This design comes from an exercise in tuning for a short achievable clock period and few clock cycles on the open sky130 flow, not from production work. At most, simulation tests tie the RTL to the original design; equivalence was not proved. Some runs may be left out. An edit can pass the tests and still lose a function that they never use. The RTL of runs 2 to 4 was laid out without a check of its function. The clock port is modelled as an ideal driver; clocking choices that lean on that would not hold on a real chip.

Figure 1. Worst path highlighted (run 1).
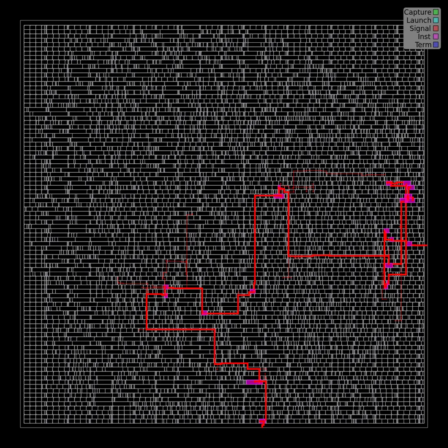
Figure 2. M3 wires (run 1).
Cells faint in the background.
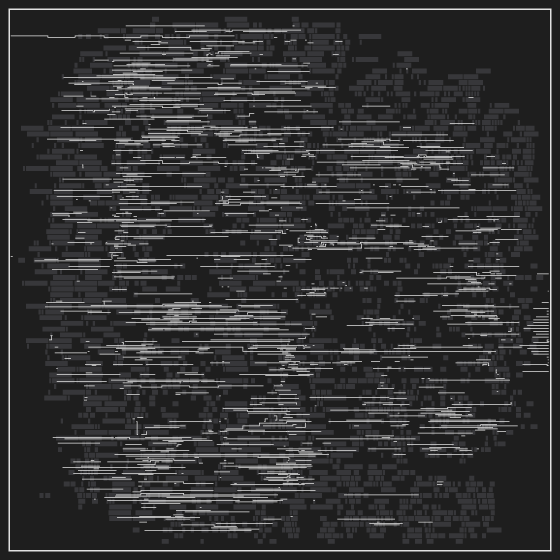
Figure 3. Signal wires on met4 (run 1).
Supply wires on this layer in grey. Cells faint in the background.
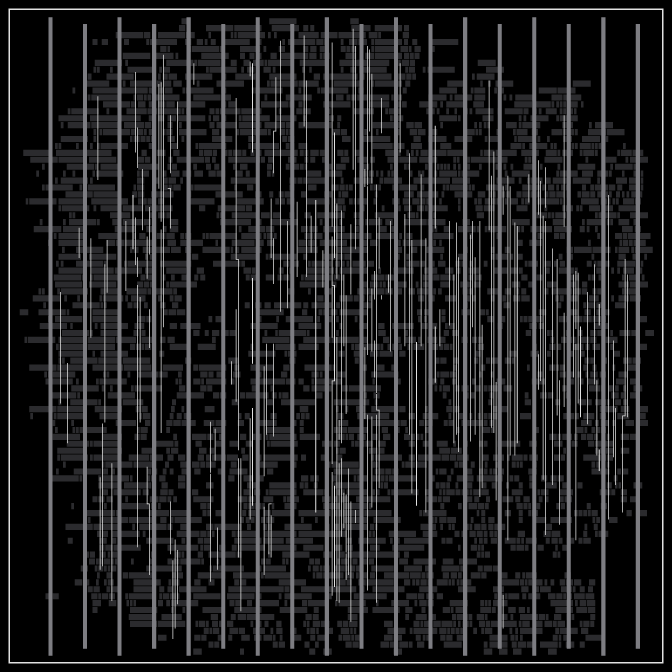
Figure 4. Cell area per tile (run 1).
26 x 26 tiles, from white (low) to dark blue (high), 0 to 100% covered.
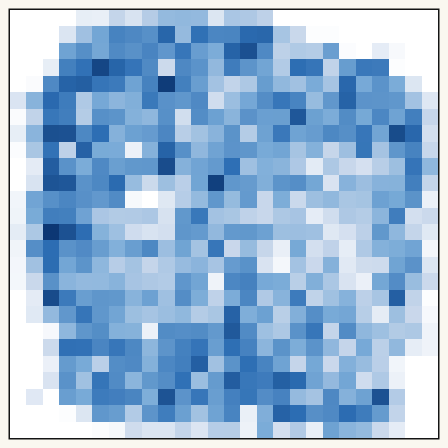
==> flow/config.mk <==
export PLATFORM = sky130hd
export DESIGN_NAME = cpu16
export DESIGN_NICKNAME = cpu16
export VERILOG_FILES = /design/flow/design.v
export SDC_FILE = /design/flow/constraint.sdc
export NUM_CORES = 4
export LEC_CHECK = 0
export CAP_MARGIN = 20
export CORE_MARGIN = 2
export CORE_UTILIZATION = 40
export SLEW_MARGIN = 20
==> flow/constraint.sdc <==
create_clock -name core_clock -period 12.5 [get_ports {clk}]
set_input_delay 2.5000 -clock core_clock [delete_from_list [all_inputs] [get_ports {clk}]]
set_output_delay 2.5000 -clock core_clock [all_outputs]
set_load 0.01 [all_outputs]
==> flow/design.v <==
module adder(
        input [15:0]a,
		input [15:0]b,
		output  [15:0]out
	);
	assign 	out=a+b;
endmodule
module sign_extend(
	input [3:0] imm,
	output [16-1:0] imm_sign_extend
);
assign imm_sign_extend = {{12{imm[3]}}, imm[3:0]};
endmodule
module PC1(
       	clk,
		rst,       
		nextPC,		 
		currPC);
		input clk,rst;		 
		input [16 - 1:0]nextPC;		  
		output reg [16 - 1:0]currPC;
always @( posedge clk)
begin
	if (rst) 
	begin
		 currPC <= 0;
	end 
	else 
	begin
		 currPC <= nextPC;
	end
end
endmodule	
module control(
  input [3:0] inst,
  output reg wen,
  output reg [2:0] aluop,
  output reg branch,
  output reg mem_to_reg,
  output reg mem_write,
  output reg ALUSrc,
  output reg RegDst
  );
  always@(*)
  begin
    wen = 1'b0;
    aluop = inst[2:0];
    case(inst)
        4'b0000, 4'b0001, 4'b0010, 4'b0011, 4'b0100, 4'b0101, 4'b0110, 4'b0111: begin
            wen=1;
            aluop=inst[2:0];
        end
        4'b1000:  begin
            wen=1;
            aluop=4'b0000;
        end
        4'b1001:  begin
            wen=0;
            aluop=4'b0000;
        end
        4'b1010: begin
            wen=0;
            aluop=4'b0001;
        end
        default: begin
            wen=0;
            aluop=inst[2:0];
        end
    endcase
    branch = (inst == 4'b1010)? 1'b1 : 1'b0;
    mem_to_reg = (inst == 4'b1000)? 1'b1 : 1'b0;
    mem_write = (inst == 4'b1001)? 1'b1 : 1'b0;
    ALUSrc = (inst == 4'b0100 || inst == 4'b0101 || inst == 4'b1000 || inst == 4'b1001)? 1'b1 : 1'b0;
    RegDst = (inst == 4'b1001 || inst == 4'b1010)? 1'b1 : 1'b0;
  end
endmodule
module alu(
   a,    
   b,    
   op,    
   result,    
   zero
   );
   input [16-1:0] a, b;
   input [2:0] op;
	output reg zero;
   output reg [16-1:0] result;
always @(*)
begin
   case(op)
       4'b0000: result = a + b;
       4'b0001: result = a - b;
       4'b0010: result = a & b;
       4'b0011:  result = a ^ b;
       4'b0100: result = a << b;
       4'b0101: result = a >> b;
       4'b0110: result = a <= b;
       4'b0111: result = a * b;
       default: result = a + b;  
   endcase
   zero = (a == b)? 1'b1 : 1'b0;
end
endmodule
module regfile (
	clk,
	rst,
	wen,
	raddr1, 
	raddr2, 
	waddr, 
	wdata, 
	rdata1,
	rdata2
	);
	input clk;
	input rst;
	input wen;
	input [4-1:0] raddr1; 
	input [4-1:0] raddr2; 
	input [4-1:0] waddr; 
	input [16-1:0] wdata; 
	output [16-1:0] rdata1;
	output [16-1:0] rdata2;
	reg [16-1:0] regdata [0:16-1];
integer i;
	always@(posedge clk)
		begin
			if(rst)
				begin
					for (i=0; i<16; i=i+1)
					regdata[i] <=0;
					regdata[1] <=5; 
				end
			else
				regdata[waddr] <= ((wen == 1) && (waddr != 0)) ? wdata : regdata[waddr];
		end
	assign rdata1 = regdata[raddr1];
	assign rdata2 = regdata[raddr2];
endmodule 
module cpu16(clk, rst, imem_addr, imem_data, dmem_we, dmem_addr, dmem_wdata, dmem_rdata);
input clk;
input rst;
output [16-1:0] imem_addr;
input  [16-1:0] imem_data;
output dmem_we;
output [4-1:0] dmem_addr;
output [16-1:0] dmem_wdata;
input  [16-1:0] dmem_rdata;
wire [16-1:0] rdata1;
wire [16-1:0] rdata2;
wire [4-1:0] raddr2;
wire [16-1:0] alu_in2;
wire [16-1:0] aluout;
wire [16-1:0] INST;
wire [2:0] aluop;
wire [16-1:0] imm_extended;
wire [16-1:0] branch_adder_out;
wire mem_write, mem_to_reg;
wire branch, zero, PCSrc;
wire RegDst;
wire ALUSrc;
wire [16-1:0] PCOUT, nPC;
wire [16-1:0] PCIN;
wire wen;
wire [16-1:0] wdata;
PC1 pc(.clk(clk),.rst(rst),.nextPC(PCIN),.currPC(PCOUT));
assign imem_addr = PCOUT;
assign INST = imem_data;
assign PCSrc = (branch & zero)? 1'b1: 1'b0;
adder PCAdder(.a(PCOUT), .b(16'b1), .out(nPC));
adder BranchAdder(.a(nPC), .b(imm_extended), .out(branch_adder_out));
assign PCIN = (PCSrc)? branch_adder_out : nPC;
assign raddr2 = (RegDst)? INST[11:8] : INST[3:0];
assign alu_in2 = (ALUSrc)? imm_extended : rdata2;
assign wdata = (mem_to_reg)? dmem_rdata : aluout;
sign_extend SE (.imm(INST[3:0]), .imm_sign_extend(imm_extended));
control C0 (.inst(INST[15:12]), .wen(wen), .aluop(aluop), .branch(branch), .mem_to_reg(mem_to_reg), .mem_write(mem_write), .ALUSrc(ALUSrc), .RegDst(RegDst));
regfile  RF0 ( .clk(clk), .rst(rst), .wen(wen), .raddr1(INST[7:4]), .raddr2(raddr2), .waddr(INST[11:8]), .wdata(wdata), .rdata1(rdata1), .rdata2(rdata2));
alu ALU0 ( .a(rdata1), .b(alu_in2), .op(aluop), .result(aluout), .zero(zero));
assign dmem_we = mem_write & ~rst;
assign dmem_addr = aluout[4-1:0];
assign dmem_wdata = rdata2;
endmodule
==> flow/run.sh <==
#!/bin/bash
# synth_recipe.tcl (not shown) runs the flow's synth.tcl, then flattens the netlist and writes it again
# the make line also repeats each setting of config.mk as NAME=value (left out here)
make -C /OpenROAD-flow-scripts/flow DESIGN_CONFIG=/design/flow/config.mk WORK_HOME=/design/flow/orfs CLKGATE_MAP_FILE= SYNTH_SCRIPT=/design/flow/synth_recipe.tcl finish
==> summary.md, run 1 <==
| Metric | Value |
|---|---|
| DRT Pass-1 Iters | `8` |
| Slew margin rel. | `23.5%` |
| Top post-synthesis cells by area | `edfxtp_1 30%, mux4_2 7.1%, fa_1 6.5%` |
| Worst hold slack | `0.637 ns` |
| End of the critical path | `dmem_addr[3]` |
| Gr usage total | `34.5%` |
| # clk buffers | `40` |
| Worst r2r src | `RF0.regdata[2][7]$_SDFFCE_PN0P_` |
| Simple-Gate Fraction of Synth Area | `18.9%` |
| Period utilization | `a little over nine tenths` |
| Seq/total area | `28.2%` |
| Length of routed met2 wiring | `51800 um` |
| Crit path arrival time | `a little under 10 ns` |
| Clock latency (worst-skew pair) | `between 0.5 and 0.6 ns` |
| Post-DP HPWL | `83000 um` |
| DR DRC count | `0` |
| Routed len/inst | `31.5 um` |
| Gpl congestion | `1.01` |
| Post-route ant nets | `0` |
| Worst path slowest cell | `a211oi_1` |
| Synthesized-area fraction occupied by xor and xnor cells | `2.83%` |
| Status | `finished clean` |
| Ant. Diodes | `1` |
| Hold Path Depth | `3` |
| Top class by area | `multi-input combinational cells` |
| # IOs | `71` |
| Adder-Cell Fraction of Synth Area | `11.3%` |
| EDFF count, synth | `256` |
| Gr busiest metal | `met2` |
| Antenna violations before repair | `0` |
| Placed cells | `between 3000 and 4000` |
| Synth Register Bits | `272` |
| Regs by FF count | `RF0.regdata: 256 flops, pc.currPC: 16 flops` |
| Crit path largest cell delay | `just over 1 ns` |
| Worst endpoint required time | `10.00 ns` |
| Max FFs per register | `256` |
| Hold Path Origin | `pc.currPC[15]$_SDFF_PP0_` |
| Crit-path cells | `clkdlybuf4s50_1, xnor2_4, o21ai_1, a211oi_1, a32oi_1, and4_1, nor3_4, inv_2, ha_1, ha_1, ha_1, ha_1, ha_1, ha_1, a221oi_1, nand2_1, a21oi_1, o221ai_1, and3_1, clkdlybuf4s50_1` |
| Post-cts sizing count | `0` |
| R2R setup slack | `around 4 ns` |
| Top FF cell, synth | `edfxtp_1` |
| Well-Tap Cells | `between 800 and 900` |
| Inverters | `171` |
| Fraction of post-synthesis cell area in the top cell type by area | `30.3%` |
| Area occupied by multi-input gates | `15800 sq um` |
| Distinct cells, synth | `between 100 and 150` |
| Post-Synthesis Cells | `2754` |
| Reg-to-Reg End | `RF0.regdata[4][15]$_SDFFCE_PN0P_` |
Notes on Figure 1 above:
post-layout min period: 12.22 ns
Final WS setup: 0.284 ns
setup TNS: 0 ns
final cell count without fillers: 3660

Notes on Figure 2 above:
main direction: horizontal
share of all routed wire: 10%
longest straight run: 120 um
met3 Use GR: 6.14%
detailed-route via count: 24085
DRT Wirelength: 115000 um

Notes on Figure 3 above:
wire length on this layer: 7510 um
longest straight run: 143 um
share of all routed wire: 6.5%

Notes on Figure 4 above:
nearly empty tiles: 11%
tiles over 75% full: 6.8%
mean over tiles: 42%
fullest tile: 97%
initial core utilization: 40.3%
Core ar.: 63000 sq um
Core Util, Final: 45.1%

## Run 2: files that changed since run 1, shown whole
removed: flow/run.sh
==> flow/design.v <==
module adder(
        input [15:0]a,
		input [15:0]b,
		output  [15:0]out
	);
	assign 	out=a+b;
endmodule
module mul_csa(
	input  [15:0] a,
	input  [15:0] b,
	output [15:0] s,
	output [15:0] c
);
wire [15:0] p0  = b[0]  ? a         : 16'd0;
wire [15:0] p1  = b[1]  ? a << 1    : 16'd0;
wire [15:0] p2  = b[2]  ? a << 2    : 16'd0;
wire [15:0] p3  = b[3]  ? a << 3    : 16'd0;
wire [15:0] p4  = b[4]  ? a << 4    : 16'd0;
wire [15:0] p5  = b[5]  ? a << 5    : 16'd0;
wire [15:0] p6  = b[6]  ? a << 6    : 16'd0;
wire [15:0] p7  = b[7]  ? a << 7    : 16'd0;
wire [15:0] p8  = b[8]  ? a << 8    : 16'd0;
wire [15:0] p9  = b[9]  ? a << 9    : 16'd0;
wire [15:0] p10 = b[10] ? a << 10   : 16'd0;
wire [15:0] p11 = b[11] ? a << 11   : 16'd0;
wire [15:0] p12 = b[12] ? a << 12   : 16'd0;
wire [15:0] p13 = b[13] ? a << 13   : 16'd0;
wire [15:0] p14 = b[14] ? a << 14   : 16'd0;
wire [15:0] p15 = b[15] ? a << 15   : 16'd0;
wire [15:0] s1a, c1a, s1b, c1b, s1c, c1c, s1d, c1d, s1e, c1e;
csa3 l1a(p0, p1, p2, s1a, c1a);
csa3 l1b(p3, p4, p5, s1b, c1b);
csa3 l1c(p6, p7, p8, s1c, c1c);
csa3 l1d(p9, p10, p11, s1d, c1d);
csa3 l1e(p12, p13, p14, s1e, c1e);
wire [15:0] s2a, c2a, s2b, c2b, s2c, c2c;
csa3 l2a(s1a, c1a, s1b, s2a, c2a);
csa3 l2b(c1b, s1c, c1c, s2b, c2b);
csa3 l2c(s1d, c1d, s1e, s2c, c2c);
wire [15:0] s3a, c3a, s3b, c3b;
csa3 l3a(s2a, c2a, s2b, s3a, c3a);
csa3 l3b(c2b, s2c, c2c, s3b, c3b);
wire [15:0] s4a, c4a, s4b, c4b;
csa3 l4a(s3a, c3a, s3b, s4a, c4a);
csa3 l4b(c3b, c1e, p15, s4b, c4b);
wire [15:0] s5, c5;
csa3 l5(s4a, c4a, s4b, s5, c5);
csa3 l6(s5, c5, c4b, s, c);
endmodule
module csa3(
	input  [15:0] x,
	input  [15:0] y,
	input  [15:0] z,
	output [15:0] s,
	output [15:0] c
);
assign s = x ^ y ^ z;
wire [15:0] m = (x & y) | (x & z) | (y & z);
assign c = {m[14:0], 1'b0};
endmodule
module sign_extend(
	input [3:0] imm,
	output [16-1:0] imm_sign_extend
);
assign imm_sign_extend = {{12{imm[3]}}, imm[3:0]};
endmodule
module PC1(
       	clk,
		rst,
		en,
		nextPC,
		currPC);
		input clk,rst,en;
		input [16 - 1:0]nextPC;
		output reg [16 - 1:0]currPC;
always @( posedge clk)
begin
	if (rst)
		 currPC <= 0;
	else if (en)
		 currPC <= nextPC;
end
endmodule
module control(
  input  [3:0] op,
  output is_alu,     
  output is_lw,
  output is_sw,
  output is_mul,
  output is_beq,
  output uses_rt,    
  output uses_rd     
);
  assign is_alu  = (op[3] == 1'b0) & (op[2:0] != 3'b111);
  assign is_mul  = (op == 4'b0111);
  assign is_lw   = (op == 4'b1000);
  assign is_sw   = (op == 4'b1001);
  assign is_beq  = (op == 4'b1010);
  assign uses_rt = (op[3] == 1'b0) & (op[2:1] != 2'b10);
  assign uses_rd = is_sw | is_beq;
endmodule
module alu(
   input  [16-1:0] a,
   input  [16-1:0] b,
   input  [3:0] imm,
   input  [2:0] op,
   output reg [16-1:0] result
);
wire [3:0] sh = imm[3] ? 4'd0 : imm[3:0];    
wire       shz = imm[3];                      
always @(*) begin
   case(op)
       3'd0: result = a + b;
       3'd1: result = a - b;
       3'd2: result = a & b;
       3'd3: result = a ^ b;
       3'd4: result = shz ? 16'd0 : (a << sh);
       3'd5: result = shz ? 16'd0 : (a >> sh);
       3'd6: result = {15'd0, (a <= b)};
       default: result = a + b;
   endcase
end
endmodule
module regfile #(parameter NR = 8) (
	input clk,
	input rst,
	input [4*NR-1:0] raddr,
	input f0_en,
	input [3:0] f0_addr,
	input [15:0] f0_data,
	input f1_en,
	input [3:0] f1_addr,
	input [15:0] f1_data,
	input w2_en,
	input [3:0] w2_addr,
	input [15:0] w2_data,
	output [16*NR-1:0] rdata
);
reg [15:0] r [1:15];
wire [15:0] v [0:15];
assign v[0] = 16'd0;
genvar j, k;
generate
	for (j = 1; j < 16; j = j + 1) begin : g
		assign v[j] = (f1_en && f1_addr == j) ? f1_data :
		              (f0_en && f0_addr == j) ? f0_data : r[j];
		always @(posedge clk) begin
			if (rst)
				r[j] <= (j == 1) ? 16'd5 : 16'd0;
			else if ((f1_en && f1_addr == j) || (f0_en && f0_addr == j))
				r[j] <= v[j];
			else if (w2_en && w2_addr == j)
				r[j] <= w2_data;
		end
	end
	for (k = 0; k < NR; k = k + 1) begin : rd
		assign rdata[16*k +: 16] = v[raddr[4*k +: 4]];
	end
endgenerate
endmodule
module cpu16(clk, rst, imem_addr, imem_data, dmem_we, dmem_addr, dmem_wdata, dmem_rdata);
input clk;
input rst;
output [16-1:0] imem_addr;
input  [16-1:0] imem_data;
output dmem_we;
output [4-1:0] dmem_addr;
output [16-1:0] dmem_wdata;
input  [16-1:0] dmem_rdata;
reg        x0_wr, x0_lw;     
reg  [2:0] x0_op;
reg  [3:0] x0_rd, x0_imm;
reg [15:0] x0_a, x0_b;
reg        x1_wr, x1_lw;     
reg  [2:0] x1_op;
reg  [3:0] x1_rd, x1_imm;
reg [15:0] x1_a, x1_b;
reg        x_sw;             
reg  [3:0] x_addr;           
reg [15:0] x_wdata;          
reg        xm_wr;            
reg  [3:0] xm_rd;
reg [15:0] x_ma, x_mb;
reg        m_wr;             
reg  [3:0] m_rd;
reg [15:0] m_s, m_c;         
reg        bt_v, bt_cj;      
reg [15:0] bt_trig;          
reg [15:0] bt_jt;            
reg [15:0] bt_ct;            
reg  [3:0] bt_crd, bt_crs;   
reg        v_pend;           
reg        p_cnt;            
reg [15:0] p_ct;
reg  [3:0] p_crd, p_crs;
localparam NC = 8;
reg        c_v   [0:NC-1];
reg [15:0] c_tag [0:NC-1];
reg [15:0] c_dat [0:NC-1];
reg  [2:0] c_ptr;
wire [16-1:0] pc;
wire [16-1:0] pc1, pc2;
adder PCAdder(.a(pc), .b(16'd1), .out(pc1));
adder PCAdder2(.a(pc), .b(16'd2), .out(pc2));
wire [NC-1:0] hv0, hv1;
wire [15:0] cd [0:NC];
assign cd[0] = 16'd0;
genvar ci;
generate
    for (ci = 0; ci < NC; ci = ci + 1) begin : cl
        assign hv0[ci] = c_v[ci] & (c_tag[ci] == pc);
        assign hv1[ci] = c_v[ci] & (c_tag[ci] == pc1);
        assign cd[ci+1] = cd[ci] | (hv1[ci] ? c_dat[ci] : 16'd0);
        always @(posedge clk) begin
            if (rst)
                c_v[ci] <= 1'b0;
            else if (~|hv0 && c_ptr == ci) begin
                c_v[ci]   <= 1'b1;
                c_tag[ci] <= pc;
                c_dat[ci] <= imem_data;
            end
        end
    end
endgenerate
always @(posedge clk) begin
    if (~|hv0)
        c_ptr <= c_ptr + 3'd1;
end
wire h1 = |hv1;
wire [15:0] ins0 = imem_data;
wire [15:0] ins1 = cd[NC];
wire [3:0] op0 = ins0[15:12], rd0 = ins0[11:8], rs0 = ins0[7:4], rt0 = ins0[3:0];
wire [3:0] op1 = ins1[15:12], rd1 = ins1[11:8], rs1 = ins1[7:4], rt1 = ins1[3:0];
wire [15:0] imm0;
sign_extend SE(.imm(rt0), .imm_sign_extend(imm0));
wire is_alu0, is_lw0, is_sw0, is_mul0, is_beq0, uses_rt0, uses_rd0;
wire is_alu1, is_lw1, is_sw1, is_mul1, is_beq1, uses_rt1, uses_rd1;
control C0(.op(op0), .is_alu(is_alu0), .is_lw(is_lw0), .is_sw(is_sw0), .is_mul(is_mul0),
           .is_beq(is_beq0), .uses_rt(uses_rt0), .uses_rd(uses_rd0));
control C1(.op(op1), .is_alu(is_alu1), .is_lw(is_lw1), .is_sw(is_sw1), .is_mul(is_mul1),
           .is_beq(is_beq1), .uses_rt(uses_rt1), .uses_rd(uses_rd1));
wire is_jmp0  = is_beq0 & (rd0 == rs0);      
wire is_cbeq0 = is_beq0 & (rd0 != rs0);
wire d_wr0 = (is_alu0 | is_lw0 | is_mul0) & (rd0 != 4'd0);
wire d_wr1 = (is_alu1 | is_lw1 | is_mul1) & (rd1 != 4'd0);
wire mem0 = is_lw0 | is_sw0;
wire mem1 = is_lw1 | is_sw1;
wire [15:0] alu0_out, alu1_out;
alu ALU0(.a(x0_a), .b(x0_b), .imm(x0_imm), .op(x0_op), .result(alu0_out));
alu ALU1(.a(x1_a), .b(x1_b), .imm(x1_imm), .op(x1_op), .result(alu1_out));
wire [15:0] x0_res = x0_lw ? dmem_rdata : alu0_out;
wire [15:0] x1_res = x1_lw ? dmem_rdata : alu1_out;
wire [15:0] pp_s, pp_c;
mul_csa MUL0(.a(x_ma), .b(x_mb), .s(pp_s), .c(pp_c));
wire [15:0] product;
adder MADD(.a(m_s), .b(m_c), .out(product));
function pend_mul(input [3:0] r);
    pend_mul = (xm_wr & (xm_rd == r)) | (m_wr & (m_rd == r));
endfunction
wire stall = pend_mul(rs0) | (uses_rt0 & pend_mul(rt0)) | (uses_rd0 & pend_mul(rd0));
wire blk1  = pend_mul(rs1) | (uses_rt1 & pend_mul(rt1)) | (uses_rd1 & pend_mul(rd1));
wire [15:0] va0, vb0, vd0, va1, vb1, vd1, vc1, vc2;
regfile #(.NR(8)) RF0(.clk(clk), .rst(rst),
            .raddr({bt_crs, bt_crd, rd1, rt1, rs1, rd0, rt0, rs0}),
            .f0_en(x0_wr), .f0_addr(x0_rd), .f0_data(x0_res),
            .f1_en(x1_wr), .f1_addr(x1_rd), .f1_data(x1_res),
            .w2_en(m_wr), .w2_addr(m_rd), .w2_data(product),
            .rdata({vc2, vc1, vd1, vb1, va1, vd0, vb0, va0}));
wire taken  = is_beq0 & (vd0 == va0);
wire squash = v_pend & (vc1 == vc2);
wire go     = ~squash & ~stall;
wire raw    = d_wr0 & ((rd0 == rs1) | (uses_rt1 & (rd0 == rt1)) | (uses_rd1 & (rd0 == rd1)));
wire ok     = h1 & ~is_beq1 & ~blk1 & ~is_beq0 & ~raw &
              ~(mem0 & mem1) & ~(is_mul0 & is_mul1) & ~(is_mul0 & d_wr1 & (rd1 == rd0));
wire [16-1:0] target;
adder BranchAdder(.a(pc1), .b(imm0), .out(target));
wire hit_p0 = bt_v & (pc == bt_trig);
wire hit_p1 = bt_v & (pc1 == bt_trig);
wire fold   = ok ? hit_p1 : (hit_p0 & ~taken);
function wr_c(input d_wr, input [3:0] r);
    wr_c = d_wr & ((r == bt_crd) | (r == bt_crs));
endfunction
function sub_c(input d_wr, input [3:0] o, input [3:0] r);
    sub_c = d_wr & ((o == 4'b0001) | (o == 4'b0011)) &
            (((r == bt_crd) & (bt_crs == 4'd0)) | ((r == bt_crs) & (bt_crd == 4'd0)));
endfunction
wire wc0   = wr_c(d_wr0, rd0);
wire wc1   = wr_c(d_wr1, rd1);
wire wc    = wc0 | (ok & wc1);
wire xc    = xm_wr & ((xm_rd == bt_crd) | (xm_rd == bt_crs));
wire mc    = m_wr & ((m_rd == bt_crd) | (m_rd == bt_crs));
wire subx  = ok ? sub_c(d_wr1, op1, rd1) : sub_c(d_wr0, op0, rd0);
wire eqx   = ok ? (va1 == vb1) : (va0 == vb0);
wire c_now = (~wc & ~xc & ~mc) | subx;
wire c_tk  = subx ? eqx : (vc1 == vc2);
wire blk   = bt_cj & ((is_mul0 & wc0) | (ok & is_mul1 & wc1) | xc);
wire fold_ok = fold & ~blk;
wire fold_c  = fold_ok & bt_cj & c_now & c_tk;    
wire pend    = fold_ok & bt_cj & ~c_now;           
wire [16-1:0] npc = squash  ? bt_ct :
                        taken   ? target :
                        fold_c  ? bt_ct :
                        fold_ok ? bt_jt :
                        ok      ? pc2 : pc1;
PC1 pc0(.clk(clk), .rst(rst), .en(go | squash), .nextPC(npc), .currPC(pc));
wire [15:0] pcm1 = pc - 16'd1;
wire [15:0] pcm2 = pc - 16'd2;
always @(posedge clk) begin
    if (rst) begin
        bt_v   <= 1'b0;
        v_pend <= 1'b0;
        p_cnt  <= 1'b0;
    end else begin
        v_pend <= go & pend;
        p_cnt  <= go & is_cbeq0 & ~taken & ~fold_ok;
        if (go & is_jmp0) begin
            bt_v  <= 1'b1;
            bt_cj <= p_cnt;
            bt_trig <= p_cnt ? pcm2 : pcm1;
            bt_jt <= target;
            bt_ct <= p_ct;
            bt_crd <= p_crd;
            bt_crs <= p_crs;
        end
    end
    p_ct  <= target;
    p_crd <= rd0;
    p_crs <= rs0;
end
wire go1 = go & ok;
always @(posedge clk) begin
    if (rst) begin
        x0_wr <= 1'b0;
        x1_wr <= 1'b0;
        x_sw  <= 1'b0;
        xm_wr <= 1'b0;
        m_wr  <= 1'b0;
    end else begin
        x0_wr <= go & (is_alu0 | is_lw0) & (rd0 != 4'd0);
        x1_wr <= go1 & (is_alu1 | is_lw1) & (rd1 != 4'd0);
        x_sw  <= go & is_sw0 | go1 & is_sw1;
        xm_wr <= go & is_mul0 & (rd0 != 4'd0) | go1 & is_mul1 & (rd1 != 4'd0);
        m_wr  <= xm_wr;
    end
    x0_lw   <= is_lw0;
    x0_op   <= op0[2:0];
    x0_rd   <= rd0;
    x0_imm  <= rt0;
    x0_a    <= va0;
    x0_b    <= vb0;
    x1_lw   <= is_lw1;
    x1_op   <= op1[2:0];
    x1_rd   <= rd1;
    x1_imm  <= rt1;
    x1_a    <= va1;
    x1_b    <= vb1;
    x_addr  <= mem0 ? va0[3:0] + rt0 : va1[3:0] + rt1;
    x_wdata <= mem0 ? vd0 : vd1;
    xm_rd   <= is_mul0 ? rd0 : rd1;
    x_ma    <= is_mul0 ? va0 : va1;
    x_mb    <= is_mul0 ? vb0 : vb1;
    m_rd    <= xm_rd;
    m_s     <= pp_s;
    m_c     <= pp_c;
end
assign imem_addr  = pc;
assign dmem_we    = x_sw & ~rst;
assign dmem_addr  = x_addr;
assign dmem_wdata = x_wdata;
endmodule
==> flow/flow/run.sh <==
#!/bin/bash
# The standard layout, with the timing repair aiming for more setup slack
# than the clock needs, so that it shortens paths below the period.
set -euo pipefail
bash standard.sh SETUP_SLACK_MARGIN=8 TNS_END_PERCENT=100 MATCH_CELL_FOOTPRINT=0 finish > make_finish.log 2>&1
==> flow/standard.sh <==
#!/bin/bash
# synth_recipe.tcl (not shown) runs the flow's synth.tcl, then flattens the netlist and writes it again
# the make line also repeats each setting of config.mk as NAME=value (left out here)
make -C /OpenROAD-flow-scripts/flow DESIGN_CONFIG=/design/flow/config.mk WORK_HOME=/design/flow/orfs CLKGATE_MAP_FILE= SYNTH_SCRIPT=/design/flow/synth_recipe.tcl "${@:-finish}"
==> flow/config.mk <==
export PLATFORM = sky130hd
export DESIGN_NAME = cpu16
export DESIGN_NICKNAME = cpu16
export VERILOG_FILES = /design/flow/design.v
export SDC_FILE = /design/flow/constraint.sdc
export NUM_CORES = 4
export LEC_CHECK = 0
export ABC_CLOCK_PERIOD_IN_PS = 3000
export CAP_MARGIN = 20
export CORE_MARGIN = 2
export CORE_UTILIZATION = 40
export SLEW_MARGIN = 20
==> run 2 against run 1 <==
Against the previous run: the run now fails in global routing (5_1_grt); synthesized area grew to 3.0 times the previous value; synthesized cell count rose to 3.6 times the previous value.
==> summary.md, run 2 <==
| Metric | Value |
|---|---|
| Status | `aborted with a tool error` |
| Halt Stage | `global routing (5_1_grt)` |
| Log Error | `[ERROR GRT-0116] Global routing finished with congestion. Check the congestion regions in the DRC Viewer.` |
| TritonCTS Buffers | `98` |
| Adder-Cell Fraction of Synth Area | `4.70%` |
| Fraction of post-synthesis cell area in the top cell type by area | `12.7%` |
| Post-DP HPWL | `556000 um` |
| Mux cell area share after synthesis | `under 10%` |
| Place WS | `roughly 1.4 ns` |
| Setup bufs post-CTS | `496` |
| Die H | `approximately 440 um` |
| Top FF cell, synth | `dfxtp_1` |
| Gpl congestion | `1.52` |
| Post-cts sizing count | `around 1500` |
| Top post-synthesis cells by area | `edfxtp_1 13%, dfxtp_1 12%, nor2_1 5.9%` |
| Clk sinks | `781` |
| Placed Area | `83500 sq um` |
| Compound-Gate Fraction of Synth Area | `between 30% and 40%` |
| Synth Cell Area | `75000 sq um` |
| Largest net degree at the start of global routing | `131` |
| Die width | `between 400 and 500 um` |
| Simple-Gate Fraction of Synth Area | `approximately 24%` |
| Placed cells | `12463` |
| Area leader, netlist | `edfxtp_1` |
| Most instantiated library cell after synthesis | `nor2_1` |
| GR Layer Usage met1 | `88.2%` |
| # IOs | `71` |
| Initial core utilization | `about two fifths` |
| Distinct cells, synth | `127` |
| Met2 usage | `96.1%` |
| EDFF count, synth | `about 320` |
| Async S/R FF share, synth | `0%` |
| Port bufs | `70` |
| Hold Buf Count CTS | `0` |
| Root buffer cell | `clkbuf_16` |
| Synth Register Bits | `between 700 and 800` |
| Yosys warnings | `8` |
| Clock Path Buffers | `3` |
| Post-Synthesis Cells | `9930` |
| Global-route wire length before repair | `1170000 um` |
| Vias in the first global route | `121949` |
| Synthesized-area fraction occupied by xor and xnor cells | `5.39%` |
| Largest family of logic cells by synthesized area | `compound AO/OA/AOI/OAI gates` |
| Synth top cells by count | `1169 x nor2_1, 1096 x nand2_1, 628 x a21oi_1` |
| Max H-tree Level | `3` |
| Met3 Use GR | `76.7%` |
| Congestion Overflow GR | `2080` |
| Gr usage total | `86.2%` |
| Register area share after synthesis | `25.1%` |
| Gr busiest metal | `met2` |
| Synthesized area per cell | `roughly 7.5 sq um` |
| Num rows | `between 150 and 200` |
==> run 2 -> run 3 <==
--- a/flow/design.v
+++ b/flow/design.v
@@ -135,5 +135,6 @@
 	input [3:0] w2_addr,
 	input [15:0] w2_data,
-	output [16*NR-1:0] rdata
+	output [16*NR-1:0] rdata,
+	output [255:0] eq          
 );
 reg [15:0] r [1:15];
@@ -157,4 +158,15 @@
 		assign rdata[16*k +: 16] = v[raddr[4*k +: 4]];
 	end
+	for (j = 0; j < 16; j = j + 1) begin : ea
+		for (k = 0; k < 16; k = k + 1) begin : eb
+			if (j == k) begin : same
+				assign eq[16*j + k] = 1'b1;
+			end else if (j < k) begin : cmp
+				assign eq[16*j + k] = (v[j] == v[k]);
+			end else begin : sym
+				assign eq[16*j + k] = eq[16*k + j];
+			end
+		end
+	end
 endgenerate
 endmodule
@@ -260,13 +272,18 @@
 wire stall = pend_mul(rs0) | (uses_rt0 & pend_mul(rt0)) | (uses_rd0 & pend_mul(rd0));
 wire blk1  = pend_mul(rs1) | (uses_rt1 & pend_mul(rt1)) | (uses_rd1 & pend_mul(rd1));
-wire [15:0] va0, vb0, vd0, va1, vb1, vd1, vc1, vc2;
-regfile #(.NR(8)) RF0(.clk(clk), .rst(rst),
-            .raddr({bt_crs, bt_crd, rd1, rt1, rs1, rd0, rt0, rs0}),
+wire [15:0] va0, vb0, vd0, va1, vb1, vd1;
+wire [255:0] eqm;
+regfile #(.NR(6)) RF0(.clk(clk), .rst(rst),
+            .raddr({rd1, rt1, rs1, rd0, rt0, rs0}),
             .f0_en(x0_wr), .f0_addr(x0_rd), .f0_data(x0_res),
             .f1_en(x1_wr), .f1_addr(x1_rd), .f1_data(x1_res),
             .w2_en(m_wr), .w2_addr(m_rd), .w2_data(product),
-            .rdata({vc2, vc1, vd1, vb1, va1, vd0, vb0, va0}));
-wire taken  = is_beq0 & (vd0 == va0);
-wire squash = v_pend & (vc1 == vc2);
+            .rdata({vd1, vb1, va1, vd0, vb0, va0}), .eq(eqm));
+wire eq_d0  = eqm[{rd0, rs0}];           
+wire eq_st0 = eqm[{rs0, rt0}];           
+wire eq_st1 = eqm[{rs1, rt1}];           
+wire eq_c   = eqm[{bt_crd, bt_crs}];     
+wire taken  = is_beq0 & eq_d0;
+wire squash = v_pend & eq_c;
 wire go     = ~squash & ~stall;
 wire raw    = d_wr0 & ((rd0 == rs1) | (uses_rt1 & (rd0 == rt1)) | (uses_rd1 & (rd0 == rd1)));
@@ -291,7 +308,7 @@
 wire mc    = m_wr & ((m_rd == bt_crd) | (m_rd == bt_crs));
 wire subx  = ok ? sub_c(d_wr1, op1, rd1) : sub_c(d_wr0, op0, rd0);
-wire eqx   = ok ? (va1 == vb1) : (va0 == vb0);
+wire eqx   = ok ? eq_st1 : eq_st0;
 wire c_now = (~wc & ~xc & ~mc) | subx;
-wire c_tk  = subx ? eqx : (vc1 == vc2);
+wire c_tk  = subx ? eqx : eq_c;
 wire blk   = bt_cj & ((is_mul0 & wc0) | (ok & is_mul1 & wc1) | xc);
 wire fold_ok = fold & ~blk;
==> run 3 against run 2 <==
Against the previous run: the run again fails in global routing (5_1_grt); synthesized cell count rose by 32%; synthesized area rose by 31%.
==> summary.md, run 3 <==
| Metric | Value |
|---|---|
| Status | `aborted with a tool error` |
| Halt Stage | `global routing (5_1_grt)` |
| Log Error | `[ERROR GRT-0116] Global routing finished with congestion. Check the congestion regions in the DRC Viewer.` |
| Die H | `500 um` |
| Met2 usage | `99.9%` |
| Met3 Use GR | `81.3%` |
| Place WS | `1.05 ns` |
| Max H-tree Level | `3` |
| Congestion Overflow GR | `5170` |
| Setup bufs post-CTS | `924` |
| Gpl congestion | `1.39` |
| Async S/R FF share, synth | `0%` |
| Top post-synthesis cells by area | `xnor2_1 12%, edfxtp_1 9.6%, dfxtp_1 9.5%` |
| Die width | `between 500 and 600 um` |
| Synthesized area per cell | `7.53 sq um` |
| Post-cts sizing count | `around 2200` |
| Largest net degree at the start of global routing | `80` |
| Root buffer cell | `clkbuf_16` |
| Register area share after synthesis | `19.1%` |
| Post-Synthesis Cells | `13075` |
| Global-route wire length before repair | `1630000 um` |
| Compound-Gate Fraction of Synth Area | `28.0%` |
| Vias in the first global route | `165647` |
| EDFF count, synth | `316` |
| Placed cells | `roughly 16000` |
| Top FF cell, synth | `dfxtp_1` |
| Yosys warnings | `8` |
| Synth top cells by count | `1311 x xnor2_1, 1163 x nand2_1, 1099 x nor2_1` |
| TritonCTS Buffers | `between 90 and 100` |
| Post-DP HPWL | `692000 um` |
| Simple-Gate Fraction of Synth Area | `22.7%` |
| Num rows | `approximately 180` |
| Gr busiest metal | `met2` |
| Mux cell area share after synthesis | `under 10%` |
| Synthesized-area fraction occupied by xor and xnor cells | `16.5%` |
| Area leader, netlist | `xnor2_1` |
## Run 4: files that changed since run 3, shown whole
==> flow/design.v <==
module adder(
        input [15:0]a,
		input [15:0]b,
		output  [15:0]out
	);
	assign 	out=a+b;
endmodule
module mul_csa(
	input  [15:0] a,
	input  [15:0] b,
	output [15:0] s,
	output [15:0] c
);
wire [15:0] p0  = b[0]  ? a         : 16'd0;
wire [15:0] p1  = b[1]  ? a << 1    : 16'd0;
wire [15:0] p2  = b[2]  ? a << 2    : 16'd0;
wire [15:0] p3  = b[3]  ? a << 3    : 16'd0;
wire [15:0] p4  = b[4]  ? a << 4    : 16'd0;
wire [15:0] p5  = b[5]  ? a << 5    : 16'd0;
wire [15:0] p6  = b[6]  ? a << 6    : 16'd0;
wire [15:0] p7  = b[7]  ? a << 7    : 16'd0;
wire [15:0] p8  = b[8]  ? a << 8    : 16'd0;
wire [15:0] p9  = b[9]  ? a << 9    : 16'd0;
wire [15:0] p10 = b[10] ? a << 10   : 16'd0;
wire [15:0] p11 = b[11] ? a << 11   : 16'd0;
wire [15:0] p12 = b[12] ? a << 12   : 16'd0;
wire [15:0] p13 = b[13] ? a << 13   : 16'd0;
wire [15:0] p14 = b[14] ? a << 14   : 16'd0;
wire [15:0] p15 = b[15] ? a << 15   : 16'd0;
wire [15:0] s1a, c1a, s1b, c1b, s1c, c1c, s1d, c1d, s1e, c1e;
csa3 l1a(p0, p1, p2, s1a, c1a);
csa3 l1b(p3, p4, p5, s1b, c1b);
csa3 l1c(p6, p7, p8, s1c, c1c);
csa3 l1d(p9, p10, p11, s1d, c1d);
csa3 l1e(p12, p13, p14, s1e, c1e);
wire [15:0] s2a, c2a, s2b, c2b, s2c, c2c;
csa3 l2a(s1a, c1a, s1b, s2a, c2a);
csa3 l2b(c1b, s1c, c1c, s2b, c2b);
csa3 l2c(s1d, c1d, s1e, s2c, c2c);
wire [15:0] s3a, c3a, s3b, c3b;
csa3 l3a(s2a, c2a, s2b, s3a, c3a);
csa3 l3b(c2b, s2c, c2c, s3b, c3b);
wire [15:0] s4a, c4a, s4b, c4b;
csa3 l4a(s3a, c3a, s3b, s4a, c4a);
csa3 l4b(c3b, c1e, p15, s4b, c4b);
wire [15:0] s5, c5;
csa3 l5(s4a, c4a, s4b, s5, c5);
csa3 l6(s5, c5, c4b, s, c);
endmodule
module csa3(
	input  [15:0] x,
	input  [15:0] y,
	input  [15:0] z,
	output [15:0] s,
	output [15:0] c
);
assign s = x ^ y ^ z;
wire [15:0] m = (x & y) | (x & z) | (y & z);
assign c = {m[14:0], 1'b0};
endmodule
module sign_extend(
	input [3:0] imm,
	output [16-1:0] imm_sign_extend
);
assign imm_sign_extend = {{12{imm[3]}}, imm[3:0]};
endmodule
module PC1(
       	clk,
		rst,
		en,
		nextPC,
		currPC);
		input clk,rst,en;
		input [16 - 1:0]nextPC;
		output reg [16 - 1:0]currPC;
always @( posedge clk)
begin
	if (rst)
		 currPC <= 0;
	else if (en)
		 currPC <= nextPC;
end
endmodule
module control(
  input  [3:0] op,
  output is_alu,     
  output is_lw,
  output is_sw,
  output is_mul,
  output is_beq,
  output uses_rt,    
  output uses_rd     
);
  assign is_alu  = (op[3] == 1'b0) & (op[2:0] != 3'b111);
  assign is_mul  = (op == 4'b0111);
  assign is_lw   = (op == 4'b1000);
  assign is_sw   = (op == 4'b1001);
  assign is_beq  = (op == 4'b1010);
  assign uses_rt = (op[3] == 1'b0) & (op[2:1] != 2'b10);
  assign uses_rd = is_sw | is_beq;
endmodule
module alu(
   input  [16-1:0] a,
   input  [16-1:0] b,
   input  [3:0] imm,
   input  [2:0] op,
   output reg [16-1:0] result
);
wire [3:0] sh = imm[3] ? 4'd0 : imm[3:0];    
wire       shz = imm[3];                      
always @(*) begin
   case(op)
       3'd0: result = a + b;
       3'd1: result = a - b;
       3'd2: result = a & b;
       3'd3: result = a ^ b;
       3'd4: result = shz ? 16'd0 : (a << sh);
       3'd5: result = shz ? 16'd0 : (a >> sh);
       3'd6: result = {15'd0, (a <= b)};
       default: result = a + b;
   endcase
end
endmodule
module regfile #(parameter NR = 8) (
	input clk,
	input rst,
	input [4*NR-1:0] raddr,
	input f0_en,
	input [3:0] f0_addr,
	input [15:0] f0_data,
	input f1_en,
	input [3:0] f1_addr,
	input [15:0] f1_data,
	input w2_en,
	input [3:0] w2_addr,
	input [15:0] w2_data,
	output [16*NR-1:0] rdata,
	input [3:0] qaddr1,        
	input [3:0] qaddr2,
	output eq_q                
);
reg [15:0] r [1:15];
wire [15:0] v [0:15];
assign v[0] = 16'd0;
genvar j, k;
generate
	for (j = 1; j < 16; j = j + 1) begin : g
		assign v[j] = (f1_en && f1_addr == j) ? f1_data :
		              (f0_en && f0_addr == j) ? f0_data : r[j];
		always @(posedge clk) begin
			if (rst)
				r[j] <= (j == 1) ? 16'd5 : 16'd0;
			else if ((f1_en && f1_addr == j) || (f0_en && f0_addr == j))
				r[j] <= v[j];
			else if (w2_en && w2_addr == j)
				r[j] <= w2_data;
		end
	end
	wire [15:0] q [0:15];
	assign q[0] = 16'd0;
	for (j = 1; j < 16; j = j + 1) begin : gq
		assign q[j] = r[j];
	end
	assign eq_q = (q[qaddr1] == q[qaddr2]);
	for (k = 0; k < NR; k = k + 1) begin : rd
		assign rdata[16*k +: 16] = v[raddr[4*k +: 4]];
	end
endgenerate
endmodule
module cpu16(clk, rst, imem_addr, imem_data, dmem_we, dmem_addr, dmem_wdata, dmem_rdata);
input clk;
input rst;
output [16-1:0] imem_addr;
input  [16-1:0] imem_data;
output dmem_we;
output [4-1:0] dmem_addr;
output [16-1:0] dmem_wdata;
input  [16-1:0] dmem_rdata;
reg        x0_wr, x0_lw;     
reg  [2:0] x0_op;
reg  [3:0] x0_rd, x0_imm;
reg [15:0] x0_a, x0_b;
reg        x1_wr, x1_lw;     
reg  [2:0] x1_op;
reg  [3:0] x1_rd, x1_imm;
reg [15:0] x1_a, x1_b;
reg        x_sw;             
reg  [3:0] x_base, x_off;    
reg [15:0] x_wdata;          
reg        xm_wr;            
reg  [3:0] xm_rd;
reg [15:0] x_ma, x_mb;
reg        x_br;             
reg        x_pt;             
reg [15:0] x_alt;            
reg [15:0] x_bd;             
reg        x_f0, x_f1;       
reg [15:0] x_falt;           
reg        m_wr;             
reg  [3:0] m_rd;
reg [15:0] m_s, m_c;         
reg        bt_v, bt_cj;      
reg [15:0] bt_trig;          
reg [15:0] bt_trigm1;        
reg [15:0] bt_jt;            
reg [15:0] bt_ct;            
reg  [3:0] bt_crd, bt_crs;   
reg  [3:0] bt_trs, bt_trt;   
reg        p_cnt;            
reg [15:0] p_ct;
reg  [3:0] p_crd, p_crs;
localparam NC = 8;
reg        c_v   [0:NC-1];
reg [15:0] c_tag [0:NC-1];   
reg [15:0] c_dat [0:NC-1];
reg  [2:0] c_ptr;
wire [16-1:0] pc;
wire [16-1:0] pc1, pc2;
adder PCAdder(.a(pc), .b(16'd1), .out(pc1));
adder PCAdder2(.a(pc), .b(16'd2), .out(pc2));
wire [15:0] pcm1 = pc - 16'd1;
wire [NC-1:0] hv0, hv1;
wire [15:0] cd [0:NC];
assign cd[0] = 16'd0;
genvar ci;
generate
    for (ci = 0; ci < NC; ci = ci + 1) begin : cl
        assign hv0[ci] = c_v[ci] & (c_tag[ci] == pcm1);
        assign hv1[ci] = c_v[ci] & (c_tag[ci] == pc);
        assign cd[ci+1] = cd[ci] | (hv1[ci] ? c_dat[ci] : 16'd0);
        always @(posedge clk) begin
            if (rst)
                c_v[ci] <= 1'b0;
            else if (~|hv0 && c_ptr == ci) begin
                c_v[ci]   <= 1'b1;
                c_tag[ci] <= pcm1;
                c_dat[ci] <= imem_data;
            end
        end
    end
endgenerate
always @(posedge clk) begin
    if (~|hv0)
        c_ptr <= c_ptr + 3'd1;
end
wire h1 = |hv1;
wire [15:0] ins0 = imem_data;
wire [15:0] ins1 = cd[NC];
wire [3:0] op0 = ins0[15:12], rd0 = ins0[11:8], rs0 = ins0[7:4], rt0 = ins0[3:0];
wire [3:0] op1 = ins1[15:12], rd1 = ins1[11:8], rs1 = ins1[7:4], rt1 = ins1[3:0];
wire [15:0] imm0;
sign_extend SE(.imm(rt0), .imm_sign_extend(imm0));
wire is_alu0, is_lw0, is_sw0, is_mul0, is_beq0, uses_rt0, uses_rd0;
wire is_alu1, is_lw1, is_sw1, is_mul1, is_beq1, uses_rt1, uses_rd1;
control C0(.op(op0), .is_alu(is_alu0), .is_lw(is_lw0), .is_sw(is_sw0), .is_mul(is_mul0),
           .is_beq(is_beq0), .uses_rt(uses_rt0), .uses_rd(uses_rd0));
control C1(.op(op1), .is_alu(is_alu1), .is_lw(is_lw1), .is_sw(is_sw1), .is_mul(is_mul1),
           .is_beq(is_beq1), .uses_rt(uses_rt1), .uses_rd(uses_rd1));
wire is_jmp0  = is_beq0 & (rd0 == rs0);      
wire is_cbeq0 = is_beq0 & (rd0 != rs0);
wire d_wr0 = (is_alu0 | is_lw0 | is_mul0) & (rd0 != 4'd0);
wire d_wr1 = (is_alu1 | is_lw1 | is_mul1) & (rd1 != 4'd0);
wire mem0 = is_lw0 | is_sw0;
wire mem1 = is_lw1 | is_sw1;
wire [15:0] alu0_out, alu1_out;
alu ALU0(.a(x0_a), .b(x0_b), .imm(x0_imm), .op(x0_op), .result(alu0_out));
alu ALU1(.a(x1_a), .b(x1_b), .imm(x1_imm), .op(x1_op), .result(alu1_out));
wire [15:0] x0_res = x0_lw ? dmem_rdata : alu0_out;
wire [15:0] x1_res = x1_lw ? dmem_rdata : alu1_out;
wire [15:0] pp_s, pp_c;
mul_csa MUL0(.a(x_ma), .b(x_mb), .s(pp_s), .c(pp_c));
wire [15:0] product;
adder MADD(.a(m_s), .b(m_c), .out(product));
function pend_mul(input [3:0] r);
    pend_mul = (xm_wr & (xm_rd == r)) | (m_wr & (m_rd == r));
endfunction
wire stall = pend_mul(rs0) | (uses_rt0 & pend_mul(rt0)) | (uses_rd0 & pend_mul(rd0));
wire blk1  = pend_mul(rs1) | (uses_rt1 & pend_mul(rt1)) | (uses_rd1 & pend_mul(rd1));
wire [15:0] va0, vb0, vd0, va1, vb1, vd1;
wire eq_t;
regfile #(.NR(6)) RF0(.clk(clk), .rst(rst),
            .raddr({rd1, rt1, rs1, rd0, rt0, rs0}),
            .f0_en(x0_wr), .f0_addr(x0_rd), .f0_data(x0_res),
            .f1_en(x1_wr), .f1_addr(x1_rd), .f1_data(x1_res),
            .w2_en(m_wr), .w2_addr(m_rd), .w2_data(product),
            .rdata({vd1, vb1, va1, vd0, vb0, va0}),
            .qaddr1(e_trs), .qaddr2(e_trt), .eq_q(eq_t));
reg        l_en, l_cj;
reg [15:0] l_trig, l_trigm1, l_jt, l_ct;
reg  [3:0] l_crd, l_crs, l_trs, l_trt;
reg  [3:0] q_rs, q_rt;       
reg  [3:0] p_trs, p_trt;     
wire        e_v    = l_en | bt_v;
wire        e_cj   = l_en ? l_cj   : bt_cj;
wire [15:0] e_trig = l_en ? l_trig : bt_trig;
wire [15:0] e_trigm1 = l_en ? l_trigm1 : bt_trigm1;
wire [15:0] e_jt   = l_en ? l_jt   : bt_jt;
wire [15:0] e_ct   = l_en ? l_ct   : bt_ct;
wire  [3:0] e_crd  = l_en ? l_crd  : bt_crd;
wire  [3:0] e_crs  = l_en ? l_crs  : bt_crs;
wire  [3:0] e_trs  = l_en ? l_trs  : bt_trs;
wire  [3:0] e_trt  = l_en ? l_trt  : bt_trt;
wire ptk    = is_jmp0 | (is_cbeq0 & imm0[15]);           
wire x_beq  = x_br & (x_bd == x0_a);                     
wire mis    = (x_br & (x_beq != x_pt)) |
              (x_f0 & (x0_a == x0_b)) | (x_f1 & (x1_a == x1_b));
wire go     = ~mis & ~stall;
wire raw    = d_wr0 & ((rd0 == rs1) | (uses_rt1 & (rd0 == rt1)) | (uses_rd1 & (rd0 == rd1)));
wire ok     = h1 & ~is_beq1 & ~blk1 & ~is_beq0 & ~raw &
              ~(mem0 & mem1) & ~(is_mul0 & is_mul1) & ~(is_mul0 & d_wr1 & (rd1 == rd0));
wire [16-1:0] target;
adder BranchAdder(.a(pc1), .b(imm0), .out(target));
wire hit_p0 = e_v & (pc == e_trig);
wire hit_p1 = e_v & (pc == e_trigm1);
function sub_c(input d_wr, input [3:0] o, input [3:0] r);
    sub_c = d_wr & ((o == 4'b0001) | (o == 4'b0011)) &
            (((r == e_crd) & (e_crs == 4'd0)) | ((r == e_crs) & (e_crd == 4'd0)));
endfunction
wire f_p1   = hit_p1 & (~e_cj | sub_c(d_wr1, op1, rd1));
wire f_p0   = hit_p0 & ~ptk & (~e_cj | sub_c(d_wr0, op0, rd0));
wire fold   = ok ? f_p1 : f_p0;
function w_t(input [3:0] r);
    w_t = (x0_wr & (x0_rd == r)) | (x1_wr & (x1_rd == r)) | pend_mul(r);
endfunction
wire t_src  = ok ? ((rs1 == e_trs) & (rt1 == e_trt)) : ((rs0 == e_trs) & (rt0 == e_trt));
wire t_now  = t_src & ~w_t(e_trs) & ~w_t(e_trt);
wire fold_c = fold & e_cj & t_now & eq_t;        
wire fold_j = fold & ~(e_cj & t_now & eq_t);     
wire [16-1:0] npc = mis  ? (x_br ? x_alt : x_falt) :
                        ptk  ? target :
                        fold_c ? e_ct :
                        fold_j ? e_jt :
                        ok   ? pc2 : pc1;
PC1 pc0(.clk(clk), .rst(rst), .en(go | mis), .nextPC(npc), .currPC(pc));
always @(posedge clk) begin
    if (rst) begin
        bt_v   <= 1'b0;
        l_en   <= 1'b0;
        p_cnt  <= 1'b0;
        x_br   <= 1'b0;
        x_f0   <= 1'b0;
        x_f1   <= 1'b0;
    end else begin
        l_en   <= go & is_jmp0;
        p_cnt  <= go & is_cbeq0 & ~ptk & ~fold;
        x_br   <= go & is_cbeq0;
        x_f0   <= go & fold & e_cj & ~t_now & ~ok;
        x_f1   <= go & fold & e_cj & ~t_now & ok;
        if (l_en) begin
            bt_v  <= 1'b1;
            bt_cj <= l_cj;
            bt_trig <= l_trig;
            bt_trigm1 <= l_trigm1;
            bt_jt <= l_jt;
            bt_ct <= l_ct;
            bt_crd <= l_crd;
            bt_crs <= l_crs;
            bt_trs <= l_trs;
            bt_trt <= l_trt;
        end
    end
    l_cj  <= p_cnt;
    l_trig <= p_cnt ? pc - 16'd2 : pcm1;
    l_trigm1 <= p_cnt ? pc - 16'd3 : pc - 16'd2;
    l_jt  <= target;
    l_ct  <= p_ct;
    l_crd <= p_crd;
    l_crs <= p_crs;
    l_trs <= p_trs;
    l_trt <= p_trt;
    if (go) begin
        q_rs <= ok ? rs1 : rs0;
        q_rt <= ok ? rt1 : rt0;
    end
    p_trs <= q_rs;
    p_trt <= q_rt;
    p_ct  <= target;
    p_crd <= rd0;
    p_crs <= rs0;
    x_pt  <= ptk;
    x_alt <= ptk ? pc1 : target;
    x_bd  <= vd0;
    x_falt <= e_ct;
end
wire go1 = go & ok;
always @(posedge clk) begin
    if (rst) begin
        x0_wr <= 1'b0;
        x1_wr <= 1'b0;
        x_sw  <= 1'b0;
        xm_wr <= 1'b0;
        m_wr  <= 1'b0;
    end else begin
        x0_wr <= go & (is_alu0 | is_lw0) & (rd0 != 4'd0);
        x1_wr <= go1 & (is_alu1 | is_lw1) & (rd1 != 4'd0);
        x_sw  <= go & is_sw0 | go1 & is_sw1;
        xm_wr <= go & is_mul0 & (rd0 != 4'd0) | go1 & is_mul1 & (rd1 != 4'd0);
        m_wr  <= xm_wr;
    end
    x0_lw   <= is_lw0;
    x0_op   <= op0[2:0];
    x0_rd   <= rd0;
    x0_imm  <= rt0;
    x0_a    <= va0;
    x0_b    <= vb0;
    x1_lw   <= is_lw1;
    x1_op   <= op1[2:0];
    x1_rd   <= rd1;
    x1_imm  <= rt1;
    x1_a    <= va1;
    x1_b    <= vb1;
    x_base  <= mem0 ? va0[3:0] : va1[3:0];
    x_off   <= mem0 ? rt0 : rt1;
    x_wdata <= mem0 ? vd0 : vd1;
    xm_rd   <= is_mul0 ? rd0 : rd1;
    x_ma    <= is_mul0 ? va0 : va1;
    x_mb    <= is_mul0 ? vb0 : vb1;
    m_rd    <= xm_rd;
    m_s     <= pp_s;
    m_c     <= pp_c;
end
assign imem_addr  = pc;
assign dmem_we    = x_sw & ~rst;
assign dmem_addr  = x_base + x_off;
assign dmem_wdata = x_wdata;
endmodule
==> flow/flow/run.sh <==
#!/bin/bash
# The standard layout, with these changes to how it is made:
#  - the timing repair aims for more setup slack than the clock needs, so
#    that it shortens paths below the period;
#  - rst and dmem_we get neighbouring pins (flow/io.tcl);
#  - after CTS, flow/post_cts.tcl sizes the port buffers and the rst ->
#    dmem_we path (see that file);
#  - the global router gets less of met1 and met2 (flow/fastroute.tcl).
set -euo pipefail
here=$(pwd)
bash standard.sh SETUP_SLACK_MARGIN=7.2 TNS_END_PERCENT=10 MATCH_CELL_FOOTPRINT=0 \
  PRE_IO_PLACEMENT_TCL="$here/flow/io.tcl" POST_CTS_TCL="$here/flow/post_cts.tcl" \
  FASTROUTE_TCL="$here/flow/fastroute.tcl" finish > make_finish.log 2>&1
==> flow/flow/fastroute.tcl <==
# FASTROUTE_TCL: the platform's global routing setup, but with less of met1
# and met2 offered to the global router, so that the detailed router is
# left room for pin access and more wiring goes to met3 and met4.
set_global_routing_layer_adjustment met1 0.55
set_global_routing_layer_adjustment met2 0.4
set_global_routing_layer_adjustment met3-$::env(MAX_ROUTING_LAYER) 0.2

set_routing_layers -clock $::env(MIN_CLK_ROUTING_LAYER)-$::env(MAX_ROUTING_LAYER)
set_routing_layers -signal $::env(MIN_ROUTING_LAYER)-$::env(MAX_ROUTING_LAYER)
==> flow/flow/io.tcl <==
# IO_CONSTRAINTS: keep rst and dmem_we next to each other on one edge, so
# that the rst -> dmem_we path (the only port-to-port path) stays short.
set_io_pin_constraint -pin_names {rst dmem_we} -group -order
==> flow/flow/post_cts.tcl <==
# Sourced by ORFS at the end of CTS (POST_CTS_TCL), before 4_1_cts.odb is
# written. The only path from an input port to an output port is rst ->
# dmem_we (the store enable is forced low during reset); it sets the
# shortest period the design can reach, so give it strong cells and keep
# the rst input buffer's other loads off it. Port buffers that came out as
# delay cells are replaced with plain buffers. Only buffers are added and
# cells resized: the logic and the registers stay as they are.

proc drv_pin {net} {
  foreach p [get_pins -of_objects $net] {
    if {[get_property $p direction] == "output"} { return $p }
  }
  return ""
}
proc lib_cell_name {inst} { return [get_property $inst ref_name] }
proc try_replace {inst cell} {
  if {[lib_cell_name $inst] != $cell} {
    puts "post_cts: [get_full_name $inst] [lib_cell_name $inst] -> $cell"
    replace_cell $inst [get_lib_cells */$cell]
  }
}

# port buffers: plain strong buffers
foreach port [get_ports -filter "direction==input"] {
  set pname [get_full_name $port]
  if {$pname == "clk"} { continue }
  set net [get_nets [get_full_name $port]]
  foreach p [get_pins -of_objects $net] {
    set inst [get_cells -of_objects $p]
    set cell [lib_cell_name $inst]
    if {[string match "*buf*" $cell] || [string match "*dly*" $cell]} {
      try_replace $inst sky130_fd_sc_hd__buf_12
    }
  }
}
foreach port [get_ports -filter "direction==output"] {
  set net [get_nets [get_full_name $port]]
  set d [drv_pin $net]
  if {$d == ""} { continue }
  set inst [get_cells -of_objects $d]
  set cell [lib_cell_name $inst]
  if {[string match "*buf*" $cell] || [string match "*dly*" $cell]} {
    try_replace $inst sky130_fd_sc_hd__buf_6
  }
}

# rst -> dmem_we
set ob [get_cells -of_objects [drv_pin [get_nets dmem_we]]]
set ob_in ""
foreach p [get_pins -of_objects $ob -filter "direction==input"] { set ob_in [get_nets -of_objects $p] }
set g [get_cells -of_objects [drv_pin $ob_in]]
set gcell [lib_cell_name $g]
regsub {_[0-9]+$} $gcell {_4} g4
if {[llength [get_lib_cells -quiet */$g4]] > 0} { try_replace $g $g4 }
# the rst buffer's net: keep only the gate (and a new buffer for the rest) on it
set rbuf ""
foreach p [get_pins -of_objects [get_nets rst]] {
  set i [get_cells -of_objects $p]
  if {[get_property $p direction] == "input"} { set rbuf $i }
}
if {$rbuf != ""} {
  set rnet [get_nets -of_objects [get_pins -of_objects $rbuf -filter "direction==output"]]
  set gpin ""
  set others {}
  foreach p [get_pins -of_objects $rnet -filter "direction==input"] {
    if {[get_full_name [get_cells -of_objects $p]] == [get_full_name $g]} {
      set gpin $p
    } else {
      lappend others $p
    }
  }
  if {$gpin != "" && [llength $others] > 0} {
    puts "post_cts: rst net [get_full_name $rnet]: [llength $others] loads moved behind a new buffer"
    insert_buffer -buffer_cell sky130_fd_sc_hd__buf_16 -net $rnet -load_pins $others -buffer_name rst_split_buf
  }
}

detailed_placement
check_placement -verbose
==> flow/config.mk <==
export PLATFORM = sky130hd
export DESIGN_NAME = cpu16
export DESIGN_NICKNAME = cpu16
export VERILOG_FILES = /design/flow/design.v
export SDC_FILE = /design/flow/constraint.sdc
export NUM_CORES = 4
export LEC_CHECK = 0
export ABC_CLOCK_PERIOD_IN_PS = 3000
export CAP_MARGIN = 20
export CORE_MARGIN = 2
export CORE_UTILIZATION = 40
export PLACE_DENSITY = 0.5
export SLEW_MARGIN = 20
==> run 4 against run 3 <==
Against the previous run: the flow again stops in global routing (5_1_grt); synthesized area fell by 26%; synthesized cell count fell by 30%.
==> summary.md, run 4 <==
| Metric | Value |
|---|---|
| Post-DP HPWL | `434000 um` |
| Placed cells | `11499` |
| Num rows | `~160` |
| Synthesized-area fraction occupied by xor and xnor cells | `6.48%` |
| Area leader, netlist | `dfxtp_1` |
| Die width | `approximately 430 um` |
| Clk sinks | `approximately 940` |
| EDFF count, synth | `348` |
| Yosys warnings | `8` |
| Initial core utilization | `40.3%` |
| Post-Synthesis Cells | `between 9000 and 10000` |
| Largest family of logic cells by synthesized area | `compound AO/OA/AOI/OAI gates` |
| Largest net degree at the start of global routing | `135` |
| Log Error | `[ERROR GRT-0116] Global routing finished with congestion. Check the congestion regions in the DRC Viewer.` |
| Congestion Overflow GR | `2188` |
| Distinct cells, synth | `106` |
| Synth Cell Area | `73000 sq um` |
| Met2 usage | `between 90 and 100%` |
| Adder-Cell Fraction of Synth Area | `4.77%` |
| Placed Area | `roughly 80000 sq um` |
| Status | `aborted with a tool error` |
| Halt Stage | `global routing (5_1_grt)` |
| Vias in the first global route | `~110k` |
| GR Layer Usage met1 | `between 90 and 100%` |
| Met3 Use GR | `87.3%` |
| Compound-Gate Fraction of Synth Area | `26.5%` |
==> run 4 -> run 5 <==
--- a/flow/design.v
+++ b/flow/design.v
@@ -220,11 +220,14 @@
 adder PCAdder2(.a(pc), .b(16'd2), .out(pc2));
 wire [15:0] pcm1 = pc - 16'd1;
-wire [NC-1:0] hv0, hv1;
+reg         f_v;
+reg  [15:0] f_tag, f_dat;
+wire [NC-1:0] hvf, hv1;
 wire [15:0] cd [0:NC];
 assign cd[0] = 16'd0;
+wire fill = f_v & ~|hvf;
 genvar ci;
 generate
     for (ci = 0; ci < NC; ci = ci + 1) begin : cl
-        assign hv0[ci] = c_v[ci] & (c_tag[ci] == pcm1);
+        assign hvf[ci] = c_v[ci] & (c_tag[ci] == f_tag);
         assign hv1[ci] = c_v[ci] & (c_tag[ci] == pc);
         assign cd[ci+1] = cd[ci] | (hv1[ci] ? c_dat[ci] : 16'd0);
@@ -232,8 +235,8 @@
             if (rst)
                 c_v[ci] <= 1'b0;
-            else if (~|hv0 && c_ptr == ci) begin
+            else if (fill && c_ptr == ci) begin
                 c_v[ci]   <= 1'b1;
-                c_tag[ci] <= pcm1;
-                c_dat[ci] <= imem_data;
+                c_tag[ci] <= f_tag;
+                c_dat[ci] <= f_dat;
             end
         end
@@ -241,5 +244,11 @@
 endgenerate
 always @(posedge clk) begin
-    if (~|hv0)
+    if (rst)
+        f_v <= 1'b0;
+    else
+        f_v <= ~(f_v & (f_tag == pcm1));
+    f_tag <= pcm1;
+    f_dat <= imem_data;
+    if (fill)
         c_ptr <= c_ptr + 3'd1;
 end
==> flow/flow/run.sh (replaced) <==
#!/bin/bash
# The standard layout, with these changes to how it is made:
#  - the timing repair aims for more setup slack than the clock needs, so
#    that it shortens paths below the period;
#  - rst and dmem_we get neighbouring pins (flow/io.tcl);
#  - after CTS, flow/post_cts.tcl sizes the port buffers and the rst ->
#    dmem_we path (see that file).
set -euo pipefail
here=$(pwd)
bash standard.sh SETUP_SLACK_MARGIN=7.2 TNS_END_PERCENT=10 MATCH_CELL_FOOTPRINT=0 \
  PRE_IO_PLACEMENT_TCL="$here/flow/io.tcl" POST_CTS_TCL="$here/flow/post_cts.tcl" finish > make_finish.log 2>&1
--- a/flow/config.mk
+++ b/flow/config.mk
@@ -9,5 +9,5 @@
 export CAP_MARGIN = 20
 export CORE_MARGIN = 2
-export CORE_UTILIZATION = 40
-export PLACE_DENSITY = 0.5
+export CORE_UTILIZATION = 30
+export PLACE_DENSITY = 0.45
 export SLEW_MARGIN = 20
removed: flow/flow/fastroute.tcl
Figure 5. Sequential cells coloured by netlist name (run 5).
Other sequential cells in the stronger grey, the rest of the logic in the fainter grey.
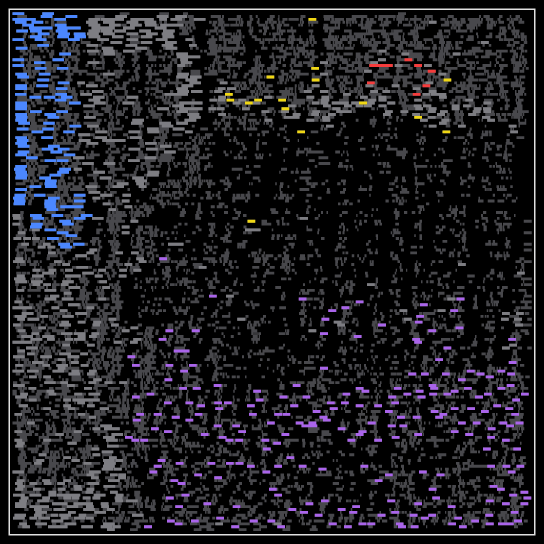
legend:
  m_c:
    colour: red
    placed_flops: 9
    where: upper right
  RF0.r:
    colour: purple
    placed_flops: 240
  x0_b:
    colour: yellow
    placed_flops: 16
    where: top centre
  c_tag:
    colour: blue
    placed_flops: 128
    where: upper left
Core Util, Final: 36.5%
Seq/total area: 26.0%
storage element area: 22700 sq um

==> run 5 against run 4 <==
Against the previous run: now clean on timing, DRC and antenna; synthesized cell count fell by 4.0%; synthesized area fell by 1.1%.
==> summary.md, run 5 <==
| Metric | Value |
|---|---|
| Most instantiated library cell after synthesis | `nand2_1` |
| Hold Path Depth | `0` |
| Slew margin rel. | `13.2%` |
| Core ar. | `240000 sq um` |
| EDFF count, synth | `348` |
| Crit path largest cell delay | `a little under 1 ns` |
| Crit path arrival time | `6.32 ns` |
| Area occupied by multi-input gates | `about 48000 sq um` |
| Regs by FF count | `RF0.r: 240 flops, c_dat: 128 flops, c_tag: 128 flops` |
| Clk sinks | `960` |
| Synth top cells by count | `1029 x nand2_1, 851 x nor2_1, 612 x dfxtp_1` |
| Placed cells | `12041` |
| GR Layer Usage met1 | `a little under three fifths` |
| Synthesized-area fraction occupied by xor and xnor cells | `7.34%` |
| Hold Path Origin | `p_trs[2]$_DFF_P_` |
| Post-DP HPWL | `439000 um` |
| Distinct cells, synth | `102` |
| Gpl congestion | `1.10` |
| Synthesized area per cell | `8.16 sq um` |
| DRT Pass-1 Iters | `10` |
| Detailed-route via count | `86349` |
| Fraction of post-synthesis cell area in the top cell type by area | `between 15 and 20%` |
| DR DRC count | `0` |
| Register area share after synthesis | `31.5%` |
| End of the critical path | `x_mb[7]$_DFF_P_` |
| Inverters | `265` |
| Port bufs | `70` |
| Die H | `approximately 490 um` |
| Async S/R FF share, synth | `0%` |
| Status | `finished clean` |
| Die width | `between 400 and 500 um` |
| Ant. Diodes | `44` |
| Top class by area | `multi-input combinational cells` |
| Top FF cell, synth | `dfxtp_1` |
| Yosys warnings | `8` |
| Vias in the first global route | `slightly above 80000` |
| Congestion Overflow GR | `0` |
| Largest net degree at the start of global routing | `66` |
| Clock latency (worst-skew pair) | `0.86 ns` |
| Num rows | `180` |
| Gr busiest metal | `met2` |
| Adder-Cell Fraction of Synth Area | `4.82%` |
| Compound-Gate Fraction of Synth Area | `26.0%` |
| R2R setup slack | `6.90 ns` |
| Global-route wire length before repair | `782000 um` |
| Reg-to-Reg End | `x_mb[7]$_DFF_P_` |
| Largest family of logic cells by synthesized area | `compound AO/OA/AOI/OAI gates` |
| Area leader, netlist | `dfxtp_1` |
| Synth Cell Area | `72100 sq um` |
| Worst r2r src | `x0_b[1]$_DFF_P_` |
| DRT Wirelength | `602000 um` |
| Placed Area | `79400 sq um` |
| # IOs | `71` |
| Antenna violations before repair | `64` |
Testbench counts for the RTL of run 5, summed over its fixed seeds: cycles 37,079.
Figure 6. Worst path highlighted (run 5).
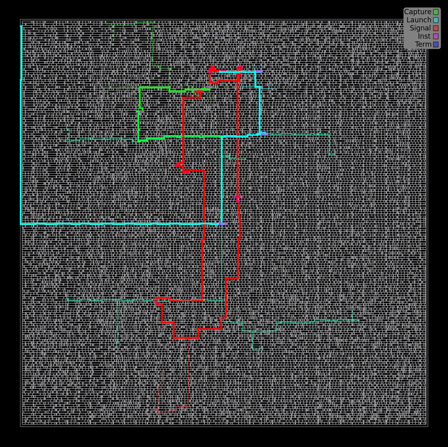
post-layout min period: 5.60 ns
final cell count without fillers: 12451
Final WS setup: 6.90 ns

Figure 7. Cell area per tile (run 5).
25 x 25 tiles, from white (low) to dark blue (high), 0 to 100% covered.
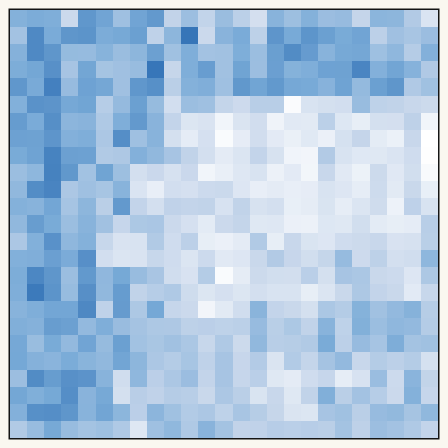

==> run 5 -> run 6 <==
--- a/flow/design.v
+++ b/flow/design.v
@@ -147,12 +147,12 @@
 	for (j = 1; j < 16; j = j + 1) begin : g
 		assign v[j] = (f1_en && f1_addr == j) ? f1_data :
-		              (f0_en && f0_addr == j) ? f0_data : r[j];
+		              (f0_en && f0_addr == j) ? f0_data :
+		              (w2_en && w2_addr == j) ? w2_data : r[j];
 		always @(posedge clk) begin
 			if (rst)
 				r[j] <= (j == 1) ? 16'd5 : 16'd0;
-			else if ((f1_en && f1_addr == j) || (f0_en && f0_addr == j))
+			else if ((f1_en && f1_addr == j) || (f0_en && f0_addr == j) ||
+			         (w2_en && w2_addr == j))
 				r[j] <= v[j];
-			else if (w2_en && w2_addr == j)
-				r[j] <= w2_data;
 		end
 	end
@@ -244,12 +244,14 @@
 endgenerate
 always @(posedge clk) begin
-    if (rst)
-        f_v <= 1'b0;
-    else
-        f_v <= ~(f_v & (f_tag == pcm1));
+    if (rst) begin
+        f_v   <= 1'b0;
+        c_ptr <= 3'd0;
+    end else begin
+        f_v   <= ~(f_v & (f_tag == pcm1));
+        if (fill)
+            c_ptr <= c_ptr + 3'd1;
+    end
     f_tag <= pcm1;
     f_dat <= imem_data;
-    if (fill)
-        c_ptr <= c_ptr + 3'd1;
 end
 wire h1 = |hv1;
@@ -284,6 +286,9 @@
     pend_mul = (xm_wr & (xm_rd == r)) | (m_wr & (m_rd == r));
 endfunction
-wire stall = pend_mul(rs0) | (uses_rt0 & pend_mul(rt0)) | (uses_rd0 & pend_mul(rd0));
-wire blk1  = pend_mul(rs1) | (uses_rt1 & pend_mul(rt1)) | (uses_rd1 & pend_mul(rd1));
+function pend_x(input [3:0] r);
+    pend_x = xm_wr & (xm_rd == r);
+endfunction
+wire stall = pend_x(rs0) | (uses_rt0 & pend_x(rt0)) | (uses_rd0 & pend_x(rd0));
+wire blk1  = pend_x(rs1) | (uses_rt1 & pend_x(rt1)) | (uses_rd1 & pend_x(rd1));
 wire [15:0] va0, vb0, vd0, va1, vb1, vd1;
 wire eq_t;
@@ -310,5 +315,13 @@
 wire  [3:0] e_trs  = l_en ? l_trs  : bt_trs;
 wire  [3:0] e_trt  = l_en ? l_trt  : bt_trt;
-wire ptk    = is_jmp0 | (is_cbeq0 & imm0[15]);           
+wire x0_sx  = x0_wr & ~x0_lw & ((x0_op == 3'd1) | (x0_op == 3'd3));
+wire x1_sx  = x1_wr & ~x1_lw & ((x1_op == 3'd1) | (x1_op == 3'd3));
+wire [3:0] bz_r = (rd0 == 4'd0) ? rs0 : rd0;             
+wire bz     = (rd0 == 4'd0) | (rs0 == 4'd0);
+wire bz1    = x1_wr & (x1_rd == bz_r);
+wire bz0    = x0_wr & (x0_rd == bz_r);
+wire fz     = is_cbeq0 & bz & (bz1 ? x1_sx : (bz0 & x0_sx));
+wire fz_eq  = bz1 ? (x1_a == x1_b) : (x0_a == x0_b);
+wire ptk    = is_jmp0 | (is_cbeq0 & (fz ? fz_eq : imm0[15]));    
 wire x_beq  = x_br & (x_bd == x0_a);                     
 wire mis    = (x_br & (x_beq != x_pt)) |
@@ -353,5 +366,5 @@
         l_en   <= go & is_jmp0;
         p_cnt  <= go & is_cbeq0 & ~ptk & ~fold;
-        x_br   <= go & is_cbeq0;
+        x_br   <= go & is_cbeq0 & ~fz;
         x_f0   <= go & fold & e_cj & ~t_now & ~ok;
         x_f1   <= go & fold & e_cj & ~t_now & ok;
@@ -378,5 +391,8 @@
     l_trs <= p_trs;
     l_trt <= p_trt;
-    if (go) begin
+    if (rst) begin
+        q_rs <= 4'd0;
+        q_rt <= 4'd0;
+    end else if (go) begin
         q_rs <= ok ? rs1 : rs0;
         q_rt <= ok ? rt1 : rt0;
Figure 8. Cell area per tile (run 6).
24 x 24 tiles, from white (low) to dark blue (high), 0 to 100% covered.
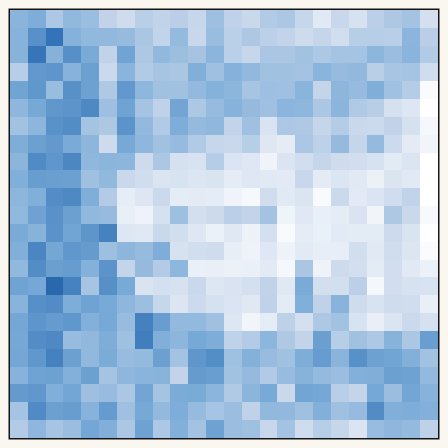
nearly empty tiles: 0.90%
tiles over 75% full: 0.20%
mean over tiles: 35%
fullest tile: 77%
initial core utilization: 30.1%
Core Util, Final: 37.3%
Core ar.: 235000 sq um

Figure 9. M3 wires (run 6).
Cells faint in the background.
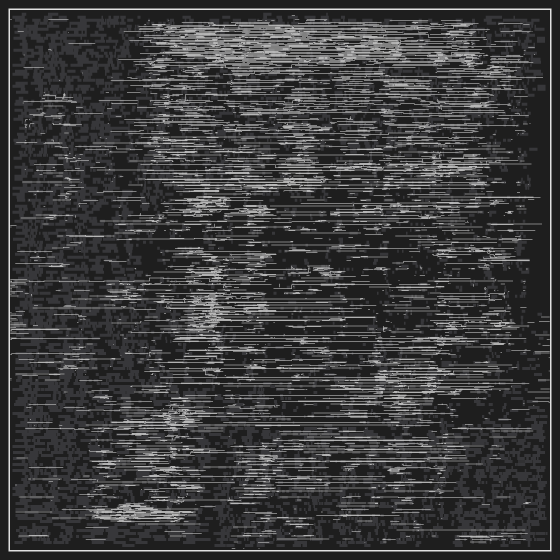
share of all routed wire: 11%
wire length on this layer: 59.7 mm
nets with wire on the layer: 1557
main direction: horizontal
DRT Wirelength: 563000 um
detailed-route via count: 82766
met3 Use GR: 13.7%

==> run 6 against run 5 <==
Against the previous run: the layout now fails its checks (capacitance limit, slew limit); sequential cell count unchanged; synthesized cell count is 2.9% lower; design area is essentially flat; routed wire length decreased by 6.5%; final cell count is 1.6% lower; sequential share of layout area decreased by 0.11 points; maximum frequency increased by 0.88%.
==> summary.md, run 6 <==
| Metric | Value |
|---|---|
| Seq/total area | `about a quarter` |
| SO Viols | `capacitance limit, slew limit` |
| Place WS | `5.18 ns` |
| EDFF count, synth | `337` |
| Top post-synthesis cells by area | `dfxtp_1 18%, edfxtp_1 14%, nor2_1 5.1%` |
| Synthesized area per cell | `8.23 sq um` |
| Status | `failed layout checks` |
| Vias in the first global route | `78123` |
| Regs by FF count | `RF0.r: 240 flops, c_dat: 128 flops, c_tag: 128 flops` |
| Storage element area | `22700 sq um` |
| Die width | `489 um` |
| Area leader, netlist | `dfxtp_1` |
| Top class by area | `multi-input combinational cells` |
| Synth Cell Area | `70700 sq um` |
| GR Layer Usage met1 | `53.1%` |
| Gr busiest metal | `met2` |
| Gpl congestion | `~1.1` |
| Top FF cell, synth | `dfxtp_1` |
| # IOs | `just over 70` |
| Hold Path Depth | `0` |
| Slew Limit Fails | `13` |
| R2R setup slack | `6.95 ns` |
| Max Cap Viol | `1` |
Testbench counts for the RTL of run 6, summed over its fixed seeds: cycles 36,568.
Figure 10. Worst path highlighted (run 6).
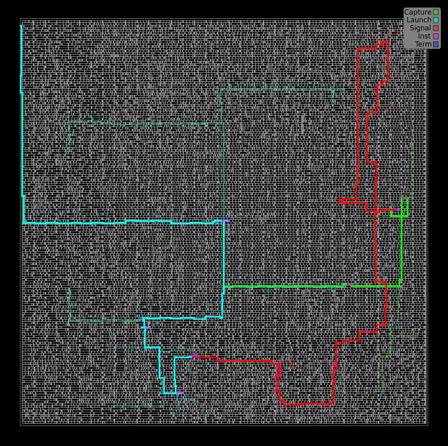

==> run 6 -> run 7 <==
--- a/flow/config.mk
+++ b/flow/config.mk
@@ -7,7 +7,7 @@
 export LEC_CHECK = 0
 export ABC_CLOCK_PERIOD_IN_PS = 3000
-export CAP_MARGIN = 20
+export CAP_MARGIN = 40
 export CORE_MARGIN = 2
 export CORE_UTILIZATION = 30
 export PLACE_DENSITY = 0.45
-export SLEW_MARGIN = 20
+export SLEW_MARGIN = 40
Figure 11. Worst path highlighted (run 7).
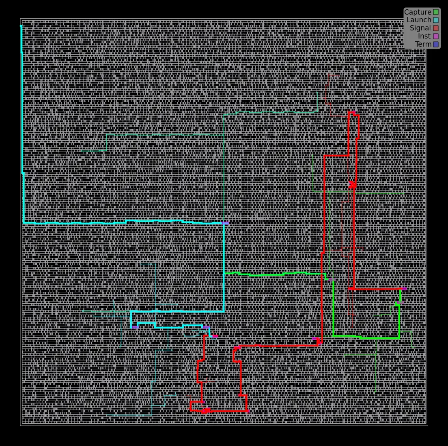
post-layout min period: 5.50 ns
final cell count without fillers: 12249
Final WS setup: 7.00 ns
Core Util, Final: 37.3%

Figure 12. M3 wires (run 7).
Cells faint in the background.
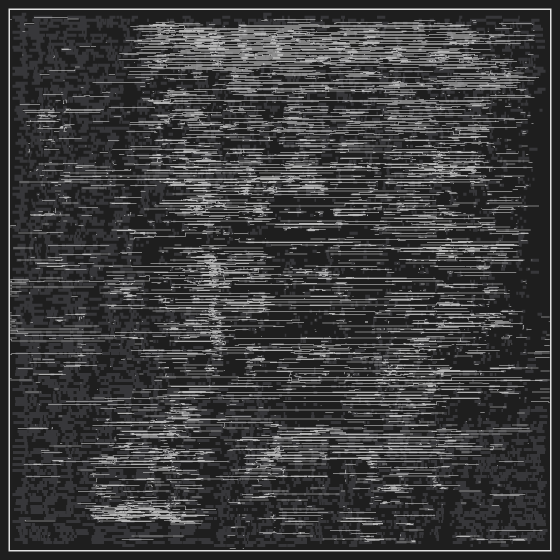
main direction: horizontal
share of all routed wire: 11%
detailed-route via count: 83132
DRT Wirelength: 565000 um
met3 Use GR: 14.1%

==> run 7 against run 6 <==
Against the previous run: the run now finishes clean; sequential cell count did not move; critical endpoint is now x_wdata[15]$_DFF_P_; setup slack improved by 0.051 ns; sequential share of layout area barely moved; routed wire length rose by 0.37%; synthesized cell count did not move; synthesized area did not move; utilization barely moved.
==> summary.md, run 7 <==
| Metric | Value |
|---|---|
| Hold Path Depth | `0` |
| GR Layer Usage met1 | `52.7%` |
| Routed len/inst | `approximately 46 um` |
| Post-Synthesis Cells | `8590` |
| Slew Limit Fails | `0` |
| Initial core utilization | `roughly 30%` |
| Status | `finished clean` |
| Period utilization | `44.0%` |
| Gr usage total | `45.5%` |
| # IOs | `71` |
| Gr busiest metal | `met2` |
| Post-route ant nets | `0` |
| Worst hold slack | `roughly 0.33 ns` |
| Async S/R FF share, synth | `0%` |
| Distinct cells, synth | `approximately 110` |
| Yosys warnings | `8` |
| Max FFs per register | `240` |
| Storage element area | `22700 sq um` |
| Max Cap Viol | `0` |
| Top FF cell, synth | `dfxtp_1` |
| Seq/total area | `25.9%` |
| Compound-Gate Fraction of Synth Area | `between 20% and 30%` |
| Port bufs | `70` |
| Congestion Overflow GR | `0` |
| Crit path arrival time | `6.19 ns` |
| Antenna violations before repair | `between 40 and 50` |
| Regs by FF count | `RF0.r: 240 flops, c_dat: 128 flops, c_tag: 128 flops` |
| Placed Area | `78900 sq um` |
| Place WS | `~5.2 ns` |
| Reg-to-Reg End | `x_wdata[15]$_DFF_P_` |
| End of the critical path | `x_wdata[15]$_DFF_P_` |
Figure 13. Cell area per tile (run 7).
24 x 24 tiles, from white (low) to dark blue (high), 0 to 100% covered.
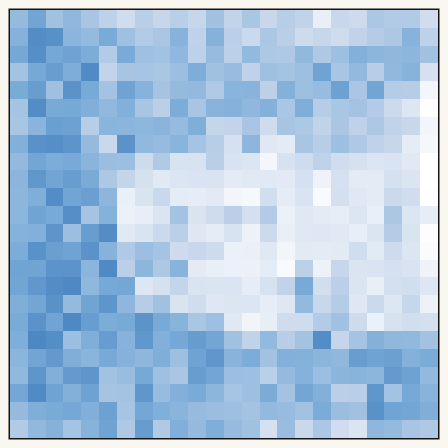

==> run 7 -> run 8 <==
--- a/flow/design.v
+++ b/flow/design.v
@@ -186,9 +186,9 @@
 reg [15:0] x1_a, x1_b;
 reg        x_sw;             
-reg  [3:0] x_base, x_off;    
-reg [15:0] x_wdata;          
+reg        x_m1;             
+reg [15:0] x1_d;             
 reg        xm_wr;            
 reg  [3:0] xm_rd;
-reg [15:0] x_ma, x_mb;
+reg        x_mm1;            
 reg        x_br;             
 reg        x_pt;             
@@ -280,5 +280,5 @@
 wire [15:0] x1_res = x1_lw ? dmem_rdata : alu1_out;
 wire [15:0] pp_s, pp_c;
-mul_csa MUL0(.a(x_ma), .b(x_mb), .s(pp_s), .c(pp_c));
+mul_csa MUL0(.a(x_mm1 ? x1_a : x0_a), .b(x_mm1 ? x1_b : x0_b), .s(pp_s), .c(pp_c));
 wire [15:0] product;
 adder MADD(.a(m_s), .b(m_c), .out(product));
@@ -305,8 +305,5 @@
 reg  [3:0] q_rs, q_rt;       
 reg  [3:0] p_trs, p_trt;     
-wire        e_v    = l_en | bt_v;
 wire        e_cj   = l_en ? l_cj   : bt_cj;
-wire [15:0] e_trig = l_en ? l_trig : bt_trig;
-wire [15:0] e_trigm1 = l_en ? l_trigm1 : bt_trigm1;
 wire [15:0] e_jt   = l_en ? l_jt   : bt_jt;
 wire [15:0] e_ct   = l_en ? l_ct   : bt_ct;
@@ -333,6 +330,6 @@
 wire [16-1:0] target;
 adder BranchAdder(.a(pc1), .b(imm0), .out(target));
-wire hit_p0 = e_v & (pc == e_trig);
-wire hit_p1 = e_v & (pc == e_trigm1);
+wire hit_p0 = l_en ? (pc == l_trig)   : (bt_v & (pc == bt_trig));
+wire hit_p1 = l_en ? (pc == l_trigm1) : (bt_v & (pc == bt_trigm1));
 function sub_c(input d_wr, input [3:0] o, input [3:0] r);
     sub_c = d_wr & ((o == 4'b0001) | (o == 4'b0011)) &
@@ -435,10 +432,8 @@
     x1_a    <= va1;
     x1_b    <= vb1;
-    x_base  <= mem0 ? va0[3:0] : va1[3:0];
-    x_off   <= mem0 ? rt0 : rt1;
-    x_wdata <= mem0 ? vd0 : vd1;
+    x_m1    <= ~mem0;
+    x1_d    <= vd1;
     xm_rd   <= is_mul0 ? rd0 : rd1;
-    x_ma    <= is_mul0 ? va0 : va1;
-    x_mb    <= is_mul0 ? vb0 : vb1;
+    x_mm1   <= ~is_mul0;
     m_rd    <= xm_rd;
     m_s     <= pp_s;
@@ -447,5 +442,5 @@
 assign imem_addr  = pc;
 assign dmem_we    = x_sw & ~rst;
-assign dmem_addr  = x_base + x_off;
-assign dmem_wdata = x_wdata;
+assign dmem_addr  = x_m1 ? x1_a[3:0] + x1_imm : x0_a[3:0] + x0_imm;
+assign dmem_wdata = x_m1 ? x1_d : x_bd;
 endmodule
--- a/flow/flow/run.sh
+++ b/flow/flow/run.sh
@@ -8,4 +8,4 @@
 set -euo pipefail
 here=$(pwd)
-bash standard.sh SETUP_SLACK_MARGIN=7.2 TNS_END_PERCENT=10 MATCH_CELL_FOOTPRINT=0 \
+bash standard.sh SETUP_SLACK_MARGIN=7.5 TNS_END_PERCENT=30 MATCH_CELL_FOOTPRINT=0 \
   PRE_IO_PLACEMENT_TCL="$here/flow/io.tcl" POST_CTS_TCL="$here/flow/post_cts.tcl" finish > make_finish.log 2>&1
Figure 14. Cell area per tile (run 8).
24 x 24 tiles, from white (low) to dark blue (high), 0 to 100% covered.
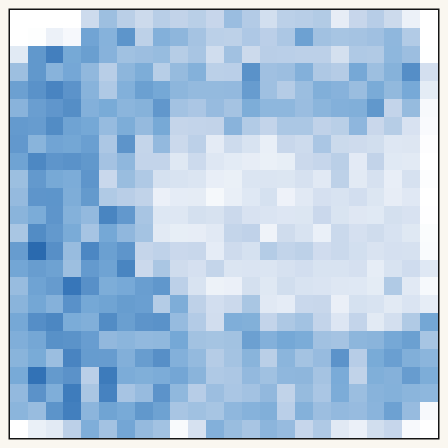
nearly empty tiles: 2.8%
tiles over 75% full: 0.20%
mean over tiles: 35%
fullest tile: 77%
Core ar.: 230000 sq um
initial core utilization: 30.2%

Figure 15. Signal wires on met4 (run 8).
Supply wires on this layer in grey. Cells faint in the background.
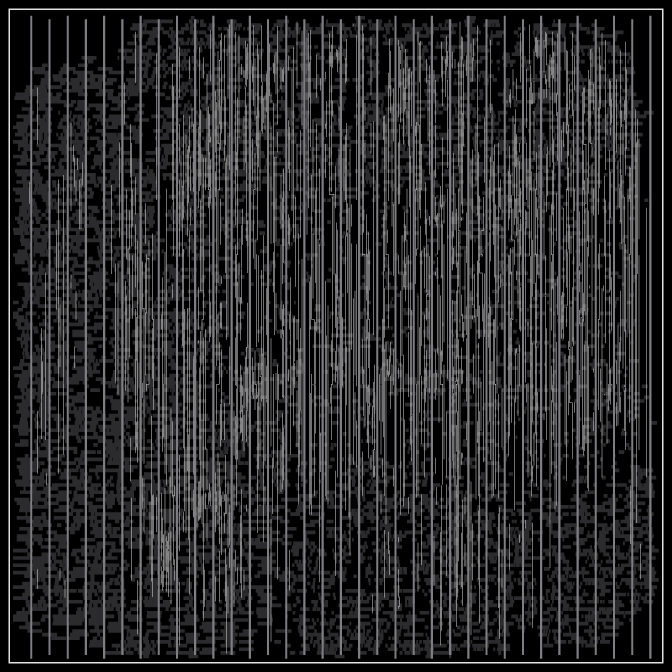
longest straight run: 271 um
wire length on this layer: 49.8 mm
share of all routed wire: 9.3%
nets with wire on the layer: 584
detailed-route via count: 81561
DRT Wirelength: 533000 um

==> run 8 against run 7 <==
Against the previous run: highest routed layer unchanged; register-to-register slack better by 0.19 ns; critical path type unchanged; sequential share of layout area is 0.33 points lower; critical path depth stayed put; die area is 1.4% lower; first-iteration DRC count is 6.8% higher.
==> summary.md, run 8 <==
| Metric | Value |
|---|---|
| Die H | `~500 um` |
| Routed len/inst | `44.7 um` |
| Distinct cells, synth | `123` |
| Largest net degree at the start of global routing | `153` |
| Largest family of logic cells by synthesized area | `compound AO/OA/AOI/OAI gates` |
| DRT Pass-1 Iters | `10` |
| Top FF cell, synth | `dfxtp_1` |
| Post-Synthesis Cells | `8439` |
| Vias in the first global route | `76944` |
| Length of routed met2 wiring | `222000 um` |
| Post-route ant nets | `0` |
| Worst r2r src | `x0_a[0]$_DFF_P_` |
| Simple-Gate Fraction of Synth Area | `21.6%` |
| Adder-Cell Fraction of Synth Area | `approximately 5.1%` |
| Final WS setup | `7.19 ns` |
| Global-route wire length before repair | `702000 um` |
| Register area share after synthesis | `31.3%` |
| Async S/R FF share, synth | `0%` |
| Reg-to-Reg End | `RF0.r[9][12]$_SDFFE_PP0P_` |
| Die width | `slightly below 500 um` |
| Compound-Gate Fraction of Synth Area | `around a quarter` |
| Worst endpoint required time | `13.13 ns` |
| Crit path largest cell delay | `between 0.7 and 0.8 ns` |
| Slew margin rel. | `33.3%` |
| Hold Path Origin | `q_rt[2]$_SDFFE_PP0P_` |
| Met2 usage | `64.1%` |
| Crit path arrival time | `5.93 ns` |
| Synthesized-area fraction occupied by xor and xnor cells | `under 10%` |
| Setup TNS | `0 ns` |
| Clock latency (worst-skew pair) | `0.89 ns` |
| Hold Path Depth | `0` |
| Synth Register Bits | `around 920` |
| Congestion Overflow GR | `0` |
| Final cell count without fillers | `11936` |
| Synthesized area per cell | `8.25 sq um` |
| Synth Cell Area | `69700 sq um` |
| Top class by area | `multi-input combinational cells` |
| Inverters | `roughly 240` |
| Gr usage total | `43.3%` |
| # IOs | `71` |
| Status | `finished clean` |
| Crit-path cells | `buf_12, ha_1, fa_1, nor2b_1, o21a_1, o21bai_1, a21oi_1, o21ai_1, a2111oi_2, buf_4, o311a_1, o31ai_2, nand2_1, buf_4, a21oi_1, nand2_1, a21oi_2` |
| Regs by FF count | `RF0.r: 240 flops, c_dat: 128 flops, c_tag: 128 flops` |
| Max Cap Viol | `0` |
| Num rows | `176` |
| GR Layer Usage met1 | `just over 50%` |
| Placed cells | `around 12000` |
| Met3 Use GR | `around 15%` |
| Post-DP HPWL | `389000 um` |
| Placed Area | `77400 sq um` |
| Worst hold slack | `0.293 ns` |
| Place WS | `5.31 ns` |
Testbench counts for the RTL of run 8, summed over its fixed seeds: cycles 36,568.
Figure 16. Sequential cells coloured by netlist name (run 8).
Other sequential cells in the stronger grey, the rest of the logic in the fainter grey.
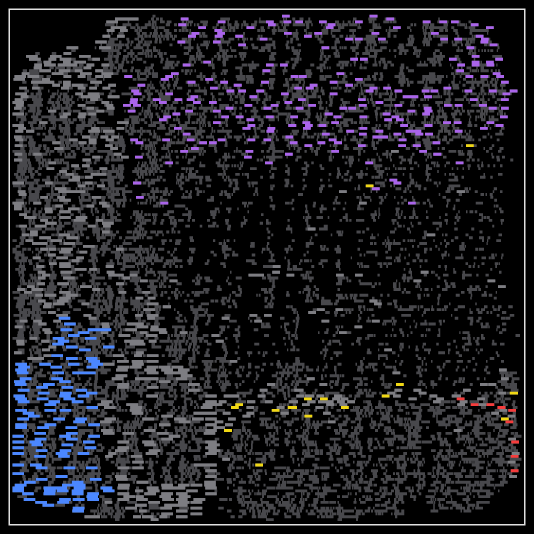

==> run 8 -> run 9 <==
--- a/flow/design.v
+++ b/flow/design.v
@@ -109,14 +109,53 @@
 wire [3:0] sh = imm[3] ? 4'd0 : imm[3:0];    
 wire       shz = imm[3];                      
+wire sub = (op == 3'd1) | (op == 3'd6);
+wire [15:0] bb = sub ? ~b : b;
+wire [15:0] p0 = a ^ bb;
+wire [15:0] g0 = (a & bb) | {15'd0, p0[0] & sub};
+wire [15:0] g1, p1, g2, p2, g3, p3, g4;
+genvar i;
+generate
+    for (i = 0; i < 16; i = i + 1) begin : ks
+        if (i >= 1) begin : l1
+            assign g1[i] = g0[i] | (p0[i] & g0[i-1]);
+            assign p1[i] = p0[i] & p0[i-1];
+        end else begin : l1n
+            assign g1[i] = g0[i];
+            assign p1[i] = p0[i];
+        end
+        if (i >= 2) begin : l2
+            assign g2[i] = g1[i] | (p1[i] & g1[i-2]);
+            assign p2[i] = p1[i] & p1[i-2];
+        end else begin : l2n
+            assign g2[i] = g1[i];
+            assign p2[i] = p1[i];
+        end
+        if (i >= 4) begin : l3
+            assign g3[i] = g2[i] | (p2[i] & g2[i-4]);
+            assign p3[i] = p2[i] & p2[i-4];
+        end else begin : l3n
+            assign g3[i] = g2[i];
+            assign p3[i] = p2[i];
+        end
+        if (i >= 8) begin : l4
+            assign g4[i] = g3[i] | (p3[i] & g3[i-8]);
+        end else begin : l4n
+            assign g4[i] = g3[i];
+        end
+    end
+endgenerate
+wire [15:0] carry = {g4[14:0], sub};         
+wire [15:0] sum = p0 ^ carry;
+wire        le = ~g4[15] | (a == b);          
 always @(*) begin
    case(op)
-       3'd0: result = a + b;
-       3'd1: result = a - b;
+       3'd0: result = sum;
+       3'd1: result = sum;
        3'd2: result = a & b;
        3'd3: result = a ^ b;
        3'd4: result = shz ? 16'd0 : (a << sh);
        3'd5: result = shz ? 16'd0 : (a >> sh);
-       3'd6: result = {15'd0, (a <= b)};
-       default: result = a + b;
+       3'd6: result = {15'd0, le};
+       default: result = sum;
    endcase
 end
Figure 17. Sequential cells coloured by netlist name (run 9).
Other sequential cells in the stronger grey, the rest of the logic in the fainter grey.
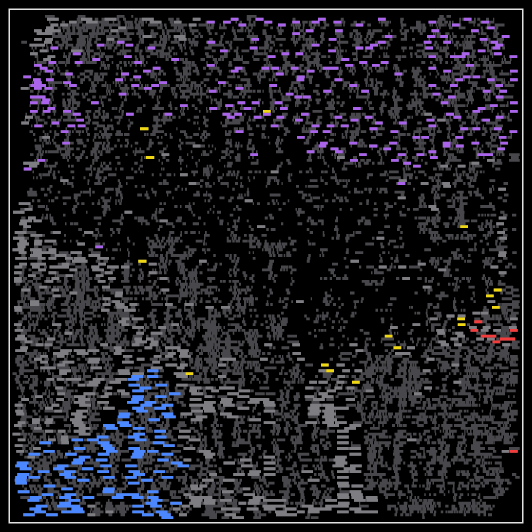
legend:
  m_c:
    colour: red
    placed_flops: 9
  c_tag:
    colour: blue
    placed_flops: 128
    where: lower left
  x0_b:
    colour: yellow
    placed_flops: 16
  RF0.r:
    colour: purple
    placed_flops: 240
    where: a band across the top
Core Util, Final: 38.7%
Seq/total area: 24.9%

==> run 9 against run 8 <==
Against the previous run: final cell count increased by 1.9%; critical endpoint is now dmem_we; register-to-register slack better by 0.12 ns; highest routed layer unchanged; still clean; hold slack better by 0.032 ns.
==> summary.md, run 9 <==
| Metric | Value |
|---|---|
| Top post-synthesis cells by area | `dfxtp_1 17%, edfxtp_1 15%, xnor2_1 6.0%` |
| Place WS | `5.37 ns` |
| Synth Cell Area | `roughly 69000 sq um` |
| Regs by FF count | `RF0.r: 240 flops, c_dat: 128 flops, c_tag: 128 flops` |
| Largest family of logic cells by synthesized area | `compound AO/OA/AOI/OAI gates` |
| Simple-Gate Fraction of Synth Area | `21.9%` |
| Clock latency (worst-skew pair) | `0.86 ns` |
| DRT Pass-1 Iters | `17` |
| Crit path largest cell delay | `~0.10 ns` |
| Post-layout min period | `5.30 ns` |
| Fraction of post-synthesis cell area in the top cell type by area | `17.0%` |
| Crit-path cells | `buf_12, nor2b_4, buf_6` |
| Area leader, netlist | `dfxtp_1` |
| Synthesized area per cell | `8.10 sq um` |
| Slew Limit Fails | `0` |
| GR Layer Usage met1 | `roughly 60%` |
| Register area share after synthesis | `31.7%` |
| Hold Path Origin | `p_trs[3]$_DFF_P_` |
| Area occupied by multi-input gates | `about 47000 sq um` |
| Die H | `483 um` |
| Vias in the first global route | `approximately 78000` |
| Worst hold slack | `between 0.3 and 0.4 ns` |
| Die width | `483 um` |
| Global-route wire length before repair | `749000 um` |
| Storage element area | `21900 sq um` |
| Worst endpoint required time | `10.00 ns` |
| Met2 usage | `64.5%` |
| Setup TNS | `0 ns` |
| Gpl congestion | `1.13` |
| Synth Register Bits | `between 900 and 1000` |
| Inverters | `212` |
| Final cell count without fillers | `about 12000` |
| Num rows | `~180` |
| Post-DP HPWL | `411000 um` |
| Mux cell area share after synthesis | `5.04%` |
| Status | `finished clean` |
| Async S/R FF share, synth | `0%` |
| Routed len/inst | `48.2 um` |
| Slew margin rel. | `a little under a third` |
| Top class by area | `multi-input combinational cells` |
| DR DRC count | `0` |
| Synth top cells by count | `1073 x nor2_1, 799 x nand2_1, 585 x dfxtp_1` |
| Max FFs per register | `240` |
Testbench counts for the RTL of run 9, summed over its fixed seeds: cycles 36,568.
Figure 18. M3 wires (run 9).
Cells faint in the background.
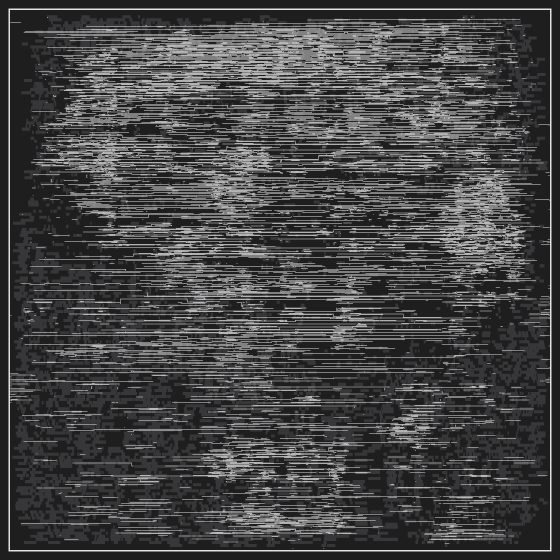
met3 Use GR: 20.7%
DRT Wirelength: 585000 um
detailed-route via count: 86029

Figure 19. Signal wires on met4 (run 9).
Supply wires on this layer in grey. Cells faint in the background.
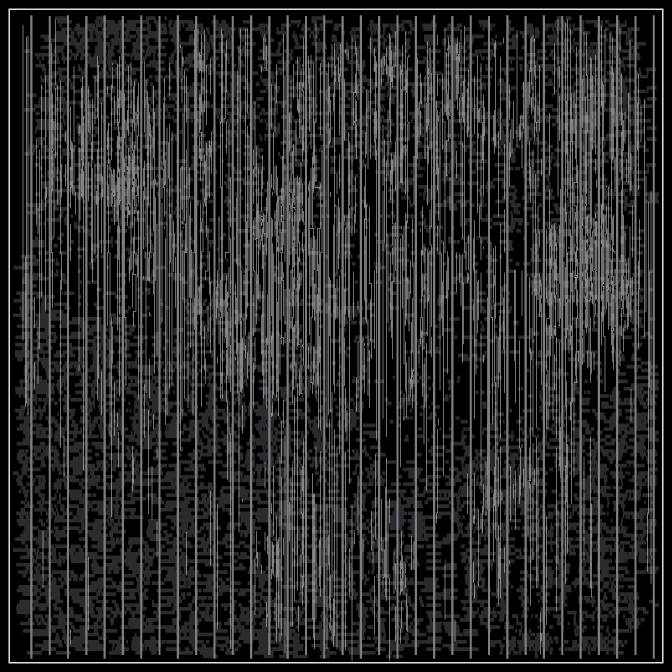

==> run 9 -> run 10 <==
--- a/flow/config.mk
+++ b/flow/config.mk
@@ -9,5 +9,5 @@
 export CAP_MARGIN = 40
 export CORE_MARGIN = 2
-export CORE_UTILIZATION = 30
-export PLACE_DENSITY = 0.45
+export CORE_UTILIZATION = 28
+export PLACE_DENSITY = 0.42
 export SLEW_MARGIN = 40
Figure 20. Signal wires on met4 (run 10).
Supply wires on this layer in grey. Cells faint in the background.
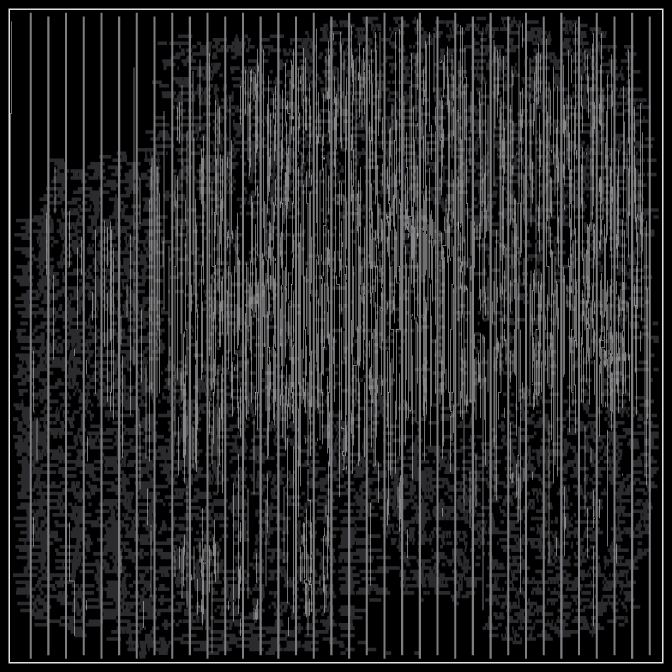
nets with wire on the layer: 593
wire length on this layer: 51.0 mm
DRT Wirelength: 524000 um
detailed-route via count: 82089

Figure 21. M3 wires (run 10).
Cells faint in the background.
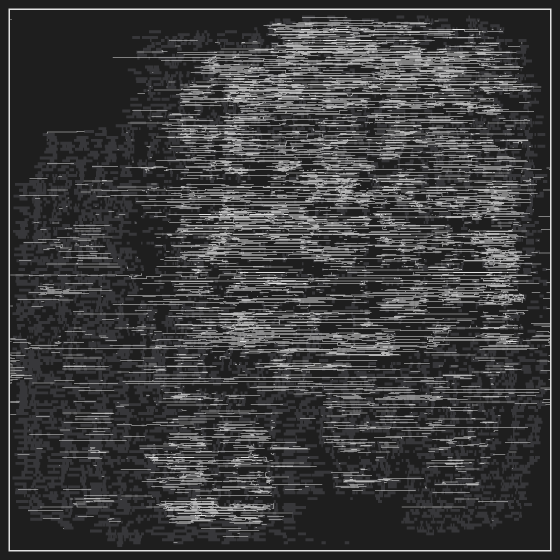
longest straight run: 228 um
main direction: horizontal
share of all routed wire: 12%
nets with wire on the layer: 1567
wire length on this layer: 64.1 mm
met3 Use GR: 12.4%

==> run 10 against run 9 <==
Against the previous run: still clean; routed wire length is 11% lower; final cell count grew 0.67%; sequential share of layout area grew 0.33 points; first-iteration DRC count fell by 14%; sequential cell count stayed put; synthesized cell count unchanged; critical path depth unchanged; via count decreased by 4.6%; critical path type unchanged; critical endpoint unchanged; largest cell class unchanged.
==> summary.md, run 10 <==
| Metric | Value |
|---|---|
| Gr busiest metal | `met2` |
| Placed cells | `11677` |
| Die H | `500 um` |
| Distinct cells, synth | `between 100 and 150` |
| Num rows | `182` |
| Area occupied by multi-input gates | `46900 sq um` |
| EDFF count, synth | `337` |
| Register area share after synthesis | `about a third` |
| Die width | `about 500 um` |
| R2R setup slack | `7.24 ns` |
| Port bufs | `70` |
| Worst r2r src | `l_en$_SDFF_PP0_` |
| Regs by FF count | `RF0.r: 240 flops, c_dat: 128 flops, c_tag: 128 flops` |
| DR DRC count | `0` |
| Crit-path cells | `buf_12, nor2b_4, buf_6` |
| Synth Cell Area | `just under 70000 sq um` |
| Congestion Overflow GR | `0` |
| Post-layout min period | `5.32 ns` |
| Place WS | `5.36 ns` |
| Status | `finished clean` |
| Synth Register Bits | `922` |
| Synthesized-area fraction occupied by xor and xnor cells | `8.18%` |
| Worst endpoint required time | `around 10 ns` |
| Period utilization | `42.5%` |
| Area leader, netlist | `dfxtp_1` |
| Setup TNS | `0 ns` |
| DRT Pass-1 Iters | `13` |
| Most instantiated library cell after synthesis | `nor2_1` |
| Well-Tap Cells | `3220` |
| Hold Path Origin | `p_trs[0]$_DFF_P_` |
| Length of routed met2 wiring | `~210000 um` |

-- what the ideal ports hide --
In the flow no input, the clock included, has a driving cell. The finished layouts below were timed again as built, in two steps. Step 1: set_driving_cell puts a clkbuf_16 on clk and a buf_2 on each other input, an assumption about the parent block. Step 2 times the ports against the registers' clock, not the clock port: input delays grow and output delays shrink by t, the midpoint of the rising clock arrivals with the driver on. Slacks: ideal ports / drivers / drivers and shift; pairs: ideal ports / drivers.
| run | shift t [ns] | setup WS [ns] | pins driven straight from the clock port |
|---|---|---|---|
| run 1 | 0.619 | 0.284 / 0.262 / 0.033 | 1 |
| run 5 | 0.916 | 6.902 / 6.902 / 6.194 | 1 |
| run 6 | 0.922 | 6.951 / 6.951 / 6.199 | 1 |
| run 7 | 0.929 | 7.003 / 7.003 / 6.175 | 1 |
| run 8 | 0.918 | 7.193 / 7.151 / 6.440 | 1 |
| run 9 | 0.945 | 7.197 / 7.082 / 6.367 | 1 |
| run 10 | 0.922 | 7.183 / 7.062 / 6.327 | 1 |
For run 10, which loses most, drivers alone change the setup slack by -0.121 ns; drivers and shift together by -0.856 ns.
